This is an optimization exercise on Yosys and OpenROAD, whose aim is small area, not a production implementation. At most, simulation tests tie the RTL to the original design; equivalence was not proved. Some runs may be left out. An edit can pass the tests and still lose a function that they never use. The RTL of runs 4 to 6 was laid out without a check of its function. Power and IR drop assume default switching activity.

==> design/flow/design.v <==
`timescale 1ns / 1ps
module baudgen_rx #(
		    parameter BAUD_DIV = 1250
		    )(
		      input wire  rst,
		      input wire  clk,
		      input wire  baud_clk_en,
		      output wire baud_clk
		      );
   localparam N = $clog2(BAUD_DIV);
   localparam M = $clog2(BAUD_DIV >> 1);
   reg [N-1:0] 			  divide_cnt;
   assign baud_clk = (divide_cnt == M) ? baud_clk_en : 0;
   always @(posedge clk) begin
      if (rst) divide_cnt <= 0;
      else begin
	 if (baud_clk_en) divide_cnt <= (divide_cnt == BAUD_DIV - 1) ? 0 : divide_cnt + 1;
	 else divide_cnt <= BAUD_DIV - 1;
      end
   end
endmodule
`timescale 1ns / 1ps
module baudgen_tx #(
		    parameter BAUD_DIV = 1250
		    )(
		      input wire  rst,
		      input wire  clk,
		      input wire  baud_clk_en,
		      output wire baud_clk
		      );
   localparam N = $clog2(BAUD_DIV);
   reg [N-1:0] 			  divide_cnt;
   assign baud_clk = (divide_cnt == 0) ? baud_clk_en : 0;
   always @(posedge clk) begin
      if (rst) divide_cnt <= 0;
      else begin
	 if (baud_clk_en) divide_cnt <= (divide_cnt == BAUD_DIV - 1) ? 0 : divide_cnt + 1;
	 else divide_cnt <= BAUD_DIV - 1;
      end
   end
endmodule
`timescale 1ns / 1ps
module uart_rx(
	input wire clk,
	input wire rst,
	input wire rx,
	output reg rx_done,
	output reg [7:0] rx_data
    );
	wire baud_clk;
	reg baud_clk_en, bit_counter_rst, load, rx_temp;
	reg [1:0] state, next_state;
	reg [3:0] bit_counter;
	reg [9:0] raw_rx_data;
	localparam IDLE = 2'b00;
	localparam RECEIVE = 2'b01;
	localparam LOAD = 2'b10;
	localparam DONE = 2'b11;
	baudgen_rx
	baudgen_rx_inst (
		.rst(rst),
		.clk(clk),
		.baud_clk_en(baud_clk_en),
		.baud_clk(baud_clk));
	always @(posedge clk) begin
		if (rst) begin
			state <= IDLE;
			bit_counter <= 4'd0;
			rx_data <= 8'd0;
			rx_temp <= 1'b1;
			raw_rx_data <= 10'd0;
			end 
		else begin
			rx_temp <= rx;
			state <= next_state;
			if (bit_counter_rst) bit_counter <= 4'd0;
			else if (baud_clk) bit_counter <= bit_counter + 4'd1;
			if (baud_clk) raw_rx_data <= {rx_temp, raw_rx_data[9:1]};
			if (load) rx_data <= raw_rx_data[8:1];
		end
	end
	always @(*) begin
		next_state = state;
		case (state)
			IDLE : begin
				baud_clk_en = 1'b0;
				bit_counter_rst = 1'b1;
				load = 1'b0;
				rx_done = 1'b0;
				if (rx_temp == 1'b0) next_state = RECEIVE;
			end
			RECEIVE : begin
				baud_clk_en = 1'b1;
				bit_counter_rst = 1'b0;
				load = 1'b0;
				rx_done = 1'b0;
				if (bit_counter == 4'd10) next_state = LOAD;
			end
			LOAD : begin
				baud_clk_en = 1'b0;
				bit_counter_rst = 1'b0;
				load = 1'b1;
				rx_done = 1'b0;
				next_state = DONE;
			end
			DONE : begin
				baud_clk_en = 1'b0;
				bit_counter_rst = 1'b0;
				load = 1'b0;
				rx_done = 1'b1;
				next_state = IDLE;
			end
			default : begin
				baud_clk_en = 1'b0;
				bit_counter_rst = 1'b0;
				load = 1'b0;
				rx_done = 1'b0;
			end
		endcase
	end
endmodule
`timescale 1ns / 1ps
module uart_tx(
	       input wire 	clk,
	       input wire 	rst,
	       input wire 	tx_start,
	       input wire [7:0] tx_data,
	       output reg 	tx,
	       output reg 	tx_ready
	       );
   wire 			baud_clk;
   reg [9:0] 			shifter;
   reg [3:0] 			bit_counter;
   reg [7:0] 			tx_data_reg;
   reg 				shifter_rst;
   reg 				baud_clk_en;
   reg [1:0] 			state, next_state;
   localparam IDLE = 2'b00;
   localparam START = 2'b01;
   localparam TRANS = 2'b10;
   baudgen_tx
     baudgen_tx_inst (
		      .rst(rst),
		      .clk(clk),
		      .baud_clk_en(baud_clk_en),
		      .baud_clk(baud_clk));
   always @(posedge clk) begin
      if (rst) tx_data_reg <= 8'd0;
      else begin
	 if (tx_start == 1'b1 && state == IDLE) tx_data_reg <= tx_data;
      end
   end
   always @(posedge clk) begin
      if (rst) begin
	 shifter <= 10'b11_1111_1111;
	 tx <= 1'b1;
	 bit_counter <= 4'd0;
      end
      else begin
	 if (shifter_rst == 1'b1) begin
	    shifter <= {tx_data_reg, 2'b01};
	    bit_counter <= 4'd0;
	 end
	 else if (shifter_rst == 1'b0 && baud_clk == 1'b1) begin
	    shifter <= {1'b1, shifter[9:1]};
	    bit_counter <= bit_counter + 4'd1;
	 end
	 tx <= shifter[0];
      end
   end
   always @(posedge clk) begin
      if (rst) state <= IDLE;
      else state <= next_state;
   end
   always @(*) begin
      next_state = state;
      baud_clk_en = 1'b0;
      case (state) 
	IDLE : begin
	   shifter_rst = 1'b0;
	   tx_ready = 1'b1;
	   if (tx_start == 1'b1) next_state = START;
	end
	START : begin
	   shifter_rst = 1'b1;
	   baud_clk_en = 1'b1;
	   tx_ready = 1'b0;
	   next_state = TRANS;
	end
	TRANS : begin
	   shifter_rst = 1'b0;
	   baud_clk_en = 1'b1;
	   tx_ready = 1'b0;
	   if (bit_counter == 4'd11) next_state = IDLE;
	end
	default : begin
	   shifter_rst = 1'b0;
	   tx_ready = 1'b0;
	end
      endcase
   end
endmodule
`timescale 1ns / 1ps
module bluetooth_parser(
    input  wire        clk,
    input  wire        rst,
    input  wire        rx_bluetooth,
    input  wire        req_husky_done,
    output reg         req_husky_arrow_en,
    output reg  [2:0]  man_motor_state,
    output reg  [3:0]  led
);
    localparam 
        MAN_STOP     = 3'b000,
        MAN_FORWARD  = 3'b001,
        MAN_BACKWARD = 3'b010,
        MAN_LEFT     = 3'b011,
        MAN_RIGHT    = 3'b100,
        AUTO         = 3'b110;
    localparam [22:0] TIMER_MAX = 23'd1_499_999;
    wire        rx_bluetooth_done;
    wire [7:0]  rx_bluetooth_data;
    reg  [7:0]  prev_rx_bluetooth_data;
    reg         periodic_mode;
    reg [22:0]  timer_cnt;
    uart_rx uart_rx_bluetooth_inst (
        .clk      (clk),
        .rst      (rst),
        .rx       (rx_bluetooth),
        .rx_done  (rx_bluetooth_done),
        .rx_data  (rx_bluetooth_data)
    );
    always @(posedge clk) begin
        if (rst) begin
            periodic_mode          <= 1'b0;
            man_motor_state        <= MAN_STOP;
            prev_rx_bluetooth_data <= 8'd0;
        end else begin
             if (rx_bluetooth_done) begin
                case (rx_bluetooth_data)
                    8'h46: man_motor_state <= MAN_FORWARD;
                    8'h52: man_motor_state <= MAN_RIGHT;
                    8'h42: man_motor_state <= MAN_BACKWARD;
                    8'h4C: man_motor_state <= MAN_LEFT;
                    8'h53: man_motor_state <= MAN_STOP;
                    8'h56: man_motor_state <= man_motor_state;
                    8'h41: 
                        if (!periodic_mode) begin
                            periodic_mode <= 1'b1;
                            man_motor_state <= AUTO;
                        end else begin
                            periodic_mode <= 1'b0;
                            man_motor_state <= MAN_STOP;
                        end 
                    default: if (!periodic_mode)
                                 man_motor_state <= MAN_STOP;
                endcase
                prev_rx_bluetooth_data <= rx_bluetooth_data;
            end
        end
    end
    always @(posedge clk) begin
        if (rst)
            timer_cnt <= 23'd0;
        else if (!periodic_mode)
            timer_cnt <= 23'd0;
        else if (timer_cnt == TIMER_MAX)
            timer_cnt <= 23'd0;
        else
            timer_cnt <= timer_cnt + 1;
    end
    always @(posedge clk) begin
        if (rst)
            req_husky_arrow_en <= 1'b0;
        else begin
            req_husky_arrow_en <= 1'b0;
            if (periodic_mode && (timer_cnt == TIMER_MAX))
                req_husky_arrow_en <= 1'b1;
            if (rx_bluetooth_done && rx_bluetooth_data == 8'h56 && prev_rx_bluetooth_data != 8'h56)
                req_husky_arrow_en <= 1'b1;
        end
    end
    always @(posedge clk) begin
        if (rst)
            led <= 4'd0;
        else begin
            if (periodic_mode)
                led <= 4'b0111;
            else 
                led <= 4'b0000;
            if (rx_bluetooth_done) begin
                case (rx_bluetooth_data)
                    8'h46: led <= 4'b1000;
                    8'h52: led <= 4'b0001;
                    8'h42: led <= 4'b0100;
                    8'h4C: led <= 4'b0010;
                    8'h53: led <= 4'b0000;
                    8'h56: led <= 4'b0011;
                    default: led <= 4'b0000;
                endcase
            end
        end
    end
endmodule
`timescale 1ns / 1ps
module bluetooth_request(
			 input wire 	  clk,
			 input wire 	  rst,
			 input wire 	  req_bluetooth_start,
			 input wire [7:0] req_bluetooth_data,
			 output reg 	  req_bluetooth_done,
			 output wire 	  tx_bluetooth
			 );
   localparam PACKET_LEN = 4'd10;
   wire 				  tx_bluetooth_ready;
   reg [3:0] 				  byte_index;
   wire [7:0] 				  tx_bluetooth_data;
   reg 					  tx_bluetooth_start;
   uart_tx
     uart_tx_bluetooth_inst (
			     .clk(clk),
			     .rst(rst),
			     .tx_start(tx_bluetooth_start),
			     .tx_data(tx_bluetooth_data),
			     .tx(tx_bluetooth),
			     .tx_ready(tx_bluetooth_ready));
   assign tx_bluetooth_data = req_bluetooth_data;
   localparam IDLE = 3'b000;
   localparam BUILD = 3'b001;
   localparam LOAD = 3'b010;
   localparam SEND = 3'b011;
   localparam WAIT = 3'b100;
   localparam DONE = 3'b101;
   reg [2:0] 				  state, next_state;
   always @(posedge clk) begin
      if (rst) begin
	 state <= IDLE;
      end
      else begin
	 state <= next_state;
      end
   end
   always @(*) begin
      next_state = state;
      tx_bluetooth_start = 1'b0;
      req_bluetooth_done = 1'b0;
      case (state)
	IDLE : begin
	   if (req_bluetooth_start) next_state = BUILD;
	end
	BUILD : begin
	   next_state = LOAD;
	end
	LOAD : begin
	   tx_bluetooth_start = 1'b1;
	   next_state = SEND;
	end
	SEND : begin
	   next_state = WAIT;
	end
	WAIT : begin
	   if (tx_bluetooth_ready) next_state = DONE;
	end
	DONE : begin
	   req_bluetooth_done = 1'b1;
	   next_state = IDLE;
	end
      endcase
   end
endmodule
`timescale 1ns / 1ps
module buzzer(
	      input wire 	clk,  
	      input wire 	rst,  
	      input wire [15:0] distance,  
	      input wire 	valid,  
	      output reg 	buzzer           
	      );
   reg [31:0] 			tone_cnt;
   localparam [31:0] tone_period = 15000;  
   reg [31:0] 			beep_cnt;
   reg [31:0] 			beep_period;
   reg 				tone_en;
   always @(posedge clk) begin
      if (rst) begin
         beep_period <= 0;
      end else if (valid) begin
         if (distance < 10)
           beep_period <= 100000;    
         else if (distance < 15)
           beep_period <= 300000;    
         else if (distance < 20)
           beep_period <= 600000;    
         else if (distance < 25)
           beep_period <= 1200000;   
         else if (distance < 30)
           beep_period <= 2400000;   
         else
           beep_period <= 32'hFFFFFFFF;  
      end
   end
   always @(posedge clk) begin
      if (rst) begin
         beep_cnt <= 0;
         tone_en <= 0;
      end else if (beep_period == 32'hFFFFFFFF) begin
         tone_en <= 0;                
         beep_cnt <= 0;
      end else begin
         beep_cnt <= beep_cnt + 1;
         if (beep_cnt >= beep_period) begin
            beep_cnt <= 0;
            tone_en <= ~tone_en;     
         end
      end
   end
   always @(posedge clk) begin
      if (rst) begin
         tone_cnt <= 0;
         buzzer <= 0;
      end else if (!tone_en) begin
         tone_cnt <= 0;
         buzzer <= 0;
      end else begin
         tone_cnt <= tone_cnt + 1;
         if (tone_cnt < tone_period / 2)
           buzzer <= 1;
         else if (tone_cnt < tone_period)
           buzzer <= 0;
         else
           tone_cnt <= 0;
      end
   end
endmodule
`timescale 1ns / 1ps
module driving_algorithm(
			 input wire 	   clk,
			 input wire 	   rst,
			 input wire [15:0] origin_x,
			 input wire [15:0] target_x,
			 input wire [15:0] origin_y,
			 input wire [15:0] target_y,
			 output reg [2:0]  auto_motor_state
			 );
   localparam [2:0]
     AUTO_STOP     = 3'b000,
     AUTO_FORWARD  = 3'b001,
     AUTO_BACKWARD = 3'b010,
     AUTO_LEFT     = 3'b011,
     AUTO_RIGHT    = 3'b100;
   localparam [22:0] TURN_CYCLES  = 23'd499_999;
   localparam [22:0] PAUSE_CYCLES = 23'd899_999;
   localparam [22:0] BACK_CYCLES  = 23'd1_999_999;
   wire signed [16:0] 			   dx = $signed(target_x) - $signed(origin_x);
   wire signed [16:0] 			   dy = $signed(target_y) - $signed(origin_y);
   wire 				   forward_enable  = (target_x > 16'd100 && target_x < 16'd200 && target_y <= 16'd130);
   wire 				   backward_enable = (target_x > 16'd100 && target_x < 16'd200 && target_y > 16'd130 && target_y < 16'd200);
   wire 				   left_enable     = (target_x < 16'd101);
   wire 				   right_enable    = (target_x > 16'd199 || suspicious_corner);
   wire 				   suspicious_corner = ((target_y > 16'd200 && target_y < 16'd240) || (dx > -30 && dx < 0 && dy > -30 && dy < 0));
   reg 					   turn_phase;
   reg [22:0] 				   cnt;
   always @(posedge clk) begin
      if (rst) begin
         turn_phase       <= 1'b1;
         cnt              <= 23'd0;
         auto_motor_state <= AUTO_STOP;
      end
      else if (forward_enable) begin
         turn_phase       <= 1'b1;
         cnt              <= 23'd0;
         auto_motor_state <= AUTO_FORWARD;
      end
      else if (backward_enable) begin
         if (cnt < BACK_CYCLES) begin
            cnt              <= cnt + 1;
            auto_motor_state <= AUTO_BACKWARD;
         end else begin
            cnt              <= 23'd0;
            auto_motor_state <= AUTO_STOP;
         end
      end
      else if (left_enable || right_enable) begin
         if (turn_phase) begin
            if (cnt < TURN_CYCLES) begin
               cnt              <= cnt + 1;
               auto_motor_state <= left_enable ? AUTO_LEFT : AUTO_RIGHT;
            end else begin
               turn_phase       <= 1'b0;
               cnt              <= 23'd0;
               auto_motor_state <= AUTO_STOP;
            end
         end else begin
            if (cnt < PAUSE_CYCLES) begin
               cnt              <= cnt + 1;
               auto_motor_state <= AUTO_STOP;
            end else begin
               turn_phase       <= 1'b1;
               cnt              <= 23'd0;
               auto_motor_state <= left_enable ? AUTO_LEFT : AUTO_RIGHT;
            end
         end
      end
      else begin
         turn_phase       <= 1'b1;
         cnt              <= 23'd0;
         auto_motor_state <= AUTO_STOP;
      end
   end
endmodule
`timescale 1ns / 1ps
module husky_cmd_set(
		     input wire       clk,
		     input wire       rst,
		     input wire       btn0,
		     input wire       req_husky_done,
		     input wire       req_husky_arrow_en,
		     output reg       req_husky_start,
		     output reg [7:0] req_husky_cmd,
		     output reg [7:0] req_husky_data_len
		     );
   reg 				      btn0_sync0, btn0_sync1, btn0_prev;
   always @(posedge clk) begin
      if (rst) begin
	 btn0_sync0 <= 1'b0;
	 btn0_sync1 <= 1'b0;
	 btn0_prev <= 1'b0;
      end
      else begin
	 btn0_sync0 <= btn0;
	 btn0_sync1 <= btn0_sync0;
	 btn0_prev <= btn0_sync1;
      end
   end
   wire 				      btn0_rise;
   assign btn0_rise = ~btn0_prev & btn0_sync1;
   localparam CMD_NONE = 8'h00;
   localparam CMD_REQUEST_KNOCK = 8'h2C;
   localparam CMD_REQUEST_ARROW_LEARNED = 8'h25;
   always @(posedge clk) begin
		if (rst) begin
			req_husky_start <= 1'b0;
			req_husky_cmd <= CMD_NONE;
			req_husky_data_len <= 8'h00;
      end
      else begin
            if (btn0_rise) begin
                req_husky_start <= 1'b1;
				req_husky_cmd <= CMD_REQUEST_KNOCK;
				req_husky_data_len <= 8'h00;
            end
			if (req_husky_arrow_en) begin  
				req_husky_start <= 1'b1;
				req_husky_cmd <= CMD_REQUEST_ARROW_LEARNED;
				req_husky_data_len <= 8'h00;
			end
			else if (req_husky_done) begin
				req_husky_start <= 1'b0;
				req_husky_cmd <= CMD_NONE;
				req_husky_data_len <= 8'h00;
			end
      end
	end
endmodule
`timescale 1ns / 1ps
module husky_parser(
		    input wire 	     clk,
		    input wire 	     rst,
		    input wire 	     rx_husky,
		    input wire 	     req_bluetooth_done,
		    output reg 	     req_bluetooth_start,
		    output reg [7:0] req_bluetooth_data,
		    output reg [15:0] origin_x,
            output reg [15:0] target_x,
            output reg [15:0] origin_y,
            output reg [15:0] target_y
		    );
   wire 			     rx_husky_done;
   wire [7:0] 			     rx_husky_data;
   uart_rx
     uart_rx_husky_inst (
			 .clk(clk),
			 .rst(rst),
			 .rx(rx_husky),
			 .rx_done(rx_husky_done),
			 .rx_data(rx_husky_data));
   localparam IDLE = 4'b0000;
   localparam HEADER1 = 4'b0001;
   localparam HEADER2 = 4'b0010;
   localparam ADDR = 4'b0011;
   localparam LEN = 4'b0100;
   localparam CMD = 4'b0101;
   localparam DATA_LOAD = 4'b0111;
   localparam DATA_WAIT = 4'b1000;
   localparam SEND = 4'b1001;
   localparam SEND_WAIT = 4'b1010;
   reg [3:0] 			     state, next_state;
   reg [3:0] 			     byte_count;
   reg [7:0] 			     buffer [0:9];
   reg [3:0] 			     send_index;
   always @(posedge clk) begin
      if (rst) begin
	 state <= IDLE;
	 next_state <= IDLE;
	 origin_x <= 16'd0;
	 origin_y <= 16'd0;
	 target_x <= 16'd0;
	 target_y <= 16'd0;
	 byte_count <= 4'd0;
	 send_index <= 4'd1;
	 req_bluetooth_start <= 1'b0;
	 req_bluetooth_data <= 8'd0;
      end 
      else begin
	 state <= next_state;
	 req_bluetooth_start <= 1'b0;
	 case (state)
	   IDLE : begin
	      if (rx_husky_done && rx_husky_data == 8'h55) next_state <= HEADER1;
	   end
	   HEADER1 : begin
              if (rx_husky_done && rx_husky_data == 8'hAA) next_state <= HEADER2;
	   end
	   HEADER2 : begin
              if (rx_husky_done && rx_husky_data == 8'h11) next_state <= ADDR;
	   end
	   ADDR : begin
              if (rx_husky_done) next_state <= LEN;
	   end
	   LEN : begin
              if (rx_husky_done) next_state <= CMD;
	   end
	   CMD : begin
              if (rx_husky_done && rx_husky_data == 8'h2B) begin
		 next_state <= DATA_LOAD;
		 byte_count <= 4'd0;
              end
	   end
	   DATA_LOAD : begin
	      buffer[byte_count] <= rx_husky_data;
	      next_state <= DATA_WAIT;
	   end
	   DATA_WAIT : begin
	      if (rx_husky_done) begin
		 if (byte_count == 4'd9) begin
		    next_state <= SEND;
		    byte_count <= 4'd0;
		    send_index <= 4'd1;
		 end
		 else begin
		    byte_count <= byte_count + 4'd1;
		    next_state <= DATA_LOAD;
		 end
	      end
	   end
	   SEND : begin
	      req_bluetooth_data <= buffer[send_index];
	      req_bluetooth_start <= 1'b1;
	      next_state <= SEND_WAIT;
	   end
	   SEND_WAIT : begin
	    if (req_bluetooth_done) begin
		 if (send_index == 4'd8) begin
		    origin_x <= {buffer[2], buffer[1]};
		    origin_y <= {buffer[4], buffer[3]};
		    target_x <= {buffer[6], buffer[5]};
		    target_y <= {buffer[8], buffer[7]};
		    send_index <= 4'd1;
		    next_state <= IDLE;
		 end
		 else begin
		    send_index <= send_index + 4'd1;
		    next_state <= SEND;
		 end
	    end
	   end
	 endcase
      end
   end
endmodule
`timescale 1ns / 1ps
module husky_request(
		     input wire       clk,
		     input wire       rst,
		     input wire       req_husky_start,
		     input wire [7:0] req_husky_cmd,
		     input wire [7:0] req_husky_data_len,
		     output reg       req_husky_done,
		     output wire      tx_husky
		     );
   localparam PACKET_LEN = 3'd6;
   wire 			      tx_husky_ready;
   reg [7:0] 			      tx_husky_packet [0:5];
   reg [2:0] 			      byte_index;
   reg [2:0] 			      state, next_state;
   wire [7:0] 			      tx_husky_data;
   reg 				      tx_husky_start;
   uart_tx
     uart_tx_husky_inst (
			 .clk(clk),
			 .rst(rst),
			 .tx_start(tx_husky_start),
			 .tx_data(tx_husky_data),
			 .tx(tx_husky),
			 .tx_ready(tx_husky_ready));
   always @(*) begin
      tx_husky_packet[0] = 8'h55;
      tx_husky_packet[1] = 8'hAA;
      tx_husky_packet[2] = 8'h11;
      tx_husky_packet[3] = req_husky_data_len;
      tx_husky_packet[4] = req_husky_cmd;
      tx_husky_packet[5] = tx_husky_packet[0] + tx_husky_packet[1] + tx_husky_packet[2] + tx_husky_packet[3] + tx_husky_packet[4];
   end
   assign tx_husky_data = tx_husky_packet[byte_index];
   localparam IDLE = 3'b000;
   localparam BUILD = 3'b001;
   localparam LOAD = 3'b010;
   localparam SEND = 3'b011;
   localparam WAIT = 3'b100;
   localparam DONE = 3'b101;
   always @(posedge clk) begin
      if (rst) begin
	 state <= IDLE;
	 byte_index <= 3'd0;
      end
      else begin
	 state <= next_state;
	 if (state == WAIT && tx_husky_ready && byte_index < PACKET_LEN - 3'd1) byte_index <= byte_index + 3'd1;
	 if (state == DONE) byte_index <= 3'd0;
      end
   end
   always @(*) begin
      next_state = state;
      tx_husky_start = 1'b0;
      req_husky_done = 1'b0;
      case (state)
	IDLE : begin
	   if (req_husky_start) next_state = BUILD;
	end
	BUILD : begin
	   next_state = LOAD;
	end
	LOAD : begin
	   tx_husky_start = 1'b1;
	   next_state = SEND;
	end
	SEND : begin
	   next_state = WAIT;
	end
	WAIT : begin
	   if (tx_husky_ready) next_state = (byte_index == PACKET_LEN - 3'd1) ? DONE : LOAD;
	end
	DONE : begin
	   req_husky_done = 1'b1;
	   next_state = IDLE;
	end
      endcase
   end
endmodule
`timescale 1ns / 1ps
module motor_controller(
			input wire 	 clk,
			input wire 	 rst,
			input wire [2:0] man_motor_state,
			input wire [2:0] auto_motor_state,
			input wire 	 obstacle_stop,
			output reg 	 A_1A,
			output reg 	 A_1B,
			output reg 	 B_1A,
			output reg 	 B_1B
			);
   localparam MAN_STOP    = 3'b000;
   localparam MAN_FORWARD = 3'b001;
   localparam MAN_BACKWARD= 3'b010;
   localparam MAN_LEFT    = 3'b011;
   localparam MAN_RIGHT   = 3'b100;
   localparam AUTO        = 3'b110;
   localparam AUTO_STOP    = 3'b000;
   localparam AUTO_FORWARD = 3'b001;
   localparam AUTO_BACKWARD= 3'b010;
   localparam AUTO_LEFT    = 3'b011;
   localparam AUTO_RIGHT   = 3'b100;
   reg [7:0] 				 counter;
   always @(posedge clk) begin
      if (rst)
        counter <= 8'd0;
      else
        counter <= (counter == 8'd255) ? 8'd0 : counter + 8'd1;
   end
   always @(*) begin
      case (man_motor_state)
        MAN_STOP : begin
           A_1A = 1'b0;
           A_1B = 1'b0;
           B_1A = 1'b0;
           B_1B = 1'b0;
        end
        MAN_FORWARD : begin
           A_1A = 1'b1;
           A_1B = 1'b0;
           B_1A = 1'b1;
           B_1B = 1'b0;
        end
        MAN_BACKWARD : begin
           A_1A = 1'b0;
           A_1B = 1'b1;
           B_1A = 1'b0;
           B_1B = 1'b1;
        end
        MAN_LEFT : begin
           A_1A = 1'b0;
           A_1B = 1'b1;
           B_1A = 1'b1;
           B_1B = 1'b0;
        end
        MAN_RIGHT : begin
           A_1A = 1'b1;
           A_1B = 1'b0;
           B_1A = 1'b0;
           B_1B = 1'b1;
        end
        AUTO : begin
	   if (obstacle_stop) begin
	      A_1A = 1'b0;
	      A_1B = 1'b0;
	      B_1A = 1'b0;
	      B_1B = 1'b0;
	   end
	   else begin
              case (auto_motor_state)
		AUTO_STOP : begin
                   A_1A = 1'b0;
                   A_1B = 1'b0;
                   B_1A = 1'b0;
                   B_1B = 1'b0;
		end
		AUTO_FORWARD : begin
                   A_1A = (counter < 8'd185) ? 1'b1 : 1'b0;
                   A_1B = 1'b0;
                   B_1A = (counter < 8'd185) ? 1'b1 : 1'b0;
                   B_1B = 1'b0;
		end
		AUTO_BACKWARD : begin
                   A_1A = 1'b0;
                   A_1B = (counter < 8'd180) ? 1'b1 : 1'b0;
                   B_1A = 1'b0;
                   B_1B = (counter < 8'd180) ? 1'b1 : 1'b0;
		end
		AUTO_LEFT : begin
                   A_1A = 1'b0;
                   A_1B = (counter < 8'd200) ? 1'b1 : 1'b0;
                   B_1A = (counter < 8'd200) ? 1'b1 : 1'b0;
                   B_1B = 1'b0;
		end
		AUTO_RIGHT : begin
                   A_1A = (counter < 8'd200) ? 1'b1 : 1'b0;
                   A_1B = 1'b0;
                   B_1A = 1'b0;
                   B_1B = (counter < 8'd200) ? 1'b1 : 1'b0;
		end
		default : begin
                   A_1A = 1'b0;
                   A_1B = 1'b0;
                   B_1A = 1'b0;
                   B_1B = 1'b0;
		end
              endcase
	   end
        end
        default : begin
           A_1A = 1'b0;
           A_1B = 1'b0;
           B_1A = 1'b0;
           B_1B = 1'b0;
        end
      endcase
   end
endmodule
`timescale 1ns / 1ps
module ultrasonic (
		   input wire 	     clk,  
		   input wire 	     rst,  
		   output reg 	     trig,  
		   input wire 	     echo,  
		   output reg [15:0] distance,  
		   output reg 	     valid,  
		   output reg 	     obstacle_stop  
		   );
   localparam CLK_FREQ = 12000000;
   localparam TRIG_PERIOD = CLK_FREQ / 10;   
   localparam TRIG_PULSE = 1200;             
   localparam STOP_THRESHOLD = 20;  
   reg [31:0] 			     trig_cnt;
   reg 				     echo_d, echo_start;
   reg [31:0] 			     echo_timer;
   always @(posedge clk) begin
      if (rst) begin
         trig_cnt <= 0;
         trig <= 0;
      end else begin
         trig_cnt <= trig_cnt + 1;
         if (trig_cnt < TRIG_PULSE)
           trig <= 1;
         else
           trig <= 0;
         if (trig_cnt >= TRIG_PERIOD)
           trig_cnt <= 0;
      end
   end
   always @(posedge clk) begin
      if (rst) begin
         echo_d <= 0;
         echo_start <= 0;
         echo_timer <= 0;
         distance <= 0;
         valid <= 0;
	 obstacle_stop <= 0;
      end else begin
         echo_d <= echo;
         echo_start <= echo & ~echo_d;   
         if (echo_start)
           echo_timer <= 0;
         else if (echo)
           echo_timer <= echo_timer + 1;
         else if (~echo & echo_d) begin  
            distance <= echo_timer / 696;  
            valid <= 1;
	    if ((echo_timer / 696) < STOP_THRESHOLD)
              obstacle_stop <= 1;
            else
              obstacle_stop <= 0;
         end else
           valid <= 0;
      end
   end
endmodule
`timescale 1ns / 1ps
module xadc_parser (
		    input wire clk,  
		    input wire rst,  
		    input wire [15:0] adc_data,  
		    input wire drdy,  
		    output reg den,  
		    output reg pwm_r,  
		    output reg pwm_g,  
		    output reg pwm_b              
		    );
   reg [15:0] 		       counter;
   always @(posedge clk) begin
      if (rst) begin
         den <= 1'd0;
         counter <= 16'd0;
      end else begin
         if (counter == 16'd0) begin
            den <= 1'd1;
            counter <= counter + 16'd1;
         end else if (counter == 16'd1) begin
            den <= 1'd0;
            counter <= counter + 16'd1;
         end else if (counter == 16'd60000) begin
            counter <= 16'd0;
         end else begin
            counter <= counter + 16'd1;
         end
      end
   end
   reg [7:0] duty;             
   wire [17:0] scaled_wire;
   assign scaled_wire = (adc_data[15:4] - 12'd880) * 12'd271;
   always @(posedge clk) begin
      if (rst)
        duty <= 8'd0;
      else if (drdy) begin
         if (adc_data[15:4] <= 12'd880)
           duty <= 8'd0;
         else if (adc_data[15:4] >= 12'd1360)
           duty <= 8'd255;
         else begin
	    duty <= scaled_wire >> 9;
         end
      end
   end
   reg [7:0] pwm_counter;
   always @(posedge clk) begin
      if (rst)
        pwm_counter <= 8'd0;
      else
        pwm_counter <= pwm_counter + 8'd1;
   end
   always @(posedge clk) begin
      if (rst) begin
         pwm_r <= 1'd0;
         pwm_g <= 1'd0;
         pwm_b <= 1'd0;
      end else begin
         pwm_r <= (pwm_counter < duty) ? 1'd1 : 1'd0;
         pwm_g <= (pwm_counter < duty) ? 1'd1 : 1'd0;
         pwm_b <= (pwm_counter < duty) ? 1'd1 : 1'd0;
      end
   end
endmodule
`timescale 1ns / 1ps
module top(
	   input wire 	     clk,
	   input wire 	     rst,
	   input wire 	     btn0,
	   input wire 	     rx_bluetooth,
	   input wire 	     rx_husky,
	   input wire [15:0] adc_data,
	   input wire 	     adc_drdy,
	   input wire 	     echo,
	   output wire 	     tx_bluetooth,
	   output wire 	     tx_husky,
	   output wire 	     tx_pc,
	   output wire 	     A_1A,
	   output wire 	     A_1B,
	   output wire 	     B_1A,
	   output wire 	     B_1B,
	   output wire [3:0] led,
	   output wire 	     right_pwm_r,
	   output wire 	     right_pwm_g,
	   output wire 	     right_pwm_b,
	   output wire 	     left_pwm_r,
	   output wire 	     left_pwm_g,
	   output wire 	     left_pwm_b,
	   output wire 	     trig,
	   output wire 	     buzzer,
	   output wire 	     adc_den
	   );
   wire 		     pwm_r, pwm_g, pwm_b;
   assign tx_pc = rx_husky;
   assign right_pwm_r = pwm_r;
   assign right_pwm_g = pwm_g;
   assign right_pwm_b = pwm_b;
   assign left_pwm_r = pwm_r;
   assign left_pwm_g = pwm_g;
   assign left_pwm_b = pwm_b;
   wire 		     req_husky_start;
   wire 		     req_husky_done;
   wire 		     req_husky_arrow_en;
   wire [7:0] 		     req_husky_cmd;
   wire [7:0] 		     req_husky_data_len;
   wire 		     req_bluetooth_done;
   wire 		     req_bluetooth_start;
   wire [7:0] 		     req_bluetooth_data;
   wire [2:0] 		     man_motor_state;
   wire [2:0] 		     auto_motor_state;
   wire [15:0] 		     origin_x;
   wire [15:0] 		     target_x;
   wire [15:0] 		     origin_y;
   wire [15:0] 		     target_y;
   wire [15:0] 		     distance;
   wire 		     valid;
   wire 		     obstacle_stop;
   husky_cmd_set 
     husky_cmd_set_inst (
			 .clk(clk),
			 .rst(rst),
			 .btn0(btn0),
			 .req_husky_done(req_husky_done),
			 .req_husky_arrow_en(req_husky_arrow_en),
			 .req_husky_start(req_husky_start),
			 .req_husky_cmd(req_husky_cmd),
			 .req_husky_data_len(req_husky_data_len));
   husky_request
     husky_request_inst (
			 .clk(clk),
			 .rst(rst),
			 .req_husky_start(req_husky_start),
			 .req_husky_cmd(req_husky_cmd),
			 .req_husky_data_len(req_husky_data_len),
			 .req_husky_done(req_husky_done),
			 .tx_husky(tx_husky));
   husky_parser
     husky_parser_inst (
			.clk(clk),
			.rst(rst),
			.rx_husky(rx_husky),
			.req_bluetooth_done(req_bluetooth_done),
			.req_bluetooth_start(req_bluetooth_start),
			.req_bluetooth_data(req_bluetooth_data),
			.origin_x(origin_x),
			.target_x(target_x),
			.origin_y(origin_y),
			.target_y(target_y));
   driving_algorithm
     driving_algo_inst (
			.clk(clk),
			.rst(rst),
			.origin_x(origin_x),
			.target_x(target_x),
			.origin_y(origin_y),
			.target_y(target_y),
			.auto_motor_state(auto_motor_state));
   bluetooth_request
     bluetooth_request_inst (
			     .clk(clk),
			     .rst(rst),
			     .req_bluetooth_start(req_bluetooth_start),
			     .req_bluetooth_data(req_bluetooth_data),
			     .req_bluetooth_done(req_bluetooth_done),
			     .tx_bluetooth(tx_bluetooth));
   bluetooth_parser
     bluetooth_parser_inst (
			    .clk(clk),
			    .rst(rst),
			    .rx_bluetooth(rx_bluetooth),
			    .req_husky_done(req_husky_done),
			    .req_husky_arrow_en(req_husky_arrow_en),
			    .man_motor_state(man_motor_state),
			    .led(led));
   motor_controller
     motor_controller_inst (
			    .clk(clk),
			    .rst(rst),
			    .man_motor_state(man_motor_state),
			    .auto_motor_state(auto_motor_state),
				 .obstacle_stop(obstacle_stop),
			    .A_1A(A_1A),
			    .A_1B(A_1B),
			    .B_1A(B_1A),
			    .B_1B(B_1B));
   buzzer
     buzzer_inst (
		  .clk(clk),
		  .rst(rst),
		  .distance(distance),
		  .valid(valid),
		  .buzzer(buzzer));
   ultrasonic
     ultrasonic_inst (
		      .clk(clk),
		      .rst(rst),
		      .trig(trig),
		      .echo(echo),
		      .distance(distance),
		      .valid(valid),
		      .obstacle_stop(obstacle_stop));
   xadc_parser
     xadc_parser (
		  .clk(clk),
		  .rst(rst),
		  .adc_data(adc_data),
		  .drdy(adc_drdy),
		  .den(adc_den),
		  .pwm_r(pwm_r),
		  .pwm_g(pwm_g),
		  .pwm_b(pwm_b));
endmodule
==> design/flow/run.sh <==
#!/bin/bash
# synth_recipe.tcl (not shown) runs the flow's synth.tcl, then flattens the netlist and writes it again
# the make line also repeats each setting of config.mk as NAME=value (left out here)
make -C /OpenROAD-flow-scripts/flow DESIGN_CONFIG=/design/flow/config.mk WORK_HOME=/design/flow/orfs CLKGATE_MAP_FILE= SYNTH_SCRIPT=/design/flow/synth_recipe.tcl finish
==> design/flow/config.mk <==
export PLATFORM = sky130hd
export DESIGN_NAME = top
export DESIGN_NICKNAME = top
export VERILOG_FILES = /design/flow/design.v
export SDC_FILE = /design/flow/constraint.sdc
export NUM_CORES = 4
export LEC_CHECK = 0
export CAP_MARGIN = 20
export CORE_MARGIN = 2
export CORE_UTILIZATION = 40
export SLEW_MARGIN = 20
==> design/flow/constraint.sdc <==
create_clock -name core_clock -period 40.0 [get_ports {clk}]
set_input_delay 8.0000 -clock core_clock [delete_from_list [all_inputs] [get_ports {clk}]]
set_output_delay 8.0000 -clock core_clock [all_outputs]
set_load 0.01 [all_outputs]
==> run summary, run 1 <==
Final Hold Vio Count 0; Largest Register husky_parser_inst.buffer; clock root buffer clkbuf_16; minimum clock period 21090 ps; worst hold slack 431 ps; fmax approximately 0.047 GHz; measured slew at the worst slew-check pin between 900 and 1000 ps; top-area cell type share of the netlist area 0.277; metal2 WL about 37000 um; vias per inst 5.30; count of cell types in the netlist 139; final setup fails 0; Setup WS post-layout approximately 19000 ps; Async SR Flop Fraction 0; clock latency (worst-skew pair) 640 ps; Initial Utilization 0.403; nets@finish 4464; grt met1 use 0.233; commonest non-fill, non-tap cell in the layout dfxtp_1; critical path peak fanout 31; DRT iter0 DRCs between 1500 and 2000; Crit path max-delay family compound AO/OA/AOI/OAI gates; Max Cap Viol 0; status complete, no violations; max reg flops 128; leading post-synthesis cells by cell area dfxtp_1 28%, edfxtp_1 10%, ha_1 5.8%; Syn Area/Cell 8.82 um^2; Ports 43; post-synth top area cell dfxtp_1; # diodes 0; post-CTS setup buffer count 0; initial antenna violation count 0; CTS Buffer Depth 3; max-slew violations 0; Syn Inst Count 4267; Power Density approximately 40 nW/um^2; Residual DRC 0; top routing layer used met4; Met3 Wirelength between 2000 and 3000 um; Clock Skews between 20 and 25 ps; Rows 112; core footprint between 90000 and 100000 um^2; Final Power approximately 1.7 mW; Syn Std Cell Area approximately 38000 um^2; Die Y between 300 and 400 um; worst endpoint required time about 40000 ps; die area approximately 97000 um^2; Yosys reg bits roughly 650; Leakage approximately 15 nW; post-synthesis sequential area ratio 0.379; min-delay worst type flip-flop to flip-flop; cts repair resizes 0; top_reg_cell synth dfxtp_1; EDFF count, synth between 100 and 150; Synth warnings 15; GRT Residual Overflow 0; Worst setup EP type flip-flop
run 1: Yosys cell counts, types with 40 or more instances:
| master | instances |
|---|---|
| dfxtp_1 | 520 |
| nor2_1 | 514 |
| nand2_1 | 421 |
| a21oi_1 | 283 |
| inv_1 | 217 |
| ha_1 | 175 |
| nand3_1 | 162 |
| xnor2_1 | 149 |
| clkbuf_1 | 137 |
| xor2_1 | 135 |
| edfxtp_1 | 128 |
| nor3_1 | 125 |
| o21ai_0 | 123 |
| mux2i_1 | 90 |
| and3_1 | 57 |
| nand4_1 | 56 |
| nor2b_1 | 53 |
| nand2b_1 | 50 |
| nor4_1 | 45 |
| mux4_2 | 40 |
run 1: kinds of logic (layout without fill, tap and decap cells):
| family | Yosys count | after routing | share of synthesized area |
|---|---|---|---|
| xor gates and xnor gates | 290 | 290 | 0.0690 |
| buffers and inverters | 409 | 407 | 0.0432 |
| adders and majority gates | 215 | 215 | 0.0766 |
| and+or+nand+nor | 1661 | 1661 | 0.211 |
| DFF | 648 | 648 | 0.379 |
| AOI/OAI and AO/OA | 883 | 883 | 0.164 |
| muxes | 159 | 159 | 0.0570 |
| other | 2 | 32 | 0.000200 |
run 1: worst paths after layout:
kind         cells past startpoint                          end                           start  slack [ps]
min reg2reg                      1   ultrasonic_inst.echo_start          ultrasonic_inst.echo_d         430
max                             64  ultrasonic_inst.distance[0]  ultrasonic_inst.echo_timer[31]       18910
max reg2reg                     64  ultrasonic_inst.distance[0]  ultrasonic_inst.echo_timer[31]       18910
min                              1   ultrasonic_inst.echo_start          ultrasonic_inst.echo_d         430
run 1: layout make-up:
type	instances	area, um^2
Fill cell	9101	51700
Multi-Input combinational cell	3240	21900
Sequential cell	648	14300
Clock buffer	98	2070
Tap cell	1254	1570
Inverter	223	837
Clock inverter	37	526
Timing Repair Buffer	49	480
run 1: power breakdown:
part           total, mW  internal [mW]  switching (mW)  leakage (nW)
sequential         0.713          0.690          0.0230          5.41
combinational      0.240          0.110           0.130          7.91
clock              0.711          0.432           0.279          1.27
total               1.66           1.23           0.431          14.6
run 1: stage by stage:
stage                     cell area [um^2]  utilization  std cells
after floorplan                      37800            -       4297
after global placement               39000        0.418       5414
after detailed placement             39000        0.418       5414
after CTS                            41600        0.446       5549
after global routing                 41600        0.446       5549
final                                41600        0.446       5549
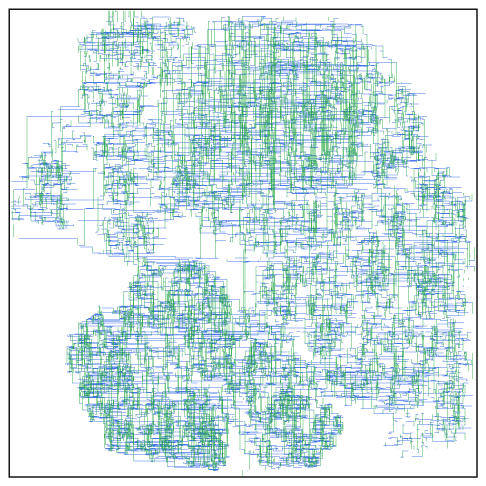
Figure 1: run 1, wiring by layer.
(1.5 px per um) Two of the layers only.
- green: metal 2 (wire length 36.6 mm)
- blue: metal 1 (wire length 40.5 mm)
DR WL/cell: 14.7 um
Total GRT Usage: 0.164
final WL: 81400 um
vias: 29400

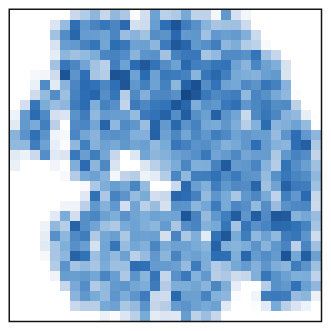
Figure 2: run 1, cell area per tile.
(1 px per um) The die is cut into 31 by 31 equal tiles; white is low, dark blue is high, 0 to 100% covered.
- mean over tiles: 42%
- tiles over 75% full: 6.7%
- fullest tile: 91%
- densest ninth of the die: top center

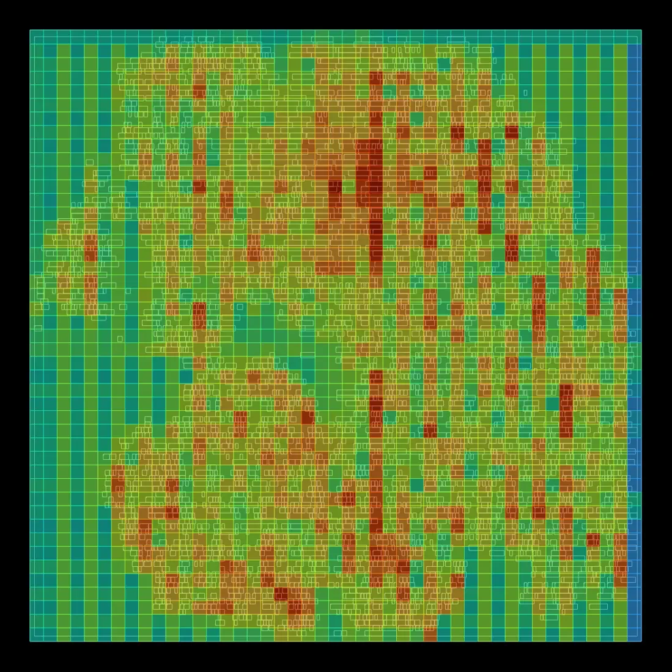
Figure 3: run 1, congestion heat map.
grt met2 use: 0.260
GR Util met3: 0.0247
Top Usage Layer GRT: met2

Figure 4. Gate families picked out (run 1).
(2 px per um)
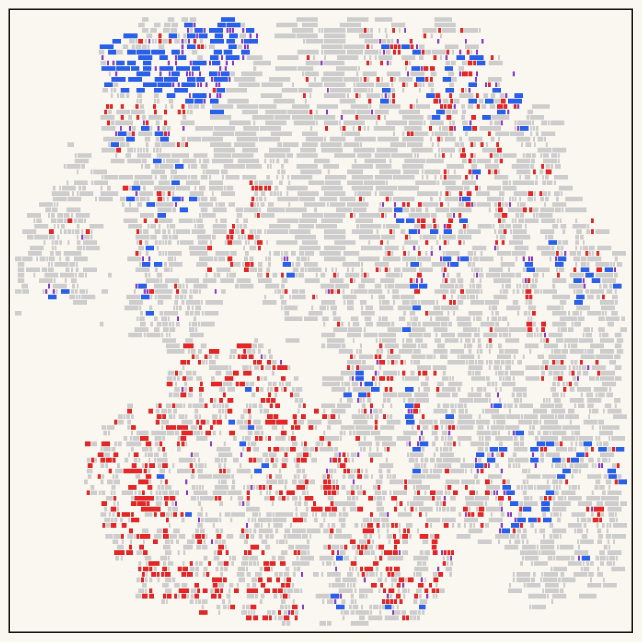

--- run 2 (changed files replaced; the others as in run 1) ---
==> design/flow/design.v <==
module uart_rx(
    input  wire       clk,
    input  wire       rst,
    input  wire       rx,
    output wire       rx_done,
    output wire [7:0] rx_data
);
    reg        rx_temp;
    reg        active;     
    reg [3:0]  bc;
    reg [10:0] div;
    reg [7:0]  sh;
    wire baud = active && div == 11'd11;
    assign rx_done = active && bc == 4'd12;
    assign rx_data = sh;
    always @(posedge clk) begin
        rx_temp <= rst | rx;
        if (rst)
            active <= 1'b0;
        else if (!active)
            active <= !rx_temp;
        else if (bc == 4'd12)
            active <= 1'b0;
        if (!active)
            bc <= 4'd0;
        else if (bc >= 4'd10 || baud)
            bc <= bc + 4'd1;
        div <= (!active || div == 11'd1249) ? 11'd0 : div + 11'd1;
        if (baud && bc != 4'd9)
            sh <= {rx_temp, sh[7:1]};
    end
endmodule
module uart_tx(
    input  wire       clk,
    input  wire       rst,
    input  wire       start,    
    input  wire       last,     
    input  wire [7:0] data,     
    output wire       load,     
    output wire       next,     
    output wire       done,     
    output wire       tx
);
    localparam S_IDLE = 3'd0, S_BUILD = 3'd1, S_LOAD = 3'd2, S_SEND = 3'd3,
               S_TRANS = 3'd4, S_WAIT = 3'd5, S_DONE = 3'd6;
    reg [2:0]  state;
    reg [10:0] div;
    reg [3:0]  bc;
    wire trans = state == S_TRANS;
    wire tick  = div == 11'd1;
    assign load = state == S_LOAD;
    assign next = state == S_WAIT && !last;
    assign done = state == S_DONE;
    reg bit_out;
    always @(*) begin
        case (bc)
            4'd1: bit_out = 1'b0;
            4'd2: bit_out = data[0];
            4'd3: bit_out = data[1];
            4'd4: bit_out = data[2];
            4'd5: bit_out = data[3];
            4'd6: bit_out = data[4];
            4'd7: bit_out = data[5];
            4'd8: bit_out = data[6];
            4'd9: bit_out = data[7];
            default: bit_out = 1'b1;
        endcase
    end
    assign tx = !trans || bit_out;
    always @(posedge clk) begin
        if (rst)
            state <= S_IDLE;
        else case (state)
            S_IDLE:  if (start) state <= S_BUILD;
            S_BUILD: state <= S_LOAD;
            S_LOAD:  state <= S_SEND;
            S_SEND:  state <= S_TRANS;
            S_TRANS: if (bc == 4'd10 && tick) state <= S_WAIT;
            S_WAIT:  state <= last ? S_DONE : S_LOAD;
            default: state <= S_IDLE;
        endcase
        div <= (!trans || div == 11'd1249) ? 11'd0 : div + 11'd1;
        bc  <= !trans ? 4'd0 : bc + {3'd0, tick};
    end
endmodule
`timescale 1ns / 1ps
module top(
	   input wire 	     clk,
	   input wire 	     rst,
	   input wire 	     btn0,
	   input wire 	     rx_bluetooth,
	   input wire 	     rx_husky,
	   input wire [15:0] adc_data,
	   input wire 	     adc_drdy,
	   input wire 	     echo,
	   output wire 	     tx_bluetooth,
	   output wire 	     tx_husky,
	   output wire 	     tx_pc,
	   output wire 	     A_1A,
	   output wire 	     A_1B,
	   output wire 	     B_1A,
	   output wire 	     B_1B,
	   output wire [3:0] led,
	   output wire 	     right_pwm_r,
	   output wire 	     right_pwm_g,
	   output wire 	     right_pwm_b,
	   output wire 	     left_pwm_r,
	   output wire 	     left_pwm_g,
	   output wire 	     left_pwm_b,
	   output wire 	     trig,
	   output wire 	     buzzer,
	   output wire 	     adc_den
	   );
   assign tx_pc = rx_husky;
   reg [7:0] pwm_cnt;
   always @(posedge clk) pwm_cnt <= rst ? 8'd0 : pwm_cnt + 8'd1;
   wire       bt_done;
   wire [7:0] bt_data;
   uart_rx bt_rx(.clk(clk), .rst(rst), .rx(rx_bluetooth), .rx_done(bt_done), .rx_data(bt_data));
   localparam [2:0] MAN_STOP = 3'b000, MAN_AUTO = 3'b001, MAN_F = 3'b111,
                    MAN_B = 3'b100, MAN_L = 3'b101, MAN_R = 3'b110;
   reg        periodic;
   reg [2:0]  man;
   reg        prev_v;
   reg        arrow_en;
   reg        bt_pd;       
   reg [20:0] timer;
   wire timer_max = timer == 21'd1_499_999;
   always @(posedge clk) begin
      if (rst) begin
         periodic <= 1'b0;
         man      <= MAN_STOP;
         prev_v   <= 1'b0;
      end else if (bt_done) begin
         case (bt_data)
           8'h46: man <= MAN_F;
           8'h52: man <= MAN_R;
           8'h42: man <= MAN_B;
           8'h4C: man <= MAN_L;
           8'h53: man <= MAN_STOP;
           8'h56: ;
           8'h41: begin
              periodic <= !periodic;
              man      <= periodic ? MAN_STOP : MAN_AUTO;
           end
           default: if (!periodic) man <= MAN_STOP;
         endcase
         prev_v <= bt_data == 8'h56;
      end
      timer    <= (!periodic || timer_max) ? 21'd0 : timer + 21'd1;
      arrow_en <= !rst && ((periodic && timer_max) || (bt_done && bt_data == 8'h56 && !prev_v));
      bt_pd    <= !rst && bt_done;
   end
   reg [3:0] led_byte;
   always @(*) begin
      case (bt_data)
        8'h46: led_byte = 4'b1000;
        8'h52: led_byte = 4'b0001;
        8'h42: led_byte = 4'b0100;
        8'h4C: led_byte = 4'b0010;
        8'h56: led_byte = 4'b0011;
        default: led_byte = 4'b0000;
      endcase
   end
   assign led = bt_pd ? led_byte : {1'b0, periodic, periodic, periodic};
   reg btn_s0, btn_s1, btn_prev;
   reg [1:0] hcmd;       
   wire h_done;
   always @(posedge clk) begin
      btn_s0   <= !rst && btn0;
      btn_s1   <= !rst && btn_s0;
      btn_prev <= !rst && btn_s1;
      if (rst)                      hcmd <= 2'b00;
      else if (arrow_en)            hcmd <= 2'b10;
      else if (h_done)              hcmd <= 2'b00;
      else if (btn_s1 && !btn_prev) hcmd <= 2'b01;
   end
   reg [2:0] hidx;
   reg [1:0] hsnap;
   wire h_load, h_next;
   reg [7:0] h_byte;
   always @(*) begin
      case (hidx)
        3'd0: h_byte = 8'h55;
        3'd1: h_byte = 8'hAA;
        3'd2: h_byte = 8'h11;
        3'd3: h_byte = 8'h00;
        3'd4: h_byte = {2'b00, |hsnap, 1'b0, hsnap[0], |hsnap, 1'b0, hsnap[1]};
        default: h_byte = {2'b00, |hsnap, 1'b1, hsnap[0], |hsnap, 1'b0, hsnap[1]};
      endcase
   end
   uart_tx h_tx(.clk(clk), .rst(rst), .start(|hcmd), .last(hidx == 3'd5), .data(h_byte),
                .load(h_load), .next(h_next), .done(h_done), .tx(tx_husky));
   always @(posedge clk) begin
      if (rst || h_done) hidx <= 3'd0;
      else if (h_next)   hidx <= hidx + 3'd1;
      if (h_load) hsnap <= hcmd;
   end
   wire       hu_done;
   wire [7:0] hu_data;
   uart_rx hu_rx(.clk(clk), .rst(rst), .rx(rx_husky), .rx_done(hu_done), .rx_data(hu_data));
   localparam [3:0] P_IDLE = 4'd0, P_H1 = 4'd1, P_H2 = 4'd2, P_ADDR = 4'd3, P_LEN = 4'd4,
                    P_CMD = 4'd5, P_DL = 4'd7, P_DW = 4'd8, P_SEND = 4'd9, P_SW = 4'd10;
   reg [3:0] pst;
   reg       lag;
   reg [3:0] pcnt;       
   reg [7:0] buf0, buf1, buf2, buf3, buf4, buf5, buf6, buf7;
   reg       bt_start;
   localparam [2:0] D_NONE = 3'd0, D_F = 3'd1, D_B = 3'd2, D_L = 3'd3, D_R = 3'd4;
   reg [2:0] dmode;
   wire      bt_req_done;
   wire p_act   = !lag;
   wire p_shift = p_act && pst == P_DW && hu_done && !pcnt[3];
   wire p_rot   = p_act && pst == P_SW && bt_req_done;
   wire [15:0] ox = {buf2, buf1};
   wire [15:0] oy = {buf4, buf3};
   wire [15:0] tx_ = {buf6, buf5};
   wire [15:0] ty_ = {buf0, buf7};
   wire signed [16:0] dx = $signed(tx_) - $signed(ox);
   wire signed [16:0] dy = $signed(ty_) - $signed(oy);
   wire f_en = tx_ > 16'd100 && tx_ < 16'd200 && ty_ <= 16'd130;
   wire b_en = tx_ > 16'd100 && tx_ < 16'd200 && ty_ > 16'd130 && ty_ < 16'd200;
   wire l_en = tx_ < 16'd101;
   wire susp = (ty_ > 16'd200 && ty_ < 16'd240) || (dx > -30 && dx < 0 && dy > -30 && dy < 0);
   wire r_en = tx_ > 16'd199 || susp;
   wire [2:0] new_mode = f_en ? D_F : b_en ? D_B : l_en ? D_L : r_en ? D_R : D_NONE;
   always @(posedge clk) begin
      if (p_shift || p_rot) begin
         buf0 <= buf1; buf1 <= buf2; buf2 <= buf3; buf3 <= buf4;
         buf4 <= buf5; buf5 <= buf6; buf6 <= buf7;
         buf7 <= p_shift ? hu_data : buf0;
      end
   end
   always @(posedge clk) begin
      if (rst) begin
         pst      <= P_IDLE;
         lag      <= 1'b0;
         bt_start <= 1'b0;
         dmode    <= D_L;
      end else begin
         bt_start <= (p_act && pst == P_SEND) || (lag && pst == P_SW);
         lag      <= 1'b0;
         if (p_act) case (pst)
           P_IDLE: if (hu_done && hu_data == 8'h55) begin pst <= P_H1; lag <= 1'b1; end
           P_H1:   if (hu_done && hu_data == 8'hAA) begin pst <= P_H2; lag <= 1'b1; end
           P_H2:   if (hu_done && hu_data == 8'h11) begin pst <= P_ADDR; lag <= 1'b1; end
           P_ADDR: if (hu_done) begin pst <= P_LEN; lag <= 1'b1; end
           P_LEN:  if (hu_done) begin pst <= P_CMD; lag <= 1'b1; end
           P_CMD:  if (hu_done && hu_data == 8'h2B) begin pst <= P_DL; lag <= 1'b1; pcnt <= 4'd0; end
           P_DL:   begin pst <= P_DW; lag <= 1'b1; end
           P_DW:   if (hu_done) begin
              lag <= 1'b1;
              if (pcnt == 4'd9) begin pst <= P_SEND; pcnt <= 4'd1; end
              else begin pst <= P_DL; pcnt <= pcnt + 4'd1; end
           end
           P_SEND: begin pst <= P_SW; lag <= 1'b1; end
           P_SW:   if (bt_req_done) begin
              lag <= 1'b1;
              if (pcnt == 4'd8) begin pst <= P_IDLE; dmode <= new_mode; end
              else begin pst <= P_SEND; pcnt <= pcnt + 4'd1; end
           end
           default: ;
         endcase
      end
   end
   uart_tx bt_tx(.clk(clk), .rst(rst), .start(bt_start), .last(1'b1), .data(buf0),
                 .load(), .next(), .done(bt_req_done), .tx(tx_bluetooth));
   localparam [2:0] A_STOP = 3'b000, A_F = 3'b111, A_B = 3'b100, A_L = 3'b101, A_R = 3'b110;
   reg        turn_phase;
   reg [20:0] dcnt;
   reg [2:0]  auto_st;
   wire [2:0] a_dir = dmode == D_L ? A_L : A_R;
   always @(posedge clk) begin
      if (rst || dmode == D_F || dmode == D_NONE) begin
         turn_phase <= 1'b1;
         dcnt       <= 21'd0;
         auto_st    <= (!rst && dmode == D_F) ? A_F : A_STOP;
      end else if (dmode == D_B) begin
         if (dcnt < 21'd1_999_999) begin dcnt <= dcnt + 21'd1; auto_st <= A_B; end
         else begin dcnt <= 21'd0; auto_st <= A_STOP; end
      end else if (turn_phase) begin
         if (dcnt < 21'd499_999) begin dcnt <= dcnt + 21'd1; auto_st <= a_dir; end
         else begin turn_phase <= 1'b0; dcnt <= 21'd0; auto_st <= A_STOP; end
      end else begin
         if (dcnt < 21'd899_999) begin dcnt <= dcnt + 21'd1; auto_st <= A_STOP; end
         else begin turn_phase <= 1'b1; dcnt <= 21'd0; auto_st <= a_dir; end
      end
   end
   reg [20:0] tcnt;
   always @(posedge clk) tcnt <= (rst || tcnt == 21'd1_200_000) ? 21'd0 : tcnt + 21'd1;
   assign trig = tcnt != 21'd0 && tcnt <= 21'd1200;
   reg        echo_d, echo_start, fell, obstacle;
   reg [11:0] epre;      
   reg [2:0]  eunits;    
   wire       efall = !echo_start && !echo && echo_d;
   always @(posedge clk) begin
      echo_d     <= !rst && echo;
      echo_start <= !rst && echo && !echo_d;
      fell       <= !rst && efall;
      if (echo_start) begin
         epre   <= 12'd0;
         eunits <= 3'd0;
      end else if (echo) begin
         if (epre == 12'd3479) begin
            epre <= 12'd0;
            if (eunits != 3'd6) eunits <= eunits + 3'd1;
         end else
           epre <= epre + 12'd1;
      end
      if (rst) obstacle <= 1'b0;
      else if (efall) obstacle <= eunits < 3'd4;
   end
   reg [2:0]  bp;
   reg [16:0] bpre;      
   reg [4:0]  bq;        
   reg        tone_en;
   reg [13:0] tone_cnt;
   reg        beep_ge;
   always @(*) begin
      case (bp)
        3'd0: beep_ge = 1'b1;
        3'd1: beep_ge = bq >= 5'd1;
        3'd2: beep_ge = bq >= 5'd3;
        3'd3: beep_ge = bq >= 5'd6;
        3'd4: beep_ge = bq >= 5'd12;
        default: beep_ge = bq >= 5'd24;
      endcase
   end
   wire beep_off = bp[2] & bp[1];
   always @(posedge clk) begin
      if (rst) bp <= 3'd0;
      else if (fell) bp <= eunits[2:1] == 2'b00 ? 3'd1 : eunits;
      if (rst || beep_off || beep_ge) begin
         bpre <= 17'd0;
         bq   <= 5'd0;
      end else if (bpre == 17'd99_999) begin
         bpre <= 17'd0;
         bq   <= bq + 5'd1;
      end else
        bpre <= bpre + 17'd1;
      if (rst || beep_off) tone_en <= 1'b0;
      else if (beep_ge) tone_en <= !tone_en;
      tone_cnt <= (rst || !tone_en || tone_cnt == 14'd15000) ? 14'd0 : tone_cnt + 14'd1;
   end
   assign buzzer = tone_cnt != 14'd0 && tone_cnt <= 14'd7500;
   wire is_auto = man == MAN_AUTO;
   wire thr = auto_st[1] ? (auto_st[0] ? pwm_cnt < 8'd185 : pwm_cnt < 8'd200)
                         : (auto_st[0] ? pwm_cnt < 8'd200 : pwm_cnt < 8'd180);
   wire m_on = is_auto ? (auto_st[2] && !obstacle && thr) : man[2];
   wire m_u  = is_auto ? auto_st[1] : man[1];
   wire m_v  = is_auto ? auto_st[0] : man[0];
   assign A_1A = m_on & m_u;
   assign A_1B = m_on & !m_u;
   assign B_1A = m_on & m_v;
   assign B_1B = m_on & !m_v;
   reg [15:0] xcnt;
   always @(posedge clk) xcnt <= (rst || xcnt == 16'd60000) ? 16'd0 : xcnt + 16'd1;
   assign adc_den = xcnt == 16'd1;
   wire [11:0] av = adc_data[15:4];
   wire [17:0] scaled = ({6'd0, av} - 18'd880) * 18'd271;
   reg  [7:0]  duty;
   reg         pwm;
   always @(posedge clk) begin
      if (rst) duty <= 8'd0;
      else if (adc_drdy) duty <= av <= 12'd880 ? 8'd0 : av >= 12'd1360 ? 8'd255 : scaled[16:9];
      pwm <= !rst && pwm_cnt < duty;
   end
   assign right_pwm_r = pwm;
   assign right_pwm_g = pwm;
   assign right_pwm_b = pwm;
   assign left_pwm_r  = pwm;
   assign left_pwm_g  = pwm;
   assign left_pwm_b  = pwm;
endmodule
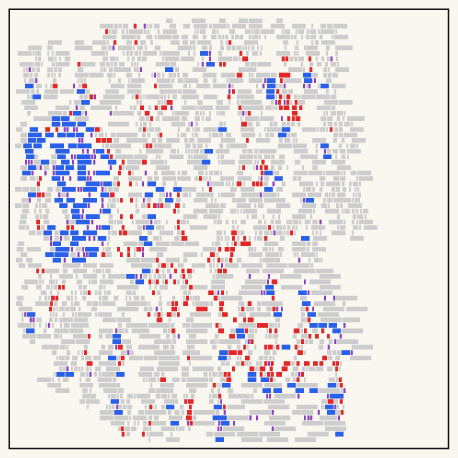
Figure 5: run 2, gate families picked out.
(2 px per um)
- blue: fa/ha/maj cells (cells 159)
- purple: inv cells (cells 170)
- red: aoi and oai cells (cells 260)

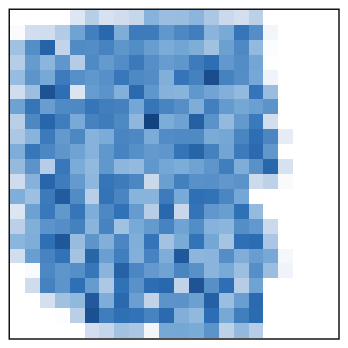
Figure 6: run 2, cell area per tile.
(1.5 px per um) The die is cut into 22 by 22 equal tiles; white is low, dark blue is high, 0 to 100% covered.
- nearly empty tiles: 23%
- tiles over 75% full: 6.4%
- mean over tiles: 42%

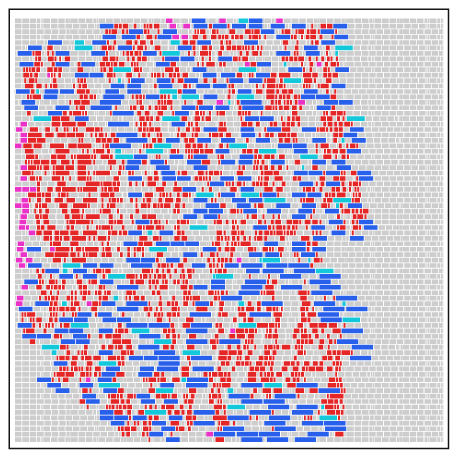
Figure 7: run 2, placed cells, one color a class.
(2 px per um) Fill, decap, tap and diode cells in gray.
- red: combinational and other logic (cells 1667)
- magenta: remaining buffers and delay cells (cells 46)
- cyan: clock drivers and dummy loads (cells 69)
- blue: sequential cells (cells 339)
fin area: 20700 um^2
sequential share of cell area: 0.369
core footprint: 45500 um^2
post-layout util: 0.456

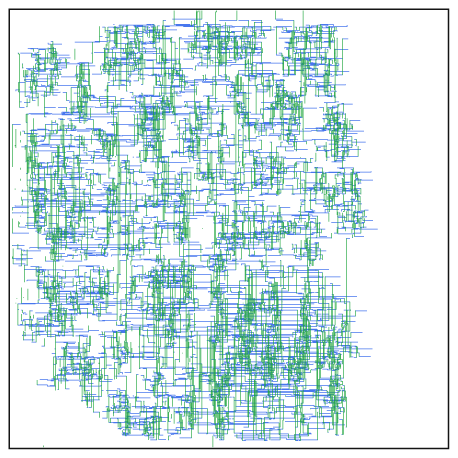
Figure 8: run 2, wiring by layer.
(2 px per um) Two of the layers only.
final WL: 36400 um
Total GRT Usage: 0.155
vias: 13900
DR WL/cell: 13.4 um

==> run summary, run 2 <==
status complete, no violations; number of nets still failing antenna checks after routing 0; DRT iter0 DRCs 723; fmax ~0.06 GHz; port bufs 38; Die Wd between 200 and 250 um; Reg2Reg Setup Slack between 30000 and 40000 ps; Hold Path Depth 1; metal2 WL about 17000 um; share of cells above drive strength 1 0.0495; Async SR Flop Fraction 0; clock root buffer clkbuf_16; # diodes 0; leading post-synthesis cells by cell area dfxtp_1 27%, edfxtp_1 14%, ha_1 9.1%; Yosys reg bits roughly 340; most common cell in the netlist nor2_1; Worst setup EP type output port; commonest non-fill, non-tap cell in the layout nor2_1; total negative slack 0 ps; Die Y 219 um; Post-synth top cells 294 x nor2_1, 253 x dfxtp_1, 168 x inv_1, 143 x nand2_1, 135 x ha_1; Worst setup SP type primary input; Synth warnings 3; htree depth 2; Reg-to-Reg Start buf7[0]; measured slew at the worst slew-check pin 894 ps; Met3 Wirelength 1290 um; commonest cells after routing, fill and taps aside 294 x nor2_1, 253 x dfxtp_1, 168 x inv_1; biggest regs dcnt x21, tcnt x21, timer x21; worst IR drop on VDD 27.5 uV; synthesis-to-finish area growth 12.3%; max-slew violations 0; Post-DP HPWL around 27000 um; hold_buf cts 0; min-delay worst type flip-flop to flip-flop; top_reg_cell synth dfxtp_1; Final Hold Vio Count 0; FILL cells ~4400; worst endpoint required time around 32000 ps; vias per inst ~5.1; vias in the first global route approximately 13000; critical path peak fanout 2; most used cell, CP clkdlybuf4s50_1; die area 47900 um^2; Area after DPL around 19000 um^2; Leakage 7.97 nW; post-CTS setup buffer count 0; final setup fails 0; top-area cell type share of the netlist area 0.274; arrival time of the worst setup path about 9000 ps; minimum clock period about 17000 ps; initial antenna violation count 0; clock latency (worst-skew pair) around 530 ps; EDFF count, synth 86; Syn Area/Cell approximately 9.0 um^2; Critical Path, Cell by Cell clkdlybuf4s50_1, clkdlybuf4s50_1; top routing layer used met4; clk sinks between 300 and 400; worst hold slack roughly 420 ps; max incr delay on CP between 500 and 600 ps; CTS Buffer Depth 3; post-synthesis sequential area ratio 0.414; Crit path buffers/inverters 2; cts repair resizes 0; FF-to-FF path depth 12; Clock Skews 12.9 ps; Crit-path slowest cell clkdlybuf4s50_1; count of cell types in the netlist between 70 and 80; Initial Utilization 0.406; Residual DRC 0; Crit path max-delay family buffers and inverters; M1 WL roughly 18000 um; first-pass GRT wire length 62700 um; Syn Std Cell Area 18500 um^2; hold_sp echo_d; post-synth top area cell dfxtp_1; fin crit share 0.426; nets@finish approximately 2300; Ports 43; Power Density 44.1 nW/um^2; critical path depth 2; Crit Path Class primary input to output port; Syn Inst Count approximately 2100; TritonCTS Buffers 38; R2R Path End dmode[2]; Hold EP echo_start; Rows about 80; Max Cap Viol 0; max_slew headroom 0.401; GRT Residual Overflow 0
-- run 2: changes by cell type after synthesis, moves of 75 or more --
cell,previous run,this run
nand2_1,421,143
dfxtp_1,520,253
nor2_1,514,294
a21oi_1,283,91
clkbuf_1,137,29
nor3_1,125,42
mux2i_1,90,15
-- run 2: cells by family after synthesis --
family | synth area share
compound gates | 0.102
xor+xnor | 0.0939
fa+ha+maj | 0.117
buf+inv | 0.0456
flops | 0.414
mux | 0.0142
simple gates | 0.213
-- run 2: power breakdown --
group / internal, mW / leakage [nW] / switching (mW)
clock network: 0.209 / 0.608 / 0.141
registers: 0.359 / 2.82 / 0.0113
logic: 0.0906 / 4.54 / 0.103
-- run 2: layout make-up --
class / instances / area [um^2] / share of cell area
clock inverter: 22 / 213 / 0.0103
timing repair buffer: 46 / 433 / 0.0209
multi-input combinational: 1497 / 10000 / 0.482
sequential: 339 / 7650 / 0.369
tap: 600 / 751 / 0.0362
clock buffer: 47 / 1060 / 0.0510
inverter: 170 / 638 / 0.0308
-- run 2: per-stage QoR --
stage,std cells,power [mW],utilization,worst slack [ps]
6_report,2721,0.914,0.456,22970
5_1_grt,2721,0.974,0.456,22930
4_1_cts,2721,0.928,0.456,22960
3_5_place_dp,2652,0.573,0.428,22960
3_3_place_gp,2651,0.570,0.428,22990
2_1_floorplan,2051,0.535,-,23880
-- run 2: how the worst max path moves through the flow --
stage | slack, ps | endpoint | from
3_5_place_dp | 22960 | tx_pc | rx_husky
6_report | 22970 | tx_pc | rx_husky
3_3_place_gp | 22990 | tx_pc | rx_husky
5_1_grt | 22930 | tx_pc | rx_husky
4_1_cts | 22960 | tx_pc | rx_husky
2_1_floorplan | 23880 | tx_pc | rx_husky
-- run 2: routing by layer --
layer / vias to the layer above / GRT usage
met1: 6484 / 0.210
li1: 7141 / -
met3: 46 / 0.0234
met2: 186 / 0.259
met4: 0 / 0.0399
met5: - / 0
==> run 2 -> run 3 <==
--- a/design/flow/design.v
+++ b/design/flow/design.v
@@ -12,3 +12,4 @@
     reg [7:0]  sh;
-    wire baud = active && div == 11'd11;
+    wire tick = div == 11'h7fc;
+    wire baud = active && tick;
     assign rx_done = active && bc == 4'd12;
@@ -27,3 +28,3 @@
             bc <= bc + 4'd1;
-        div <= (!active || div == 11'd1249) ? 11'd0 : div + 11'd1;
+        div <= !active ? 11'd0 : tick ? 11'h439 : {div[9:0], ~(div[10] ^ div[8])};
         if (baud && bc != 4'd9)
@@ -49,3 +50,3 @@
     wire trans = state == S_TRANS;
-    wire tick  = div == 11'd1;
+    wire tick  = div == 11'h001;
     assign load = state == S_LOAD;
@@ -81,3 +82,3 @@
         endcase
-        div <= (!trans || div == 11'd1249) ? 11'd0 : div + 11'd1;
+        div <= !trans ? 11'd0 : tick ? 11'h329 : {div[9:0], ~(div[10] ^ div[8])};
         bc  <= !trans ? 4'd0 : bc + {3'd0, tick};
@@ -126,4 +127,4 @@
    reg        bt_pd;       
-   reg [20:0] timer;
-   wire timer_max = timer == 21'd1_499_999;
+   reg [20:0] timer;     
+   wire timer_max = timer == 21'h1cc75c;    
    always @(posedge clk) begin
@@ -149,3 +150,3 @@
       end
-      timer    <= (!periodic || timer_max) ? 21'd0 : timer + 21'd1;
+      timer    <= (!periodic || timer_max) ? 21'd0 : {timer[19:0], ~(timer[20] ^ timer[18])};
       arrow_en <= !rst && ((periodic && timer_max) || (bt_done && bt_data == 8'h56 && !prev_v));
@@ -214,8 +215,17 @@
    wire p_rot   = p_act && pst == P_SW && bt_req_done;
-   wire [15:0] ox = {buf2, buf1};
-   wire [15:0] oy = {buf4, buf3};
+   reg       d_bor, d_lo, near;
+   wire      d_hi = !pcnt[0];
+   wire [8:0] d_diff = {d_hi & buf0[7], buf0} - {d_hi & buf4[7], buf4} - {8'd0, d_hi & d_bor};
+   wire      d_lo_ok = d_diff[7:0] != 8'd0 && d_diff[7:0] < 8'd30;
+   always @(posedge clk) begin
+      if (p_rot && pcnt <= 4'd4) begin
+         if (!d_hi) begin
+            d_bor <= d_diff[8];
+            d_lo  <= d_lo_ok;
+         end else
+           near <= (pcnt[2] ? near : 1'b1) && d_lo && d_diff == 9'd0;
+      end
+   end
    wire [15:0] tx_ = {buf6, buf5};
    wire [15:0] ty_ = {buf0, buf7};
-   wire signed [16:0] dx = $signed(tx_) - $signed(ox);
-   wire signed [16:0] dy = $signed(ty_) - $signed(oy);
    wire f_en = tx_ > 16'd100 && tx_ < 16'd200 && ty_ <= 16'd130;
@@ -223,3 +233,3 @@
    wire l_en = tx_ < 16'd101;
-   wire susp = (ty_ > 16'd200 && ty_ < 16'd240) || (dx > -30 && dx < 0 && dy > -30 && dy < 0);
+   wire susp = (ty_ > 16'd200 && ty_ < 16'd240) || near;
    wire r_en = tx_ > 16'd199 || susp;
@@ -269,19 +279,40 @@
    reg        turn_phase;
-   reg [20:0] dcnt;
+   reg [16:0] dpre;
+   reg [4:0]  dq;
    reg [2:0]  auto_st;
+   reg        d_clr, d_inc;
    wire [2:0] a_dir = dmode == D_L ? A_L : A_R;
+   always @(*) begin
+      d_clr = 1'b1;
+      d_inc = 1'b0;
+      if (rst || dmode == D_F || dmode == D_NONE) ;
+      else if (dmode == D_B) begin
+         if (dq < 5'd20) begin d_clr = 1'b0; d_inc = 1'b1; end
+      end else if (turn_phase) begin
+         if (dq < 5'd5) begin d_clr = 1'b0; d_inc = 1'b1; end
+      end else begin
+         if (dq < 5'd9) begin d_clr = 1'b0; d_inc = 1'b1; end
+      end
+   end
+   wire dpre_wrap = dpre == 17'h12a35;
    always @(posedge clk) begin
+      if (d_clr) begin
+         dpre <= 17'd0;
+         dq   <= 5'd0;
+      end else if (dpre_wrap) begin
+         dpre <= 17'h10000;
+         dq   <= dq + 5'd1;
+      end else
+        dpre <= {dpre[15:0], ~(dpre[16] ^ dpre[13])};
       if (rst || dmode == D_F || dmode == D_NONE) begin
          turn_phase <= 1'b1;
-         dcnt       <= 21'd0;
          auto_st    <= (!rst && dmode == D_F) ? A_F : A_STOP;
-      end else if (dmode == D_B) begin
-         if (dcnt < 21'd1_999_999) begin dcnt <= dcnt + 21'd1; auto_st <= A_B; end
-         else begin dcnt <= 21'd0; auto_st <= A_STOP; end
-      end else if (turn_phase) begin
-         if (dcnt < 21'd499_999) begin dcnt <= dcnt + 21'd1; auto_st <= a_dir; end
-         else begin turn_phase <= 1'b0; dcnt <= 21'd0; auto_st <= A_STOP; end
+      end else if (dmode == D_B)
+        auto_st <= d_inc ? A_B : A_STOP;
+      else if (turn_phase) begin
+         auto_st <= d_inc ? a_dir : A_STOP;
+         if (!d_inc) turn_phase <= 1'b0;
       end else begin
-         if (dcnt < 21'd899_999) begin dcnt <= dcnt + 21'd1; auto_st <= A_STOP; end
-         else begin turn_phase <= 1'b1; dcnt <= 21'd0; auto_st <= a_dir; end
+         auto_st <= d_inc ? A_STOP : a_dir;
+         if (!d_inc) turn_phase <= 1'b1;
       end
@@ -289,4 +320,9 @@
    reg [20:0] tcnt;
-   always @(posedge clk) tcnt <= (rst || tcnt == 21'd1_200_000) ? 21'd0 : tcnt + 21'd1;
-   assign trig = tcnt != 21'd0 && tcnt <= 21'd1200;
+   reg        trig_r;
+   wire       tcnt_0 = tcnt == 21'd0;
+   always @(posedge clk) begin
+      tcnt   <= (rst || tcnt == 21'h1a1d4b) ? 21'd0 : {tcnt[19:0], ~(tcnt[20] ^ tcnt[18])};
+      trig_r <= !rst && (tcnt_0 || (trig_r && tcnt != 21'h09ebaf));
+   end
+   assign trig = trig_r;
    reg        echo_d, echo_start, fell, obstacle;
@@ -303,3 +339,3 @@
       end else if (echo) begin
-         if (epre == 12'd3479) begin
+         if (epre == 12'h712) begin
             epre <= 12'd0;
@@ -307,3 +343,3 @@
          end else
-           epre <= epre + 12'd1;
+           epre <= {epre[10:0], ~(epre[11] ^ epre[5] ^ epre[3] ^ epre[0])};
       end
@@ -316,3 +352,4 @@
    reg        tone_en;
-   reg [13:0] tone_cnt;
+   reg [13:0] tone_cnt;  
+   reg        buzz;
    reg        beep_ge;
@@ -335,3 +372,3 @@
          bq   <= 5'd0;
-      end else if (bpre == 17'd99_999) begin
+      end else if (bpre == 17'h0546b) begin
          bpre <= 17'd0;
@@ -339,8 +376,10 @@
       end else
-        bpre <= bpre + 17'd1;
+        bpre <= {bpre[15:0], ~(bpre[16] ^ bpre[13])};
       if (rst || beep_off) tone_en <= 1'b0;
       else if (beep_ge) tone_en <= !tone_en;
-      tone_cnt <= (rst || !tone_en || tone_cnt == 14'd15000) ? 14'd0 : tone_cnt + 14'd1;
+      tone_cnt <= (rst || !tone_en || tone_cnt == 14'h2751) ? 14'd0
+                  : {tone_cnt[12:0], ~(tone_cnt[13] ^ tone_cnt[4] ^ tone_cnt[2] ^ tone_cnt[0])};
+      buzz     <= !rst && tone_en && (tone_cnt == 14'd0 || (buzz && tone_cnt != 14'h11d7));
    end
-   assign buzzer = tone_cnt != 14'd0 && tone_cnt <= 14'd7500;
+   assign buzzer = buzz;
    wire is_auto = man == MAN_AUTO;
@@ -355,7 +394,10 @@
    assign B_1B = m_on & !m_v;
-   reg [15:0] xcnt;
-   always @(posedge clk) xcnt <= (rst || xcnt == 16'd60000) ? 16'd0 : xcnt + 16'd1;
+   reg [15:0] xcnt;      
+   always @(posedge clk)
+     xcnt <= (rst || xcnt == 16'hadd6) ? 16'd0 : {xcnt[14:0], ~(xcnt[15] ^ xcnt[14] ^ xcnt[12] ^ xcnt[3])};
    assign adc_den = xcnt == 16'd1;
    wire [11:0] av = adc_data[15:4];
-   wire [17:0] scaled = ({6'd0, av} - 18'd880) * 18'd271;
+   wire [8:0]  ax = av[8:0] - 9'd368;
+   wire [12:0] ax15 = {ax, 4'd0} - {4'd0, ax};
+   wire [9:0]  ascaled = {1'b0, ax} + {5'd0, ax15[12:8]};
    reg  [7:0]  duty;
@@ -364,3 +406,3 @@
       if (rst) duty <= 8'd0;
-      else if (adc_drdy) duty <= av <= 12'd880 ? 8'd0 : av >= 12'd1360 ? 8'd255 : scaled[16:9];
+      else if (adc_drdy) duty <= av <= 12'd880 ? 8'd0 : av >= 12'd1360 ? 8'd255 : ascaled[8:1];
       pwm <= !rst && pwm_cnt < duty;
==> run summary, run 3 <==
Crit path max-delay family buffers and inverters; clock root buffer clkbuf_16; Synth Area in Adders 0.0573; Critical Path, Cell by Cell clkdlybuf4s50_1, clkdlybuf4s50_1; Reg2Reg Setup Slack 36310 ps; post-CTS setup buffer count 0; status complete, no violations; CP Launch Point rx_husky; commonest cells after routing, fill and taps aside 256 x dfxtp_1, 152 x nor2_1, 120 x and2_1; share of cells above drive strength 1 0.0559; cts repair resizes 0; CTS Buffer Depth 3; Leakage slightly above 6 nW; clock latency (worst-skew pair) ~520 ps; count of cell types in the netlist 74; port bufs 38; Crit path buffers/inverters 2; Post-DP HPWL between 15000 and 20000 um; fin crit share 0.425; fmax a little under 0.06 GHz; Syn Std Cell Area approximately 15000 um^2; GRT Residual Overflow 0; minimum clock period 17000 ps; TritonCTS Buffers 37; Yosys reg bits roughly 350; vias in the first global route between 9000 and 10000; Worst setup SP type primary input; xor/xnor share of the synthesized area 0.0389; max-slew violations 0; nets@finish approximately 1500; total negative slack 0 ps; most common cell in the netlist dfxtp_1; top_reg_cell synth dfxtp_1; hold_sp buf3[6]; Clock Skews 25.6 ps; worst endpoint required time roughly 32000 ps; Worst setup EP type output port; number of nets still failing antenna checks after routing 0; largest family of logic cells by synthesized area simple AND/OR/NAND/NOR gates; Final Hold Vio Count 0; DRT iter0 DRCs between 400 and 500; Die Wd just under 200 um; Syn Area/Cell 10.2 um^2; Async SR Flop Fraction 0; Residual DRC 0; Power Density approximately 44 nW/um^2; max_slew headroom 0.317; vias per inst 5.07; post-synth top area cell dfxtp_1; clk sinks approximately 350; worst hold slack roughly 420 ps; Synth Area in Compound Gates 0.0913; most used cell, CP clkdlybuf4s50_1; hold_buf cts 0; top-area cell type share of the netlist area 0.351; critical path peak fanout 2; Synth warnings 3; Post-synth top cells 256 x dfxtp_1, 152 x nor2_1, 120 x and2_1, 89 x edfxtp_1, 72 x nand2_1; arrival time of the worst setup path about 9000 ps; Syn Inst Count approximately 1400; leading post-synthesis cells by cell area dfxtp_1 35%, edfxtp_1 18%, ha_1 5.3%; commonest non-fill, non-tap cell in the layout dfxtp_1; worst IR drop on VDD approximately 32 uV; multiplexer area fraction after synthesis 0.0229; Crit Path Class primary input to output port; synthesis-to-finish area growth 13.1%
[run 3: final timing paths]
path              endpoint  cells after the start
hold reg to reg    buf2[6]                      0
hold / removal     buf2[6]                      0
setup / recovery     tx_pc                      2
setup reg to reg      near                     11
[run 3: power by group]
group / internal (mW) / switching [mW] / total, mW
Combinational: 0.0182 / 0.0198 / 0.0380
Sequential: 0.362 / 0.00527 / 0.367
Clock: 0.191 / 0.128 / 0.319
[run 3: layout make-up]
class	count	area, um^2
fill	3398	19200
sequential	345	7800
multi-input combinational	968	6340
clock buffer	61	1120
tap	461	577
timing repair buffer	40	390
inverter	69	259
clock inverter	3	18.8
[run 3: cell families (layout without fill, tap and decap cells)]
kind of cell / count (synthesis) / count (layout)
multiplexers: 32 / 32
AO/OA/AOI/OAI: 203 / 203
AND/OR/NAND/NOR: 604 / 604
buffers and inverters: 114 / 173
XOR/XNOR: 64 / 64
adder cells (fa/ha/maj): 65 / 65
flip-flops: 345 / 345
[run 3: metrics by stage]
step,std cells,power (mW),cell area (um^2),setup slack [ps]
floorplan,1427,0.403,14600,23880
global placement,1883,0.413,15400,23000
detailed placement,1883,0.413,15400,23000
CTS,1947,0.736,16500,23000
global route,1947,0.756,16500,22950
finish,1947,0.724,16500,23000
[run 3: per-layer routing]
layer  routed length, um  share of wire  global-route usage  vias up
li1                    -              -                   -     5076
met1               13000           0.50               0.189     4620
met2               11300           0.44               0.224      127
met3                 968          0.037              0.0254       44
met4                 578          0.022              0.0404        0
met5                   0              0                   0        -
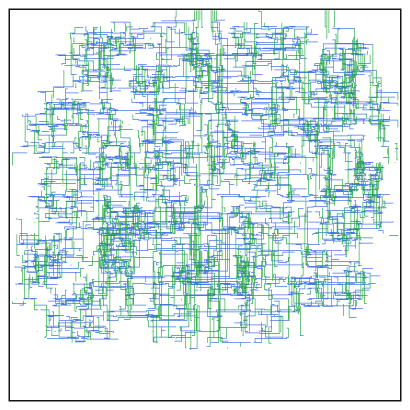
Figure 9: run 3, wiring by layer.
(2 px per um) Two of the layers only.
DR WL/cell: 13.3 um
vias: 9867
final WL: 25900 um

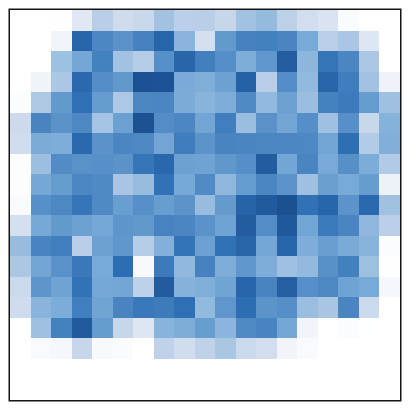
Figure 10: run 3, cell area per tile.
(2 px per um) The die is cut into 19 by 19 equal tiles; white is low, dark blue is high, 0 to 100% covered.
core footprint: 35700 um^2
Initial Utilization: 0.408
post-layout util: 0.462

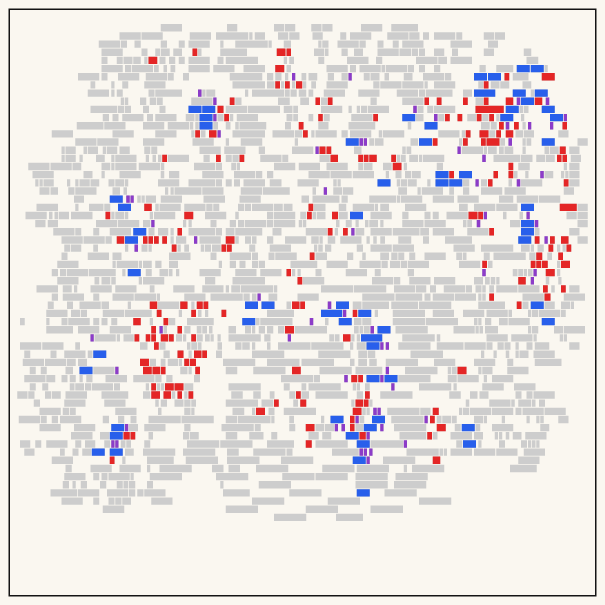
Figure 11: run 3, gate families picked out.
(3 px per um)
- blue: fa/ha/maj cells (cells 65)
- purple: inv cells (cells 69)
- red: aoi and oai cells (cells 173)

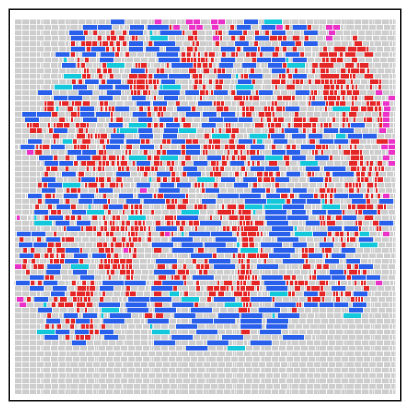
Figure 12: run 3, placed cells, one color a class.
(2 px per um) Fill, decap, tap and diode cells in gray.
sequential share of cell area: 0.473
fin area: 16500 um^2
Rows: 69

Figure 13. Congestion heat map (run 3).
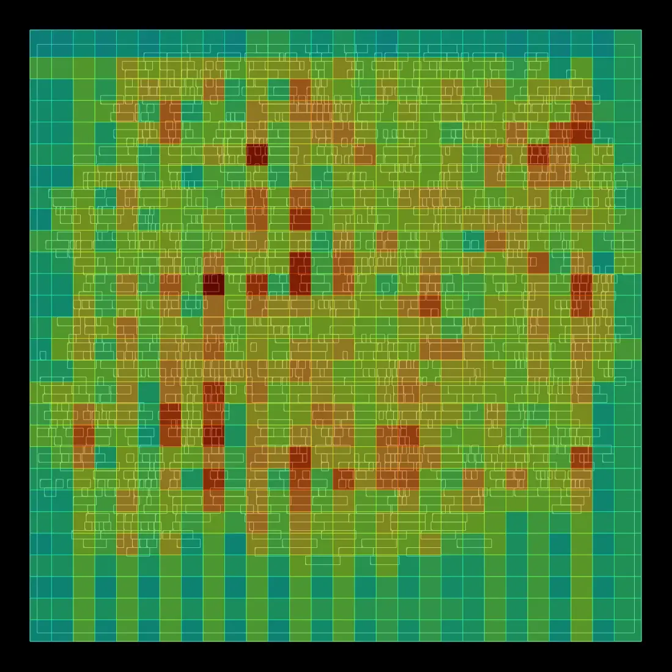

==> run 3 -> run 4 <==
--- a/design/flow/design.v
+++ b/design/flow/design.v
@@ -33,3 +33,5 @@
 endmodule
-module uart_tx(
+module uart_tx #(
+    parameter DLY = 0           
+)(
     input  wire       clk,
@@ -45,3 +47,3 @@
     localparam S_IDLE = 3'd0, S_BUILD = 3'd1, S_LOAD = 3'd2, S_SEND = 3'd3,
-               S_TRANS = 3'd4, S_WAIT = 3'd5, S_DONE = 3'd6;
+               S_TRANS = 3'd4, S_WAIT = 3'd5, S_DONE = 3'd6, S_PRE = 3'd7;
     reg [2:0]  state;
@@ -74,3 +76,4 @@
         else case (state)
-            S_IDLE:  if (start) state <= S_BUILD;
+            S_IDLE:  if (start) state <= DLY ? S_PRE : S_BUILD;
+            S_PRE:   state <= S_BUILD;
             S_BUILD: state <= S_LOAD;
@@ -80,3 +83,3 @@
             S_WAIT:  state <= last ? S_DONE : S_LOAD;
-            default: state <= S_IDLE;
+            default: state <= S_IDLE;    
         endcase
@@ -208,3 +211,2 @@
    reg [7:0] buf0, buf1, buf2, buf3, buf4, buf5, buf6, buf7;
-   reg       bt_start;
    localparam [2:0] D_NONE = 3'd0, D_F = 3'd1, D_B = 3'd2, D_L = 3'd3, D_R = 3'd4;
@@ -247,6 +249,4 @@
          lag      <= 1'b0;
-         bt_start <= 1'b0;
          dmode    <= D_L;
       end else begin
-         bt_start <= (p_act && pst == P_SEND) || (lag && pst == P_SW);
          lag      <= 1'b0;
@@ -275,3 +275,4 @@
    end
-   uart_tx bt_tx(.clk(clk), .rst(rst), .start(bt_start), .last(1'b1), .data(buf0),
+   wire bt_start = (p_act && pst == P_SEND) || (lag && pst == P_SW);
+   uart_tx #(.DLY(1)) bt_tx(.clk(clk), .rst(rst), .start(bt_start), .last(1'b1), .data(buf0),
                  .load(), .next(), .done(bt_req_done), .tx(tx_bluetooth));
@@ -349,16 +350,16 @@
    reg [2:0]  bp;
-   reg [16:0] bpre;      
-   reg [4:0]  bq;        
+   reg [13:0] tpos;
+   reg [7:0]  ba;
+   reg [2:0]  lvl;
    reg        tone_en;
-   reg [13:0] tone_cnt;  
    reg        buzz;
-   reg        beep_ge;
+   reg        lvl_hit;      
    always @(*) begin
-      case (bp)
-        3'd0: beep_ge = 1'b1;
-        3'd1: beep_ge = bq >= 5'd1;
-        3'd2: beep_ge = bq >= 5'd3;
-        3'd3: beep_ge = bq >= 5'd6;
-        3'd4: beep_ge = bq >= 5'd12;
-        default: beep_ge = bq >= 5'd24;
+      case (lvl)
+        3'd0: lvl_hit = ba == 8'h3d && tpos == 14'h34ff;    
+        3'd1: lvl_hit = ba == 8'hcb && tpos == 14'h0e4b;    
+        3'd2: lvl_hit = ba == 8'hed && tpos == 14'h3ccc;    
+        3'd3: lvl_hit = ba == 8'ha9 && tpos == 14'h3a93;    
+        3'd4: lvl_hit = ba == 8'h2d && tpos == 14'h0936;    
+        default: lvl_hit = 1'b0;
       endcase
@@ -366,2 +367,5 @@
    wire beep_off = bp[2] & bp[1];
+   wire beep_ge  = lvl >= bp;
+   wire tpos_0   = tpos == 14'd0;
+   wire tpos_end = tpos == 14'h2751;
    always @(posedge clk) begin
@@ -370,14 +374,16 @@
       if (rst || beep_off || beep_ge) begin
-         bpre <= 17'd0;
-         bq   <= 5'd0;
-      end else if (bpre == 17'h0546b) begin
-         bpre <= 17'd0;
-         bq   <= bq + 5'd1;
-      end else
-        bpre <= {bpre[15:0], ~(bpre[16] ^ bpre[13])};
+         tpos <= 14'd0;
+         ba   <= 8'd0;
+         lvl  <= 3'd0;
+      end else begin
+         if (tpos_end) begin
+            tpos <= 14'd0;
+            ba   <= {ba[6:0], ~(ba[7] ^ ba[5] ^ ba[4] ^ ba[3])};
+         end else
+           tpos <= {tpos[12:0], ~(tpos[13] ^ tpos[4] ^ tpos[2] ^ tpos[0])};
+         if (lvl_hit) lvl <= lvl + 3'd1;
+      end
       if (rst || beep_off) tone_en <= 1'b0;
       else if (beep_ge) tone_en <= !tone_en;
-      tone_cnt <= (rst || !tone_en || tone_cnt == 14'h2751) ? 14'd0
-                  : {tone_cnt[12:0], ~(tone_cnt[13] ^ tone_cnt[4] ^ tone_cnt[2] ^ tone_cnt[0])};
-      buzz     <= !rst && tone_en && (tone_cnt == 14'd0 || (buzz && tone_cnt != 14'h11d7));
+      buzz <= !rst && tone_en && (tpos_0 || (buzz && tpos != 14'h11d7));
    end
--- a/design/flow/config.mk
+++ b/design/flow/config.mk
@@ -10,2 +10,5 @@
 export CORE_UTILIZATION = 40
+export CTS_BUF_LIST = sky130_fd_sc_hd__clkbuf_8
+export CTS_CLUSTER_DIAMETER = 60
+export CTS_CLUSTER_SIZE = 16
 export SLEW_MARGIN = 20
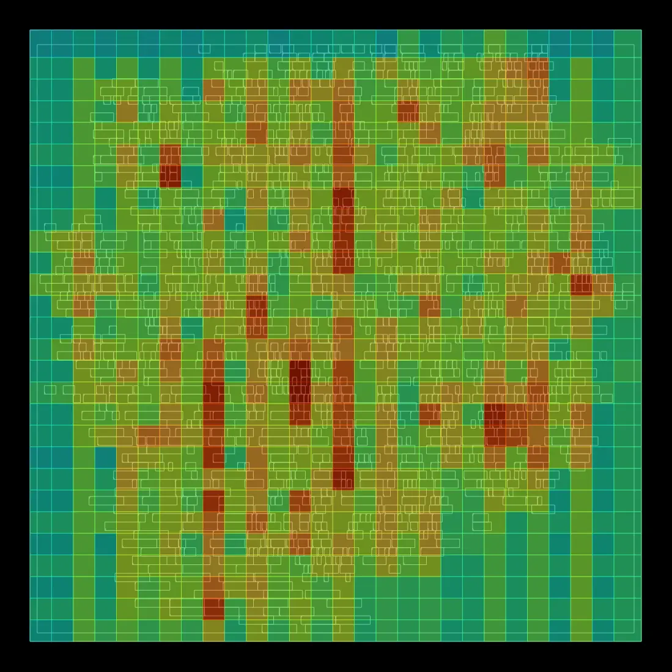
Figure 14: run 4, congestion heat map.
post-layout util: 0.449
grt met2 use: 0.230
GR Util met3: 0.0199

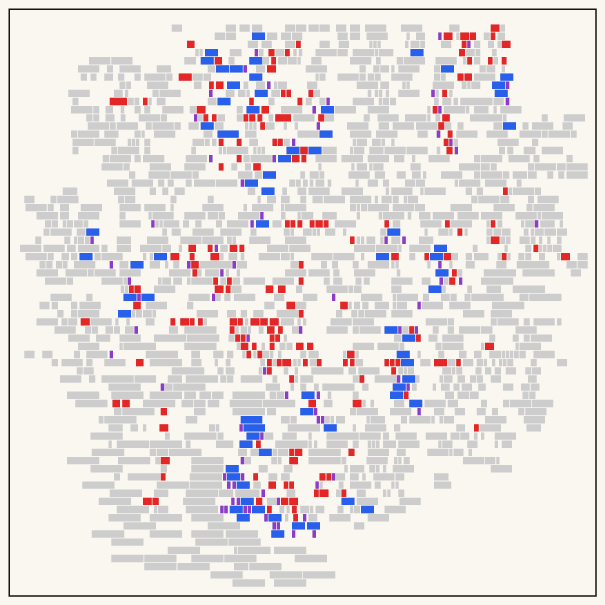
Figure 15: run 4, gate families picked out.
(3 px per um)
commonest non-fill, non-tap cell in the layout: dfxtp_1
multi-input combinational area share: 0.410

==> run summary, run 4 <==
post-CTS setup buffer count 0; Residual DRC 0; nets@finish approximately 1600; vias between 9000 and 10000; Reg-to-Reg Start pcnt[0]; TritonCTS Buffers 30; core footprint 35700 um^2; critical path peak fanout 2; number of nets still failing antenna checks after routing 0; Final Hold Vio Count 0; most used cell, CP clkdlybuf4s50_1; Rows 69; leading post-synthesis cells by cell area dfxtp_1 33%, edfxtp_1 18%, ha_1 5.7%; critical path depth 2; fin crit share 0.425; clock root buffer clkbuf_8; share of cells above drive strength 1 0.0562; vias in the first global route around 9600; measured slew at the worst slew-check pin 869 ps; hold_buf cts 0; post-synth top area cell dfxtp_1; total negative slack 0 ps; status complete, no violations; Syn Area/Cell approximately 10 um^2; Post-synth top cells 244 x dfxtp_1, 148 x nor2_1, 106 x and2_1, 89 x edfxtp_1, 80 x inv_1; clk sinks about 330; Syn Std Cell Area approximately 15000 um^2; Post-DP HPWL around 19000 um; biggest regs tcnt x21, timer x21, dpre x17; Initial Utilization 0.409; min-delay worst type flip-flop to flip-flop; synthesis-to-finish area growth 9.77%; GRT Residual Overflow 0; final WL around 27000 um; Worst setup SP type primary input; R2R Path End near; worst IR drop on VDD 21.7 uV; Leakage 5.86 nW; Die Wd around 200 um; first-pass GRT wire length around 46000 um; worst hold slack ~420 ps; Synth Area in Adders 0.0615; Crit path buffers/inverters 2; multiplexer area fraction after synthesis 0.0256; Die Y 195 um; Ports 43; max-slew violations 0
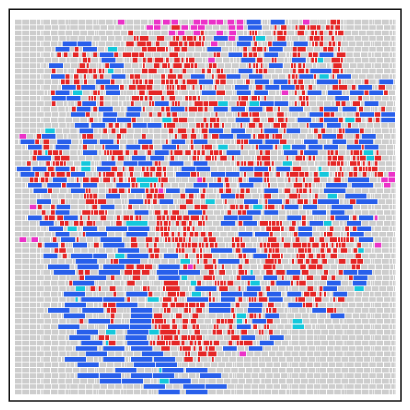
Figure 16: run 4, placed cells, one color a class.
(2 px per um) Fill, decap, tap and diode cells in gray.
fin area: 16000 um^2
sequential share of cell area: 0.471

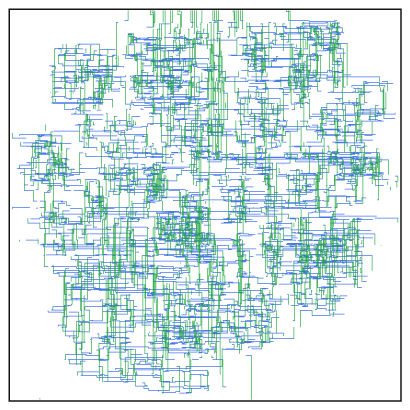
Figure 17: run 4, wiring by layer.
(2 px per um) Two of the layers only.
- green: metal 2 (wire length 12000 um)
- blue: metal 1 (wire length 13400 um)

run 4: cell types whose count changed after synthesis, moves of 6 or more:
cell	change
and2_1	-14
dfxtp_1	-12
inv_1	+11
a21oi_1	-9
nor2b_1	-8
nor4bb_1	+8
xnor2_1	+8
and3_1	+6
o21bai_1	+6
run 4: how the worst max path moves through the flow:
stage               startpoint     to  slack (ps)
floorplan             rx_husky  tx_pc       23880
global route          rx_husky  tx_pc       22960
CTS                   rx_husky  tx_pc       22990
finish                rx_husky  tx_pc       23000
global placement      rx_husky  tx_pc       23000
detailed placement    rx_husky  tx_pc       22990
run 4: area by class of cell:
| class | count | area (um^2) |
|---|---|---|
| Clock inverter | 19 | 203 |
| Inverter | 80 | 300 |
| Timing Repair Buffer | 41 | 398 |
| Tap cell | 461 | 577 |
| Clock buffer | 31 | 427 |
| Sequential cell | 333 | 7560 |
| Multi-Input combinational cell | 973 | 6570 |
| Fill cell | 3439 | 19700 |
run 4: per-stage QoR:
stage | worst slack (ps) | utilization
floorplan | 23880 | -
global placement | 23000 | 0.431
detailed placement | 22990 | 0.431
CTS | 22990 | 0.448
global route | 22960 | 0.449
finish | 23000 | 0.449
run 4: worst register-to-register path: cells and delay by family (launching register included):
family	cells	cell delay [ps]
buf+inv	1	170
fa+ha+maj	2	890
compound gates	4	1050
simple gates	2	270
xor+xnor	1	150
flops	1	490
run 4: routing by layer:
layer / wire [um] / track usage / up-vias
met5: 0 / 0 / -
met1: 13400 / 0.193 / 4686
met2: 12000 / 0.230 / 144
met3: 933 / 0.0199 / 39
li1: - / - / 5101
met4: 491 / 0.0416 / 0
run 4: kinds of logic (layout without fill, tap and decap cells):
| group | after synthesis | in the layout |
|---|---|---|
| mux | 35 | 35 |
| compound gates | 214 | 214 |
| xor+xnor | 67 | 67 |
| buf+inv | 124 | 171 |
| flops | 333 | 333 |
| simple gates | 587 | 587 |
| fa+ha+maj | 70 | 70 |
run 4: where the power goes:
group,internal (mW),leakage [nW],switching (mW)
clock,0.0898,0.340,0.121
combinational,0.0175,2.93,0.0187
sequential,0.349,2.59,0.00477
total,0.457,5.86,0.144
==> run 4 -> run 5 <==
--- a/design/flow/design.v
+++ b/design/flow/design.v
@@ -5,3 +5,5 @@
     output wire       rx_done,
-    output wire [7:0] rx_data
+    output wire [7:0] rx_data,
+    output wire       rx_sample,   
+    output wire       rx_bit
 );
@@ -16,2 +18,4 @@
     assign rx_data = sh;
+    assign rx_sample = baud && bc != 4'd0 && bc != 4'd9;
+    assign rx_bit = rx_temp;
     always @(posedge clk) begin
@@ -44,2 +48,4 @@
     output wire       done,     
+    output wire       bit_done,  
+    output wire [3:0] bit_idx,   
     output wire       tx
@@ -56,2 +62,4 @@
     assign done = state == S_DONE;
+    assign bit_idx = bc;
+    assign bit_done = trans && tick && bc >= 4'd2 && bc <= 4'd9;
     reg bit_out;
@@ -122,3 +130,4 @@
    wire [7:0] bt_data;
-   uart_rx bt_rx(.clk(clk), .rst(rst), .rx(rx_bluetooth), .rx_done(bt_done), .rx_data(bt_data));
+   uart_rx bt_rx(.clk(clk), .rst(rst), .rx(rx_bluetooth), .rx_done(bt_done), .rx_data(bt_data),
+                 .rx_sample(), .rx_bit());
    localparam [2:0] MAN_STOP = 3'b000, MAN_AUTO = 3'b001, MAN_F = 3'b111,
@@ -196,3 +205,3 @@
    uart_tx h_tx(.clk(clk), .rst(rst), .start(|hcmd), .last(hidx == 3'd5), .data(h_byte),
-                .load(h_load), .next(h_next), .done(h_done), .tx(tx_husky));
+                .load(h_load), .next(h_next), .done(h_done), .bit_done(), .bit_idx(), .tx(tx_husky));
    always @(posedge clk) begin
@@ -204,3 +213,5 @@
    wire [7:0] hu_data;
-   uart_rx hu_rx(.clk(clk), .rst(rst), .rx(rx_husky), .rx_done(hu_done), .rx_data(hu_data));
+   wire       hu_sample, hu_bit;
+   uart_rx hu_rx(.clk(clk), .rst(rst), .rx(rx_husky), .rx_done(hu_done), .rx_data(hu_data),
+                 .rx_sample(hu_sample), .rx_bit(hu_bit));
    localparam [3:0] P_IDLE = 4'd0, P_H1 = 4'd1, P_H2 = 4'd2, P_ADDR = 4'd3, P_LEN = 4'd4,
@@ -210,3 +221,2 @@
    reg [3:0] pcnt;       
-   reg [7:0] buf0, buf1, buf2, buf3, buf4, buf5, buf6, buf7;
    localparam [2:0] D_NONE = 3'd0, D_F = 3'd1, D_B = 3'd2, D_L = 3'd3, D_R = 3'd4;
@@ -214,20 +224,33 @@
    wire      bt_req_done;
-   wire p_act   = !lag;
-   wire p_shift = p_act && pst == P_DW && hu_done && !pcnt[3];
-   wire p_rot   = p_act && pst == P_SW && bt_req_done;
-   reg       d_bor, d_lo, near;
-   wire      d_hi = !pcnt[0];
-   wire [8:0] d_diff = {d_hi & buf0[7], buf0} - {d_hi & buf4[7], buf4} - {8'd0, d_hi & d_bor};
-   wire      d_lo_ok = d_diff[7:0] != 8'd0 && d_diff[7:0] < 8'd30;
+   wire      bt_bit_done;
+   wire p_act = !lag;
+   reg  [63:0] ring;
+   wire r_load = hu_sample && (pst == P_DL || pst == P_DW) && !pcnt[3];
+   wire r_rot  = bt_bit_done;
+   always @(posedge clk)
+     if (r_load || r_rot) ring <= {r_load ? hu_bit : ring[0], ring[63:1]};
+   reg       s_bor, s_nz, s_ones, s_hz, near;
+   wire [3:0] s_bc;
+   wire      s_on    = r_rot && pcnt <= 4'd4;
+   wire      s_first = pcnt[0] && s_bc == 4'd2;          
+   wire      s_low   = pcnt[0] && s_bc <= 4'd6;          
+   wire      s_last  = !pcnt[0] && s_bc == 4'd9;         
+   wire      s_a = ring[0], s_b = ring[32];
+   wire      s_bin  = !s_first && s_bor;
+   wire      s_d    = s_a ^ s_b ^ s_bin;
+   wire      s_bout = (!s_a && s_b) || (!(s_a ^ s_b) && s_bin);
+   wire      s_nz_n   = (!s_first && s_nz) || (s_low && s_d);
+   wire      s_ones_n = (s_first || s_ones) && (!s_low || s_first || s_d);
+   wire      s_hz_n   = (!s_first && s_hz) || (!s_low && s_d) || (s_last && (s_a ^ s_b ^ s_bout));
    always @(posedge clk) begin
-      if (p_rot && pcnt <= 4'd4) begin
-         if (!d_hi) begin
-            d_bor <= d_diff[8];
-            d_lo  <= d_lo_ok;
-         end else
-           near <= (pcnt[2] ? near : 1'b1) && d_lo && d_diff == 9'd0;
+      if (s_on) begin
+         s_bor  <= s_bout;
+         s_nz   <= s_nz_n;
+         s_ones <= s_ones_n;
+         s_hz   <= s_hz_n;
+         if (s_last) near <= (pcnt[2] ? near : 1'b1) && s_nz_n && !s_ones_n && !s_hz_n;
       end
    end
-   wire [15:0] tx_ = {buf6, buf5};
-   wire [15:0] ty_ = {buf0, buf7};
+   wire [15:0] tx_ = ring[47:32];
+   wire [15:0] ty_ = ring[63:48];
    wire f_en = tx_ > 16'd100 && tx_ < 16'd200 && ty_ <= 16'd130;
@@ -239,9 +262,2 @@
    always @(posedge clk) begin
-      if (p_shift || p_rot) begin
-         buf0 <= buf1; buf1 <= buf2; buf2 <= buf3; buf3 <= buf4;
-         buf4 <= buf5; buf5 <= buf6; buf6 <= buf7;
-         buf7 <= p_shift ? hu_data : buf0;
-      end
-   end
-   always @(posedge clk) begin
       if (rst) begin
@@ -276,4 +292,4 @@
    wire bt_start = (p_act && pst == P_SEND) || (lag && pst == P_SW);
-   uart_tx #(.DLY(1)) bt_tx(.clk(clk), .rst(rst), .start(bt_start), .last(1'b1), .data(buf0),
-                 .load(), .next(), .done(bt_req_done), .tx(tx_bluetooth));
+   uart_tx #(.DLY(1)) bt_tx(.clk(clk), .rst(rst), .start(bt_start), .last(1'b1), .data({8{ring[0]}}),
+                 .load(), .next(), .done(bt_req_done), .bit_done(bt_bit_done), .bit_idx(s_bc), .tx(tx_bluetooth));
    localparam [2:0] A_STOP = 3'b000, A_F = 3'b111, A_B = 3'b100, A_L = 3'b101, A_R = 3'b110;
==> design/flow/flow/run.sh (new file) <==
#!/bin/bash
# Standard layout (standard.sh) with two changes: ports are buffered with the
# smallest buffer (buf_1), and clock tree synthesis uses clkbuf_4 without
# dummy loads. All of ORFS's logs stay in orfs/logs; make's output is in standard.log.
set -euo pipefail
cat >> config.mk <<'EOC'
export BUFFER_PORTS_ARGS = -buffer_cell sky130_fd_sc_hd__buf_1
export CTS_ARGS = -sink_clustering_enable -repair_clock_nets -dont_use_dummy_load -buf_list sky130_fd_sc_hd__clkbuf_4 -sink_clustering_size 9 -sink_clustering_max_diameter 50
EOC
bash standard.sh > standard.log 2>&1
==> design/flow/standard.sh (new file) <==
#!/bin/bash
# synth_recipe.tcl (not shown) runs the flow's synth.tcl, then flattens the netlist and writes it again
# the make line also repeats each setting of config.mk as NAME=value (left out here)
make -C /OpenROAD-flow-scripts/flow DESIGN_CONFIG=/design/flow/config.mk WORK_HOME=/design/flow/orfs CLKGATE_MAP_FILE= SYNTH_SCRIPT=/design/flow/synth_recipe.tcl "${@:-finish}"
--- a/design/flow/config.mk
+++ b/design/flow/config.mk
@@ -10,5 +10,4 @@
 export CORE_UTILIZATION = 40
-export CTS_BUF_LIST = sky130_fd_sc_hd__clkbuf_8
-export CTS_CLUSTER_DIAMETER = 60
-export CTS_CLUSTER_SIZE = 16
 export SLEW_MARGIN = 20
+export BUFFER_PORTS_ARGS = -buffer_cell sky130_fd_sc_hd__buf_1
+export CTS_ARGS = -sink_clustering_enable -repair_clock_nets -dont_use_dummy_load -buf_list sky130_fd_sc_hd__clkbuf_4 -sink_clustering_size 9 -sink_clustering_max_diameter 50
removed: design/flow/run.sh
==> run summary, run 5 <==
status complete, no violations; hold_buf cts 0; max-slew violations 0; Syn Std Cell Area roughly 14000 um^2; first-pass GRT wire length 42000 um; hold_sp timer[14]; TritonCTS Buffers 45; vias in the first global route between 8000 and 9000; Post-DP HPWL 16400 um; FF-to-FF path depth 7; Final Hold Vio Count 0; Clock Skews 61.8 ps; Setup WS post-layout 23760 ps; DRT iter0 DRCs 389; core footprint ~35000 um^2; post-CTS setup buffer count 0; max reg flops 64; measured slew at the worst slew-check pin about 960 ps; Syn Inst Count around 1400; die area between 30000 and 40000 um^2; Worst setup SP type primary input; cts repair resizes 0; pre-CTS setup slack around 24000 ps; Crit path max-delay family buffers and inverters; Syn Area/Cell just over 10 um^2; clk sinks 335; fin crit share 0.406; minimum clock period between 15000 and 20000 ps; worst IR drop on VDD about 21 uV; critical path depth 2; biggest regs ring x64, tcnt x21, timer x21; Worst setup EP type output port; final setup fails 0; Area after DPL 14600 um^2; Post-synth top cells 244 x dfxtp_1, 158 x nor2_1, 112 x and2_1, 91 x edfxtp_1, 70 x nand2_1; fmax roughly 0.062 GHz; Async SR Flop Fraction 0; Reg-to-Reg Start hu_rx.div[8]; count of cell types in the netlist between 70 and 80; most common cell in the netlist dfxtp_1; Crit Path Class primary input to output port; R2R Path End ring[10]; worst hold slack about 420 ps; Power Density around 37 nW/um^2; port bufs 38; Leakage between 5 and 6 nW; max_slew headroom 0.357
## run 5: cells by family after synthesis
| group | after synthesis | synth area share |
|---|---|---|
| adders and majority gates | 56 | 0.0516 |
| DFF | 335 | 0.544 |
| xor gates and xnor gates | 62 | 0.0388 |
| muxes | 32 | 0.0231 |
| and+or+nand+nor | 599 | 0.234 |
| AOI/OAI and AO/OA | 175 | 0.0794 |
| buffers and inverters | 102 | 0.0292 |
## run 5: power by group
group	switching, mW	internal, mW	leakage (nW)
sequential	0.00610	0.353	2.60
combinational	0.0198	0.0160	2.26
clock	0.105	0.0518	0.207
total	0.131	0.420	5.08
## run 5: routing by layer
layer	wire, um	vias to the layer above	GRT usage
met3	894	54	0.0272
met1	12600	4338	0.196
met4	671	0	0.0503
li1	-	4864	-
met2	10200	125	0.206
met5	0	-	0
## run 5: how the worst max path moves through the flow
stage / to / startpoint / slack (ps)
finish: tx_pc / rx_husky / 23760
global route: tx_pc / rx_husky / 23730
CTS: tx_pc / rx_husky / 23760
detailed placement: tx_pc / rx_husky / 23760
global placement: tx_pc / rx_husky / 23760
floorplan: tx_pc / rx_husky / 23880
## run 5: layout make-up
| cell class | instances | area share |
|---|---|---|
| Multi-Input combinational cell | 924 | 0.402 |
| Clock buffer | 45 | 0.0227 |
| Antenna cell | 1 | 0.000168 |
| Inverter | 59 | 0.0149 |
| Tap cell | 455 | 0.0382 |
| Sequential cell | 335 | 0.511 |
| Timing Repair Buffer | 41 | 0.0112 |
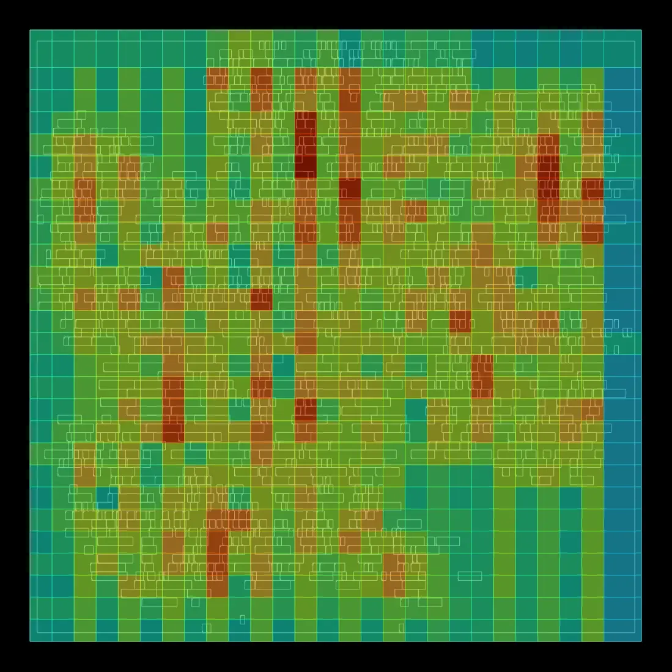
Figure 18: run 5, congestion heat map.
Total GRT Usage: 0.137
post-layout util: 0.432
DR WL/cell: 13.1 um
grt met2 use: 0.206
GR Util met3: 0.0272

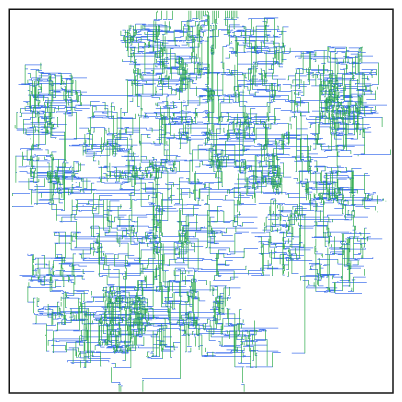
Figure 19: run 5, wiring by layer.
(2 px per um) Two of the layers only.
vias: 9381
final WL: 24300 um

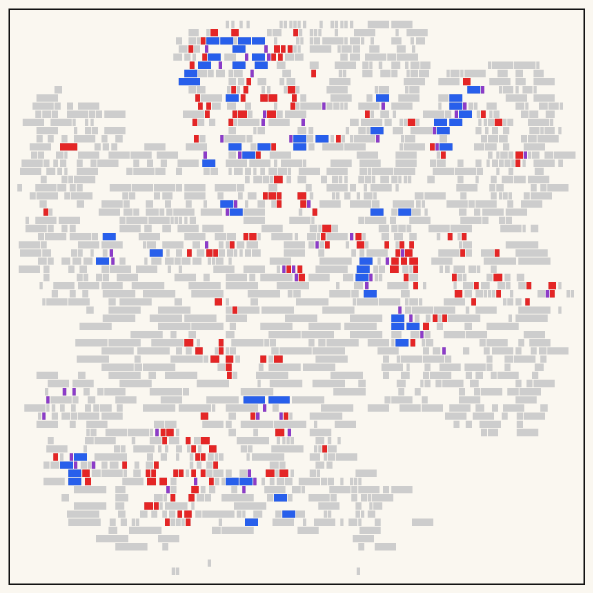
Figure 20: run 5, gate families picked out.
(3 px per um)
- blue: fa/ha/maj cells (cells 56)
- red: aoi and oai cells (cells 150)
- purple: inv cells (cells 59; where spread over the die)
multi-input combinational area share: 0.402
Layout Cells excl Fill: 1860

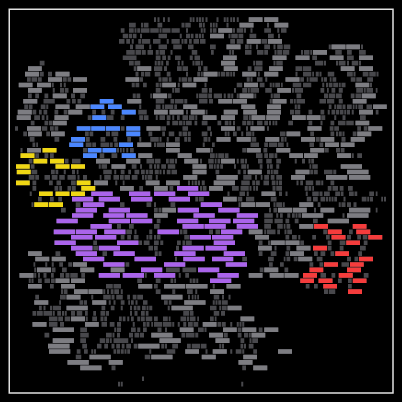
Figure 21: run 5, sequential cells grouped by signal name.
(2 px per um)
- blue: `dpre` (flops 17)
- purple: `ring` (flops 64)
- yellow: `xcnt` (flops 16; where middle left)
- red: `timer` (flops 21)
- not colored: 217

Figure 22. Cell area per tile (run 5).
(2 px per um) The die is cut into 19 by 19 equal tiles; white is low, dark blue is high, 0 to 100% covered.
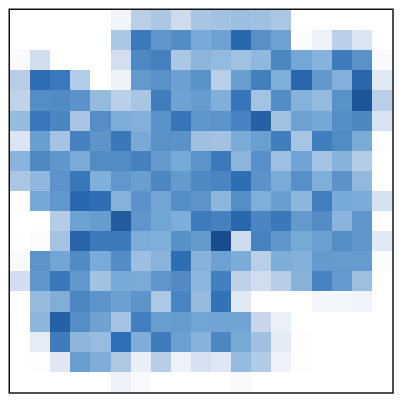

==> run 5 -> run 6 <==
==> design/flow/flow/run.sh (replaced) <==
#!/bin/bash
# Standard layout (standard.sh) with two changes: ports are buffered with the
# smallest buffer (buf_1), and clock tree synthesis uses clkbuf_8 without
# dummy loads. All of ORFS's logs stay in orfs/logs; make's output is in standard.log.
set -euo pipefail
cat >> config.mk <<'EOC'
export BUFFER_PORTS_ARGS = -buffer_cell sky130_fd_sc_hd__buf_1
export CTS_ARGS = -sink_clustering_enable -repair_clock_nets -dont_use_dummy_load -buf_list sky130_fd_sc_hd__clkbuf_8 -sink_clustering_size 18 -sink_clustering_max_diameter 80
EOC
bash standard.sh > standard.log 2>&1
--- a/design/flow/config.mk
+++ b/design/flow/config.mk
@@ -12,2 +12,2 @@
 export BUFFER_PORTS_ARGS = -buffer_cell sky130_fd_sc_hd__buf_1
-export CTS_ARGS = -sink_clustering_enable -repair_clock_nets -dont_use_dummy_load -buf_list sky130_fd_sc_hd__clkbuf_4 -sink_clustering_size 9 -sink_clustering_max_diameter 50
+export CTS_ARGS = -sink_clustering_enable -repair_clock_nets -dont_use_dummy_load -buf_list sky130_fd_sc_hd__clkbuf_8 -sink_clustering_size 18 -sink_clustering_max_diameter 80
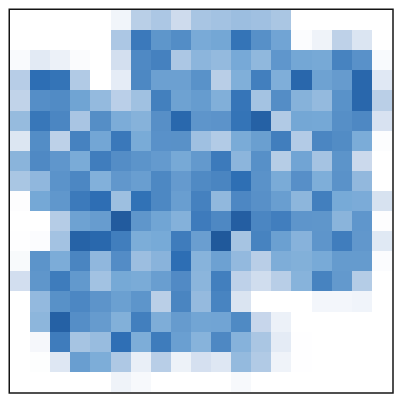
Figure 23: run 6, cell area per tile.
(2 px per um) The die is cut into 19 by 19 equal tiles; white is low, dark blue is high, 0 to 100% covered.
post-layout util: 0.431
Initial Utilization: 0.406

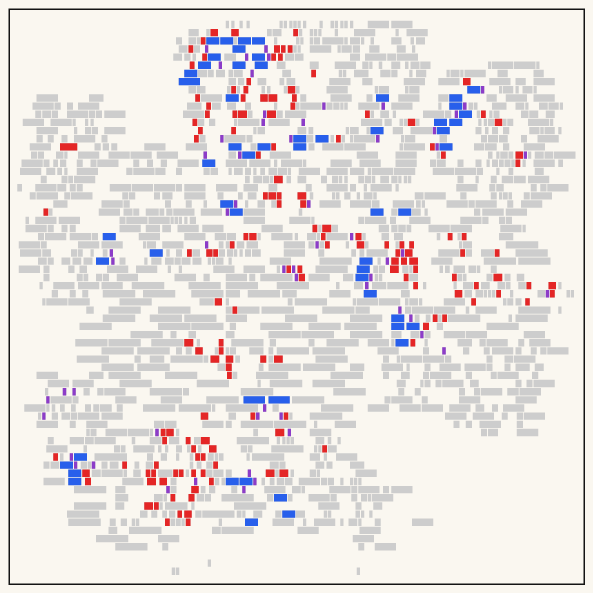
Figure 24: run 6, gate families picked out.
(3 px per um)
Layout Cells excl Fill: 1837
multi-input combinational area share: 0.403

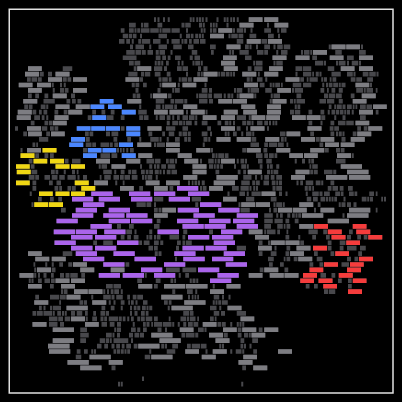
Figure 25: run 6, sequential cells grouped by signal name.
(2 px per um)
- blue: `dpre` (flops 17)
- yellow: `xcnt` (flops 16; where middle left)
- red: `timer` (flops 21)
- purple: `ring` (flops 64)

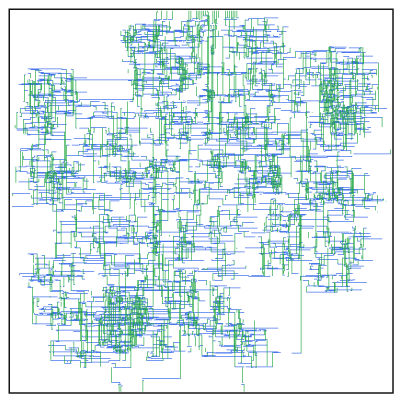
Figure 26: run 6, wiring by layer.
(2 px per um) Two of the layers only.
- green: metal 2 (wire length 10200 um)
- blue: metal 1 (wire length 12500 um)

==> run summary, run 6 <==
Final Hold Vio Count 0; cts repair resizes 0; worst endpoint required time between 30000 and 40000 ps; hold_buf cts 0; CTS Buffer Depth 3; synthesis-to-finish area growth 6.24%; clock share of power 0.276; arrival time of the worst setup path about 8200 ps; Critical Path, Cell by Cell buf_1, buf_1; Ports 43; biggest regs ring x64, tcnt x21, timer x21; Comb pwr share 0.066; vias in the first global route between 8000 and 9000; CP Launch Point rx_husky; commonest non-fill, non-tap cell in the layout dfxtp_1; Crit-path slowest cell buf_1; leading post-synthesis cells by cell area dfxtp_1 35%, edfxtp_1 20%, and2_1 5.0%; EDFF count, synth between 90 and 100; nets@finish roughly 1500; Syn Inst Count approximately 1400; Seq pwr share 0.658; core footprint roughly 35000 um^2; most common cell in the netlist dfxtp_1; Syn Std Cell Area 14000 um^2; number of nets still failing antenna checks after routing 0; total negative slack 0 ps; Yosys reg bits roughly 340; Reg-to-Reg Start hu_rx.div[8]; first-pass GRT wire length 41300 um; commonest cells after routing, fill and taps aside 244 x dfxtp_1, 158 x nor2_1, 112 x and2_1; FILL cells approximately 3400; final setup fails 0; most used cell, CP buf_1; worst IR drop on VDD between 20 and 25 uV; min-delay worst type flip-flop to flip-flop; vias just over 9000; FF-to-FF path depth 7; Largest Register ring; Total GRT Usage 0.133; Crit Path Class primary input to output port; post-CTS setup buffer count 0; Critical Path End tx_pc; GRT Residual Overflow 0; critical path peak fanout 2; minimum clock period approximately 16000 ps; Rows 68; DR WL/cell 13.0 um; internal power 0.421 mW; fmax about 0.062 GHz; Crit path buffers/inverters 2; Residual DRC 0; Syn Area/Cell roughly 10 um^2; Worst setup SP type primary input; vias per inst a little over 5; post-synth top area cell dfxtp_1; clock root buffer clkbuf_8; Power Density 36.6 nW/um^2; DRT iter0 DRCs a little under 400; Worst setup EP type output port; final WL between 20000 and 25000 um; die area about 37000 um^2; Post-DP HPWL between 15000 and 20000 um; multi-input logic area about 6000 um^2; htree depth 1; Die Y ~190 um; Reg area between 7000 and 8000 um^2; critical path depth 2; status complete, no violations; top_reg_cell synth dfxtp_1; Leakage between 5 and 6 nW; Clock Skews 42.6 ps; Synth warnings 4; Die Wd around 190 um; R2R Path End ring[10]; Max Cap Viol 0; max-slew violations 0
==> run 6: kinds of logic (layout without fill, tap and decap cells) <==
group | count (synthesis) | after routing | share of synthesized area
AOI/OAI and AO/OA | 175 | 175 | 0.0794
xor gates and xnor gates | 62 | 62 | 0.0388
adders and majority gates | 56 | 56 | 0.0516
buffers and inverters | 102 | 123 | 0.0292
DFF | 335 | 335 | 0.544
muxes | 32 | 32 | 0.0231
and+or+nand+nor | 599 | 599 | 0.234
==> run 6: power groups by stage <==
stage | combinational, mW | sequential, mW | clock (mW)
final | 0.0359 | 0.359 | 0.151
after global routing | 0.0416 | 0.360 | 0.172
after CTS | 0.0363 | 0.359 | 0.160
after detailed placement | 0.0360 | 0.367 | 0
after global placement | 0.0355 | 0.367 | 0
after floorplan | 0.0301 | 0.365 | 0
==> run 6: routing by layer <==
| layer | wire [um] | track usage |
|---|---|---|
| met1 | 12500 | 0.194 |
| met3 | 644 | 0.0178 |
| met2 | 10200 | 0.208 |
| met4 | 547 | 0.0334 |
| met5 | 0 | 0 |
==> run 6: final cells by class <==
cell class                 instances  area share
timing repair buffer              41      0.0112
inverter                          59      0.0149
clock buffer                      23      0.0213
sequential                       335       0.512
tap                              455      0.0382
multi-input combinational        924       0.403
==> run 6: how the worst min path moves through the flow <==
| stage | end | depth (start not counted) | start |
|---|---|---|---|
| final | hu_rx.div[1] | 1 | hu_rx.div[0] |
| after global routing | hu_rx.div[1] | 1 | hu_rx.div[0] |
| after CTS | hu_rx.div[1] | 1 | hu_rx.div[0] |
| after detailed placement | ring[29] | 0 | ring[30] |
| after global placement | echo_start | 1 | echo_d |
| after floorplan | echo_start | 1 | echo_d |
==> run 6: per-stage QoR <==
stage          instances  instance area (um^2)  worst slack (ps)  hold slack, ps  power (mW)
6_report            1837                 14900             23760             408       0.545
5_1_grt             1837                 14900             23730             425       0.574
4_1_cts             1837                 14900             23760             407       0.556
3_5_place_dp        1814                 14600             23760             405       0.403
3_3_place_gp        1814                 14600             23760             399       0.402
2_1_floorplan       1361                 14000             23880             392       0.395
==> run 6 -> run 7 <==
--- a/design/flow/design.v
+++ b/design/flow/design.v
@@ -1,2 +1,4 @@
-module uart_rx(
+module uart_rx #(
+    parameter KEEP = 1           
+)(
     input  wire       clk,
@@ -7,3 +9,4 @@
     output wire       rx_sample,   
-    output wire       rx_bit
+    output wire       rx_bit,
+    output wire [2:0] rx_idx       
 );
@@ -17,5 +20,6 @@
     assign rx_done = active && bc == 4'd12;
-    assign rx_data = sh;
+    assign rx_data = KEEP ? sh : 8'd0;
     assign rx_sample = baud && bc != 4'd0 && bc != 4'd9;
     assign rx_bit = rx_temp;
+    assign rx_idx = bc[2:0] - 3'd1;
     always @(posedge clk) begin
@@ -33,3 +37,3 @@
         div <= !active ? 11'd0 : tick ? 11'h439 : {div[9:0], ~(div[10] ^ div[8])};
-        if (baud && bc != 4'd9)
+        if (KEEP && baud && bc != 4'd9)
             sh <= {rx_temp, sh[7:1]};
@@ -131,3 +135,3 @@
    uart_rx bt_rx(.clk(clk), .rst(rst), .rx(rx_bluetooth), .rx_done(bt_done), .rx_data(bt_data),
-                 .rx_sample(), .rx_bit());
+                 .rx_sample(), .rx_bit(), .rx_idx());
    localparam [2:0] MAN_STOP = 3'b000, MAN_AUTO = 3'b001, MAN_F = 3'b111,
@@ -212,6 +216,6 @@
    wire       hu_done;
-   wire [7:0] hu_data;
    wire       hu_sample, hu_bit;
-   uart_rx hu_rx(.clk(clk), .rst(rst), .rx(rx_husky), .rx_done(hu_done), .rx_data(hu_data),
-                 .rx_sample(hu_sample), .rx_bit(hu_bit));
+   wire [2:0] hu_idx;
+   uart_rx #(.KEEP(0)) hu_rx(.clk(clk), .rst(rst), .rx(rx_husky), .rx_done(hu_done), .rx_data(),
+                 .rx_sample(hu_sample), .rx_bit(hu_bit), .rx_idx(hu_idx));
    localparam [3:0] P_IDLE = 4'd0, P_H1 = 4'd1, P_H2 = 4'd2, P_ADDR = 4'd3, P_LEN = 4'd4,
@@ -226,2 +230,15 @@
    wire p_act = !lag;
+   reg        hu_match;
+   reg  [7:0] hu_want;
+   always @(*) begin
+      case (pst)
+        P_H1:    hu_want = 8'hAA;
+        P_H2:    hu_want = 8'h11;
+        P_CMD:   hu_want = 8'h2B;
+        default: hu_want = 8'h55;
+      endcase
+   end
+   wire hu_bit_ok = hu_bit == hu_want[hu_idx];
+   always @(posedge clk)
+     if (hu_sample) hu_match <= (hu_idx == 3'd0 || hu_match) && hu_bit_ok;
    reg  [63:0] ring;
@@ -269,8 +286,8 @@
          if (p_act) case (pst)
-           P_IDLE: if (hu_done && hu_data == 8'h55) begin pst <= P_H1; lag <= 1'b1; end
-           P_H1:   if (hu_done && hu_data == 8'hAA) begin pst <= P_H2; lag <= 1'b1; end
-           P_H2:   if (hu_done && hu_data == 8'h11) begin pst <= P_ADDR; lag <= 1'b1; end
+           P_IDLE: if (hu_done && hu_match) begin pst <= P_H1; lag <= 1'b1; end
+           P_H1:   if (hu_done && hu_match) begin pst <= P_H2; lag <= 1'b1; end
+           P_H2:   if (hu_done && hu_match) begin pst <= P_ADDR; lag <= 1'b1; end
            P_ADDR: if (hu_done) begin pst <= P_LEN; lag <= 1'b1; end
            P_LEN:  if (hu_done) begin pst <= P_CMD; lag <= 1'b1; end
-           P_CMD:  if (hu_done && hu_data == 8'h2B) begin pst <= P_DL; lag <= 1'b1; pcnt <= 4'd0; end
+           P_CMD:  if (hu_done && hu_match) begin pst <= P_DL; lag <= 1'b1; pcnt <= 4'd0; end
            P_DL:   begin pst <= P_DW; lag <= 1'b1; end
==> design/flow/run.sh (new file) <==
#!/bin/bash
# synth_recipe.tcl (not shown) runs the flow's synth.tcl, then flattens the netlist and writes it again
# the make line also repeats each setting of config.mk as NAME=value (left out here)
make -C /OpenROAD-flow-scripts/flow DESIGN_CONFIG=/design/flow/config.mk WORK_HOME=/design/flow/orfs CLKGATE_MAP_FILE= SYNTH_SCRIPT=/design/flow/synth_recipe.tcl finish
==> design/flow/config.mk (replaced) <==
export PLATFORM = sky130hd
export DESIGN_NAME = top
export DESIGN_NICKNAME = top
export VERILOG_FILES = /design/flow/design.v
export SDC_FILE = /design/flow/constraint.sdc
export NUM_CORES = 4
export LEC_CHECK = 0
export CAP_MARGIN = 20
export CORE_MARGIN = 2
export CORE_UTILIZATION = 40
export CTS_BUF_LIST = sky130_fd_sc_hd__clkbuf_8
export CTS_CLUSTER_DIAMETER = 60
export CTS_CLUSTER_SIZE = 16
export SLEW_MARGIN = 20
removed: design/flow/flow/run.sh
removed: design/flow/standard.sh
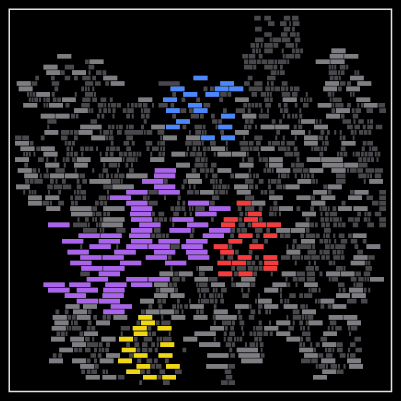
Figure 27: run 7, sequential cells grouped by signal name.
(2 px per um)
post-layout util: 0.440
sequential share of cell area: 0.490
Seq. pwr: 0.357 mW
Reg area: 7410 um^2

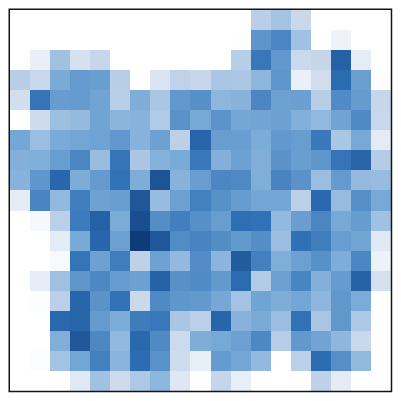
Figure 28: run 7, cell area per tile.
(2 px per um) The die is cut into 19 by 19 equal tiles; white is low, dark blue is high, 0 to 100% covered.
- mean over tiles: 40%
- tiles over 75% full: 6.9%
- nearly empty tiles: 19%
- fullest tile: 95%
- densest ninth of the die: center
core footprint: 34400 um^2
Initial Utilization: 0.404

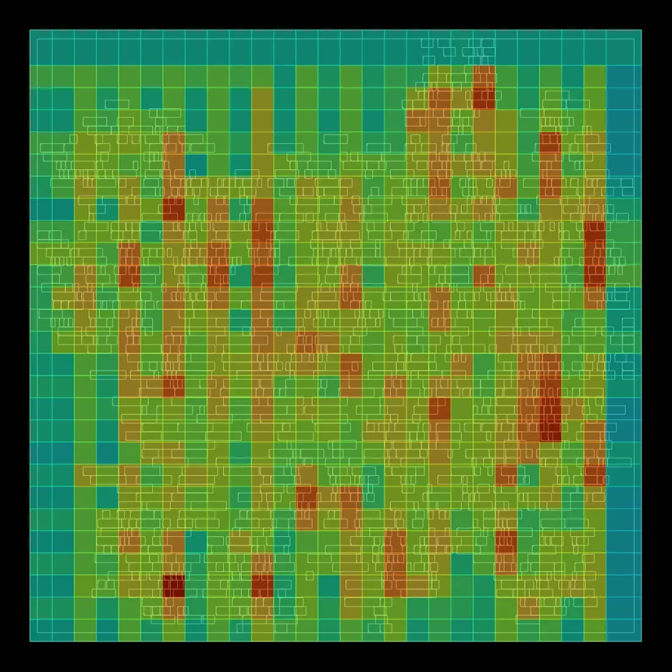
Figure 29: run 7, congestion heat map.
DR WL/cell: 13.1 um
GR Util met3: 0.0195
grt met2 use: 0.216
Total GRT Usage: 0.134

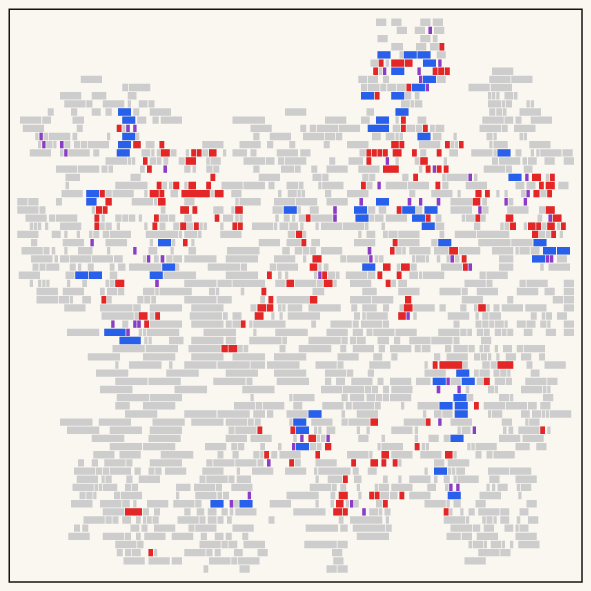
Figure 30: run 7, gate families picked out.
(3 px per um)
Layout Cells excl Fill: 1853
multi-input combinational area share: 0.400

==> run summary, run 7 <==
fin crit share 0.425; Die Y about 190 um; minimum clock period about 17000 ps; top-area cell type share of the netlist area 0.351; max-slew violations 0; Clock Skews a little over 20 ps; port bufs 38; # diodes 0; Leakage around 5.3 nW; DRT iter0 DRCs between 500 and 600; final WL approximately 24000 um; max_slew headroom 0.415; Critical Path End tx_pc; largest family of logic cells by synthesized area simple AND/OR/NAND/NOR gates; Final Hold Vio Count 0; biggest regs ring x64, tcnt x21, timer x21; clock root buffer clkbuf_8; R2R Path End ring[12]; clock latency (worst-skew pair) between 500 and 600 ps; Power Density 38.6 nW/um^2; Yosys reg bits about 330; vias between 9000 and 10000; share of cells above drive strength 1 0.0443; multiplexer area fraction after synthesis 0.0239; Syn Std Cell Area 13900 um^2; Die Wd 190 um; status complete, no violations; commonest non-fill, non-tap cell in the layout dfxtp_1; cts repair resizes 0; Synth Area in Adders 0.0546; worst endpoint required time 32000 ps; Crit path max-delay family buffers and inverters; top_reg_cell synth dfxtp_1; Comb pwr share 0.089; Critical Path, Cell by Cell clkdlybuf4s50_1, clkdlybuf4s50_1; commonest cells after routing, fill and taps aside 244 x dfxtp_1, 154 x nor2_1, 104 x and2_1; final setup fails 0; internal power roughly 0.44 mW; Crit Path Class primary input to output port; sw frac 0.248; Syn Inst Count between 1000 and 1500; critical path peak fanout 2; FF-to-FF path depth 6; Synth Area in Simple Gates 0.231; die area roughly 36000 um^2; CTS Buffer Depth 3; htree depth 1; most used cell, CP clkdlybuf4s50_1; Residual DRC 0; Worst setup SP type primary input; leading post-synthesis cells by cell area dfxtp_1 35%, edfxtp_1 18%, ha_1 5.0%; xor/xnor share of the synthesized area 0.0372; measured slew at the worst slew-check pin 874 ps; post-synthesis sequential area ratio 0.533; Rows 68; first-pass GRT wire length 41700 um; post-CTS setup buffer count 0
run 7: cell count changes after synthesis, sizes merged, moves of 4 or more:
cell and change:
edfxtp -7, and2 -8, and3 +8, nand2 +6, nor3 +5, nor3b -4, a31oi +5, a21oi +4
or4 -4, xnor2 -4, or3 -4
run 7: how the worst min path moves through the flow:
stage | endpoint | cells after the start
after global routing | ring[27] | 0
after CTS | ring[11] | 0
final | echo_start | 1
after floorplan | echo_start | 1
after global placement | echo_start | 1
after detailed placement | ring[9] | 0
run 7: through the flow:
step | worst slack (ps) | hold slack [ps] | area, um^2
finish | 23000 | 423 | 15100
CTS | 22990 | 426 | 15100
global placement | 23000 | 398 | 14600
detailed placement | 22990 | 406 | 14600
floorplan | 23880 | 392 | 13900
global route | 22960 | 435 | 15100
run 7: routing by layer:
layer,global-route usage,part of all wire,wire length (um),up-vias
met2,0.216,0.45,10900,111
met3,0.0195,0.027,668,32
li1,-,-,-,4817
met4,0.0307,0.019,465,0
met1,0.191,0.50,12300,4379
met5,0,0,0,-
run 7: kinds of logic (layout without fill, tap and decap cells):
kind of cell,after synthesis,in the layout
compound gates,184,184
mux,33,33
buf+inv,110,146
xor+xnor,59,59
simple gates,589,589
flops,328,328
fa+ha+maj,59,59
run 7: area by class of cell:
cell class,count,area [um^2]
well taps,455,569
multi-input cells,924,6050
inverters,61,229
clock buffers,26,358
clock inverters,18,103
repair buffers,41,398
flip-flops and latches,328,7410
fillers,3248,19300
run 7: power groups by stage:
| stage | combinational, mW | clock (mW) | sequential [mW] |
|---|---|---|---|
| 2_1_floorplan | 0.0469 | 0 | 0.357 |
| 5_1_grt | 0.0597 | 0.195 | 0.359 |
| 4_1_cts | 0.0527 | 0.183 | 0.357 |
| 3_5_place_dp | 0.0523 | 0 | 0.365 |
| 6_report | 0.0521 | 0.174 | 0.357 |
| 3_3_place_gp | 0.0518 | 0 | 0.365 |

-- static timing again, ports no longer ideal --
In the flow no input, the clock included, has a driving cell. The finished layouts below were timed again as built, in two steps.
Step 1, drivers: a clkbuf_16 drives clk and a buf_2 each remaining input, both assumed.
Step 2, shift: input delay + t, output delay - t, t = (earliest + latest rising clock arrival at the registers) / 2. This alone moves slack from input paths to output paths.
a / b / c = no drivers / after step 1 / after step 2; a / b = the first two.
run | t (ns) | slack for setup (ns) | hold WS [ns] | latest minus earliest clock arrival (ns) | worst register clock-pin slew, ns
run 1 | 0.686 | 18.913 / 18.913 / 18.913 | 0.431 / 0.431 / 0.431 | 0.023 / 0.023 | 0.06 / 0.06
run 2 | 0.573 | 22.971 / 22.950 / 22.950 | 0.416 / 0.416 / 0.416 | 0.013 / 0.013 | 0.06 / 0.06
run 3 | 0.557 | 23.003 / 22.982 / 22.982 | 0.416 / 0.416 / 0.416 | 0.027 / 0.027 | 0.06 / 0.06
run 4 | 0.659 | 23.000 / 22.977 / 22.977 | 0.422 / 0.422 / 0.422 | 0.034 / 0.033 | 0.10 / 0.10
run 5 | 0.688 | 23.765 / 23.743 / 23.743 | 0.418 / 0.418 / 0.418 | 0.086 / 0.086 | 0.11 / 0.11
run 6 | 0.585 | 23.765 / 23.743 / 23.743 | 0.408 / 0.408 / 0.408 | 0.043 / 0.042 | 0.11 / 0.11
run 7 | 0.601 | 22.996 / 22.974 / 22.974 | 0.423 / 0.423 / 0.423 | 0.023 / 0.024 | 0.11 / 0.11
After both steps setup and hold are still met in every run listed. For run 4, which loses most, drivers alone change the setup slack by -0.023 ns; drivers and shift together by -0.023 ns.
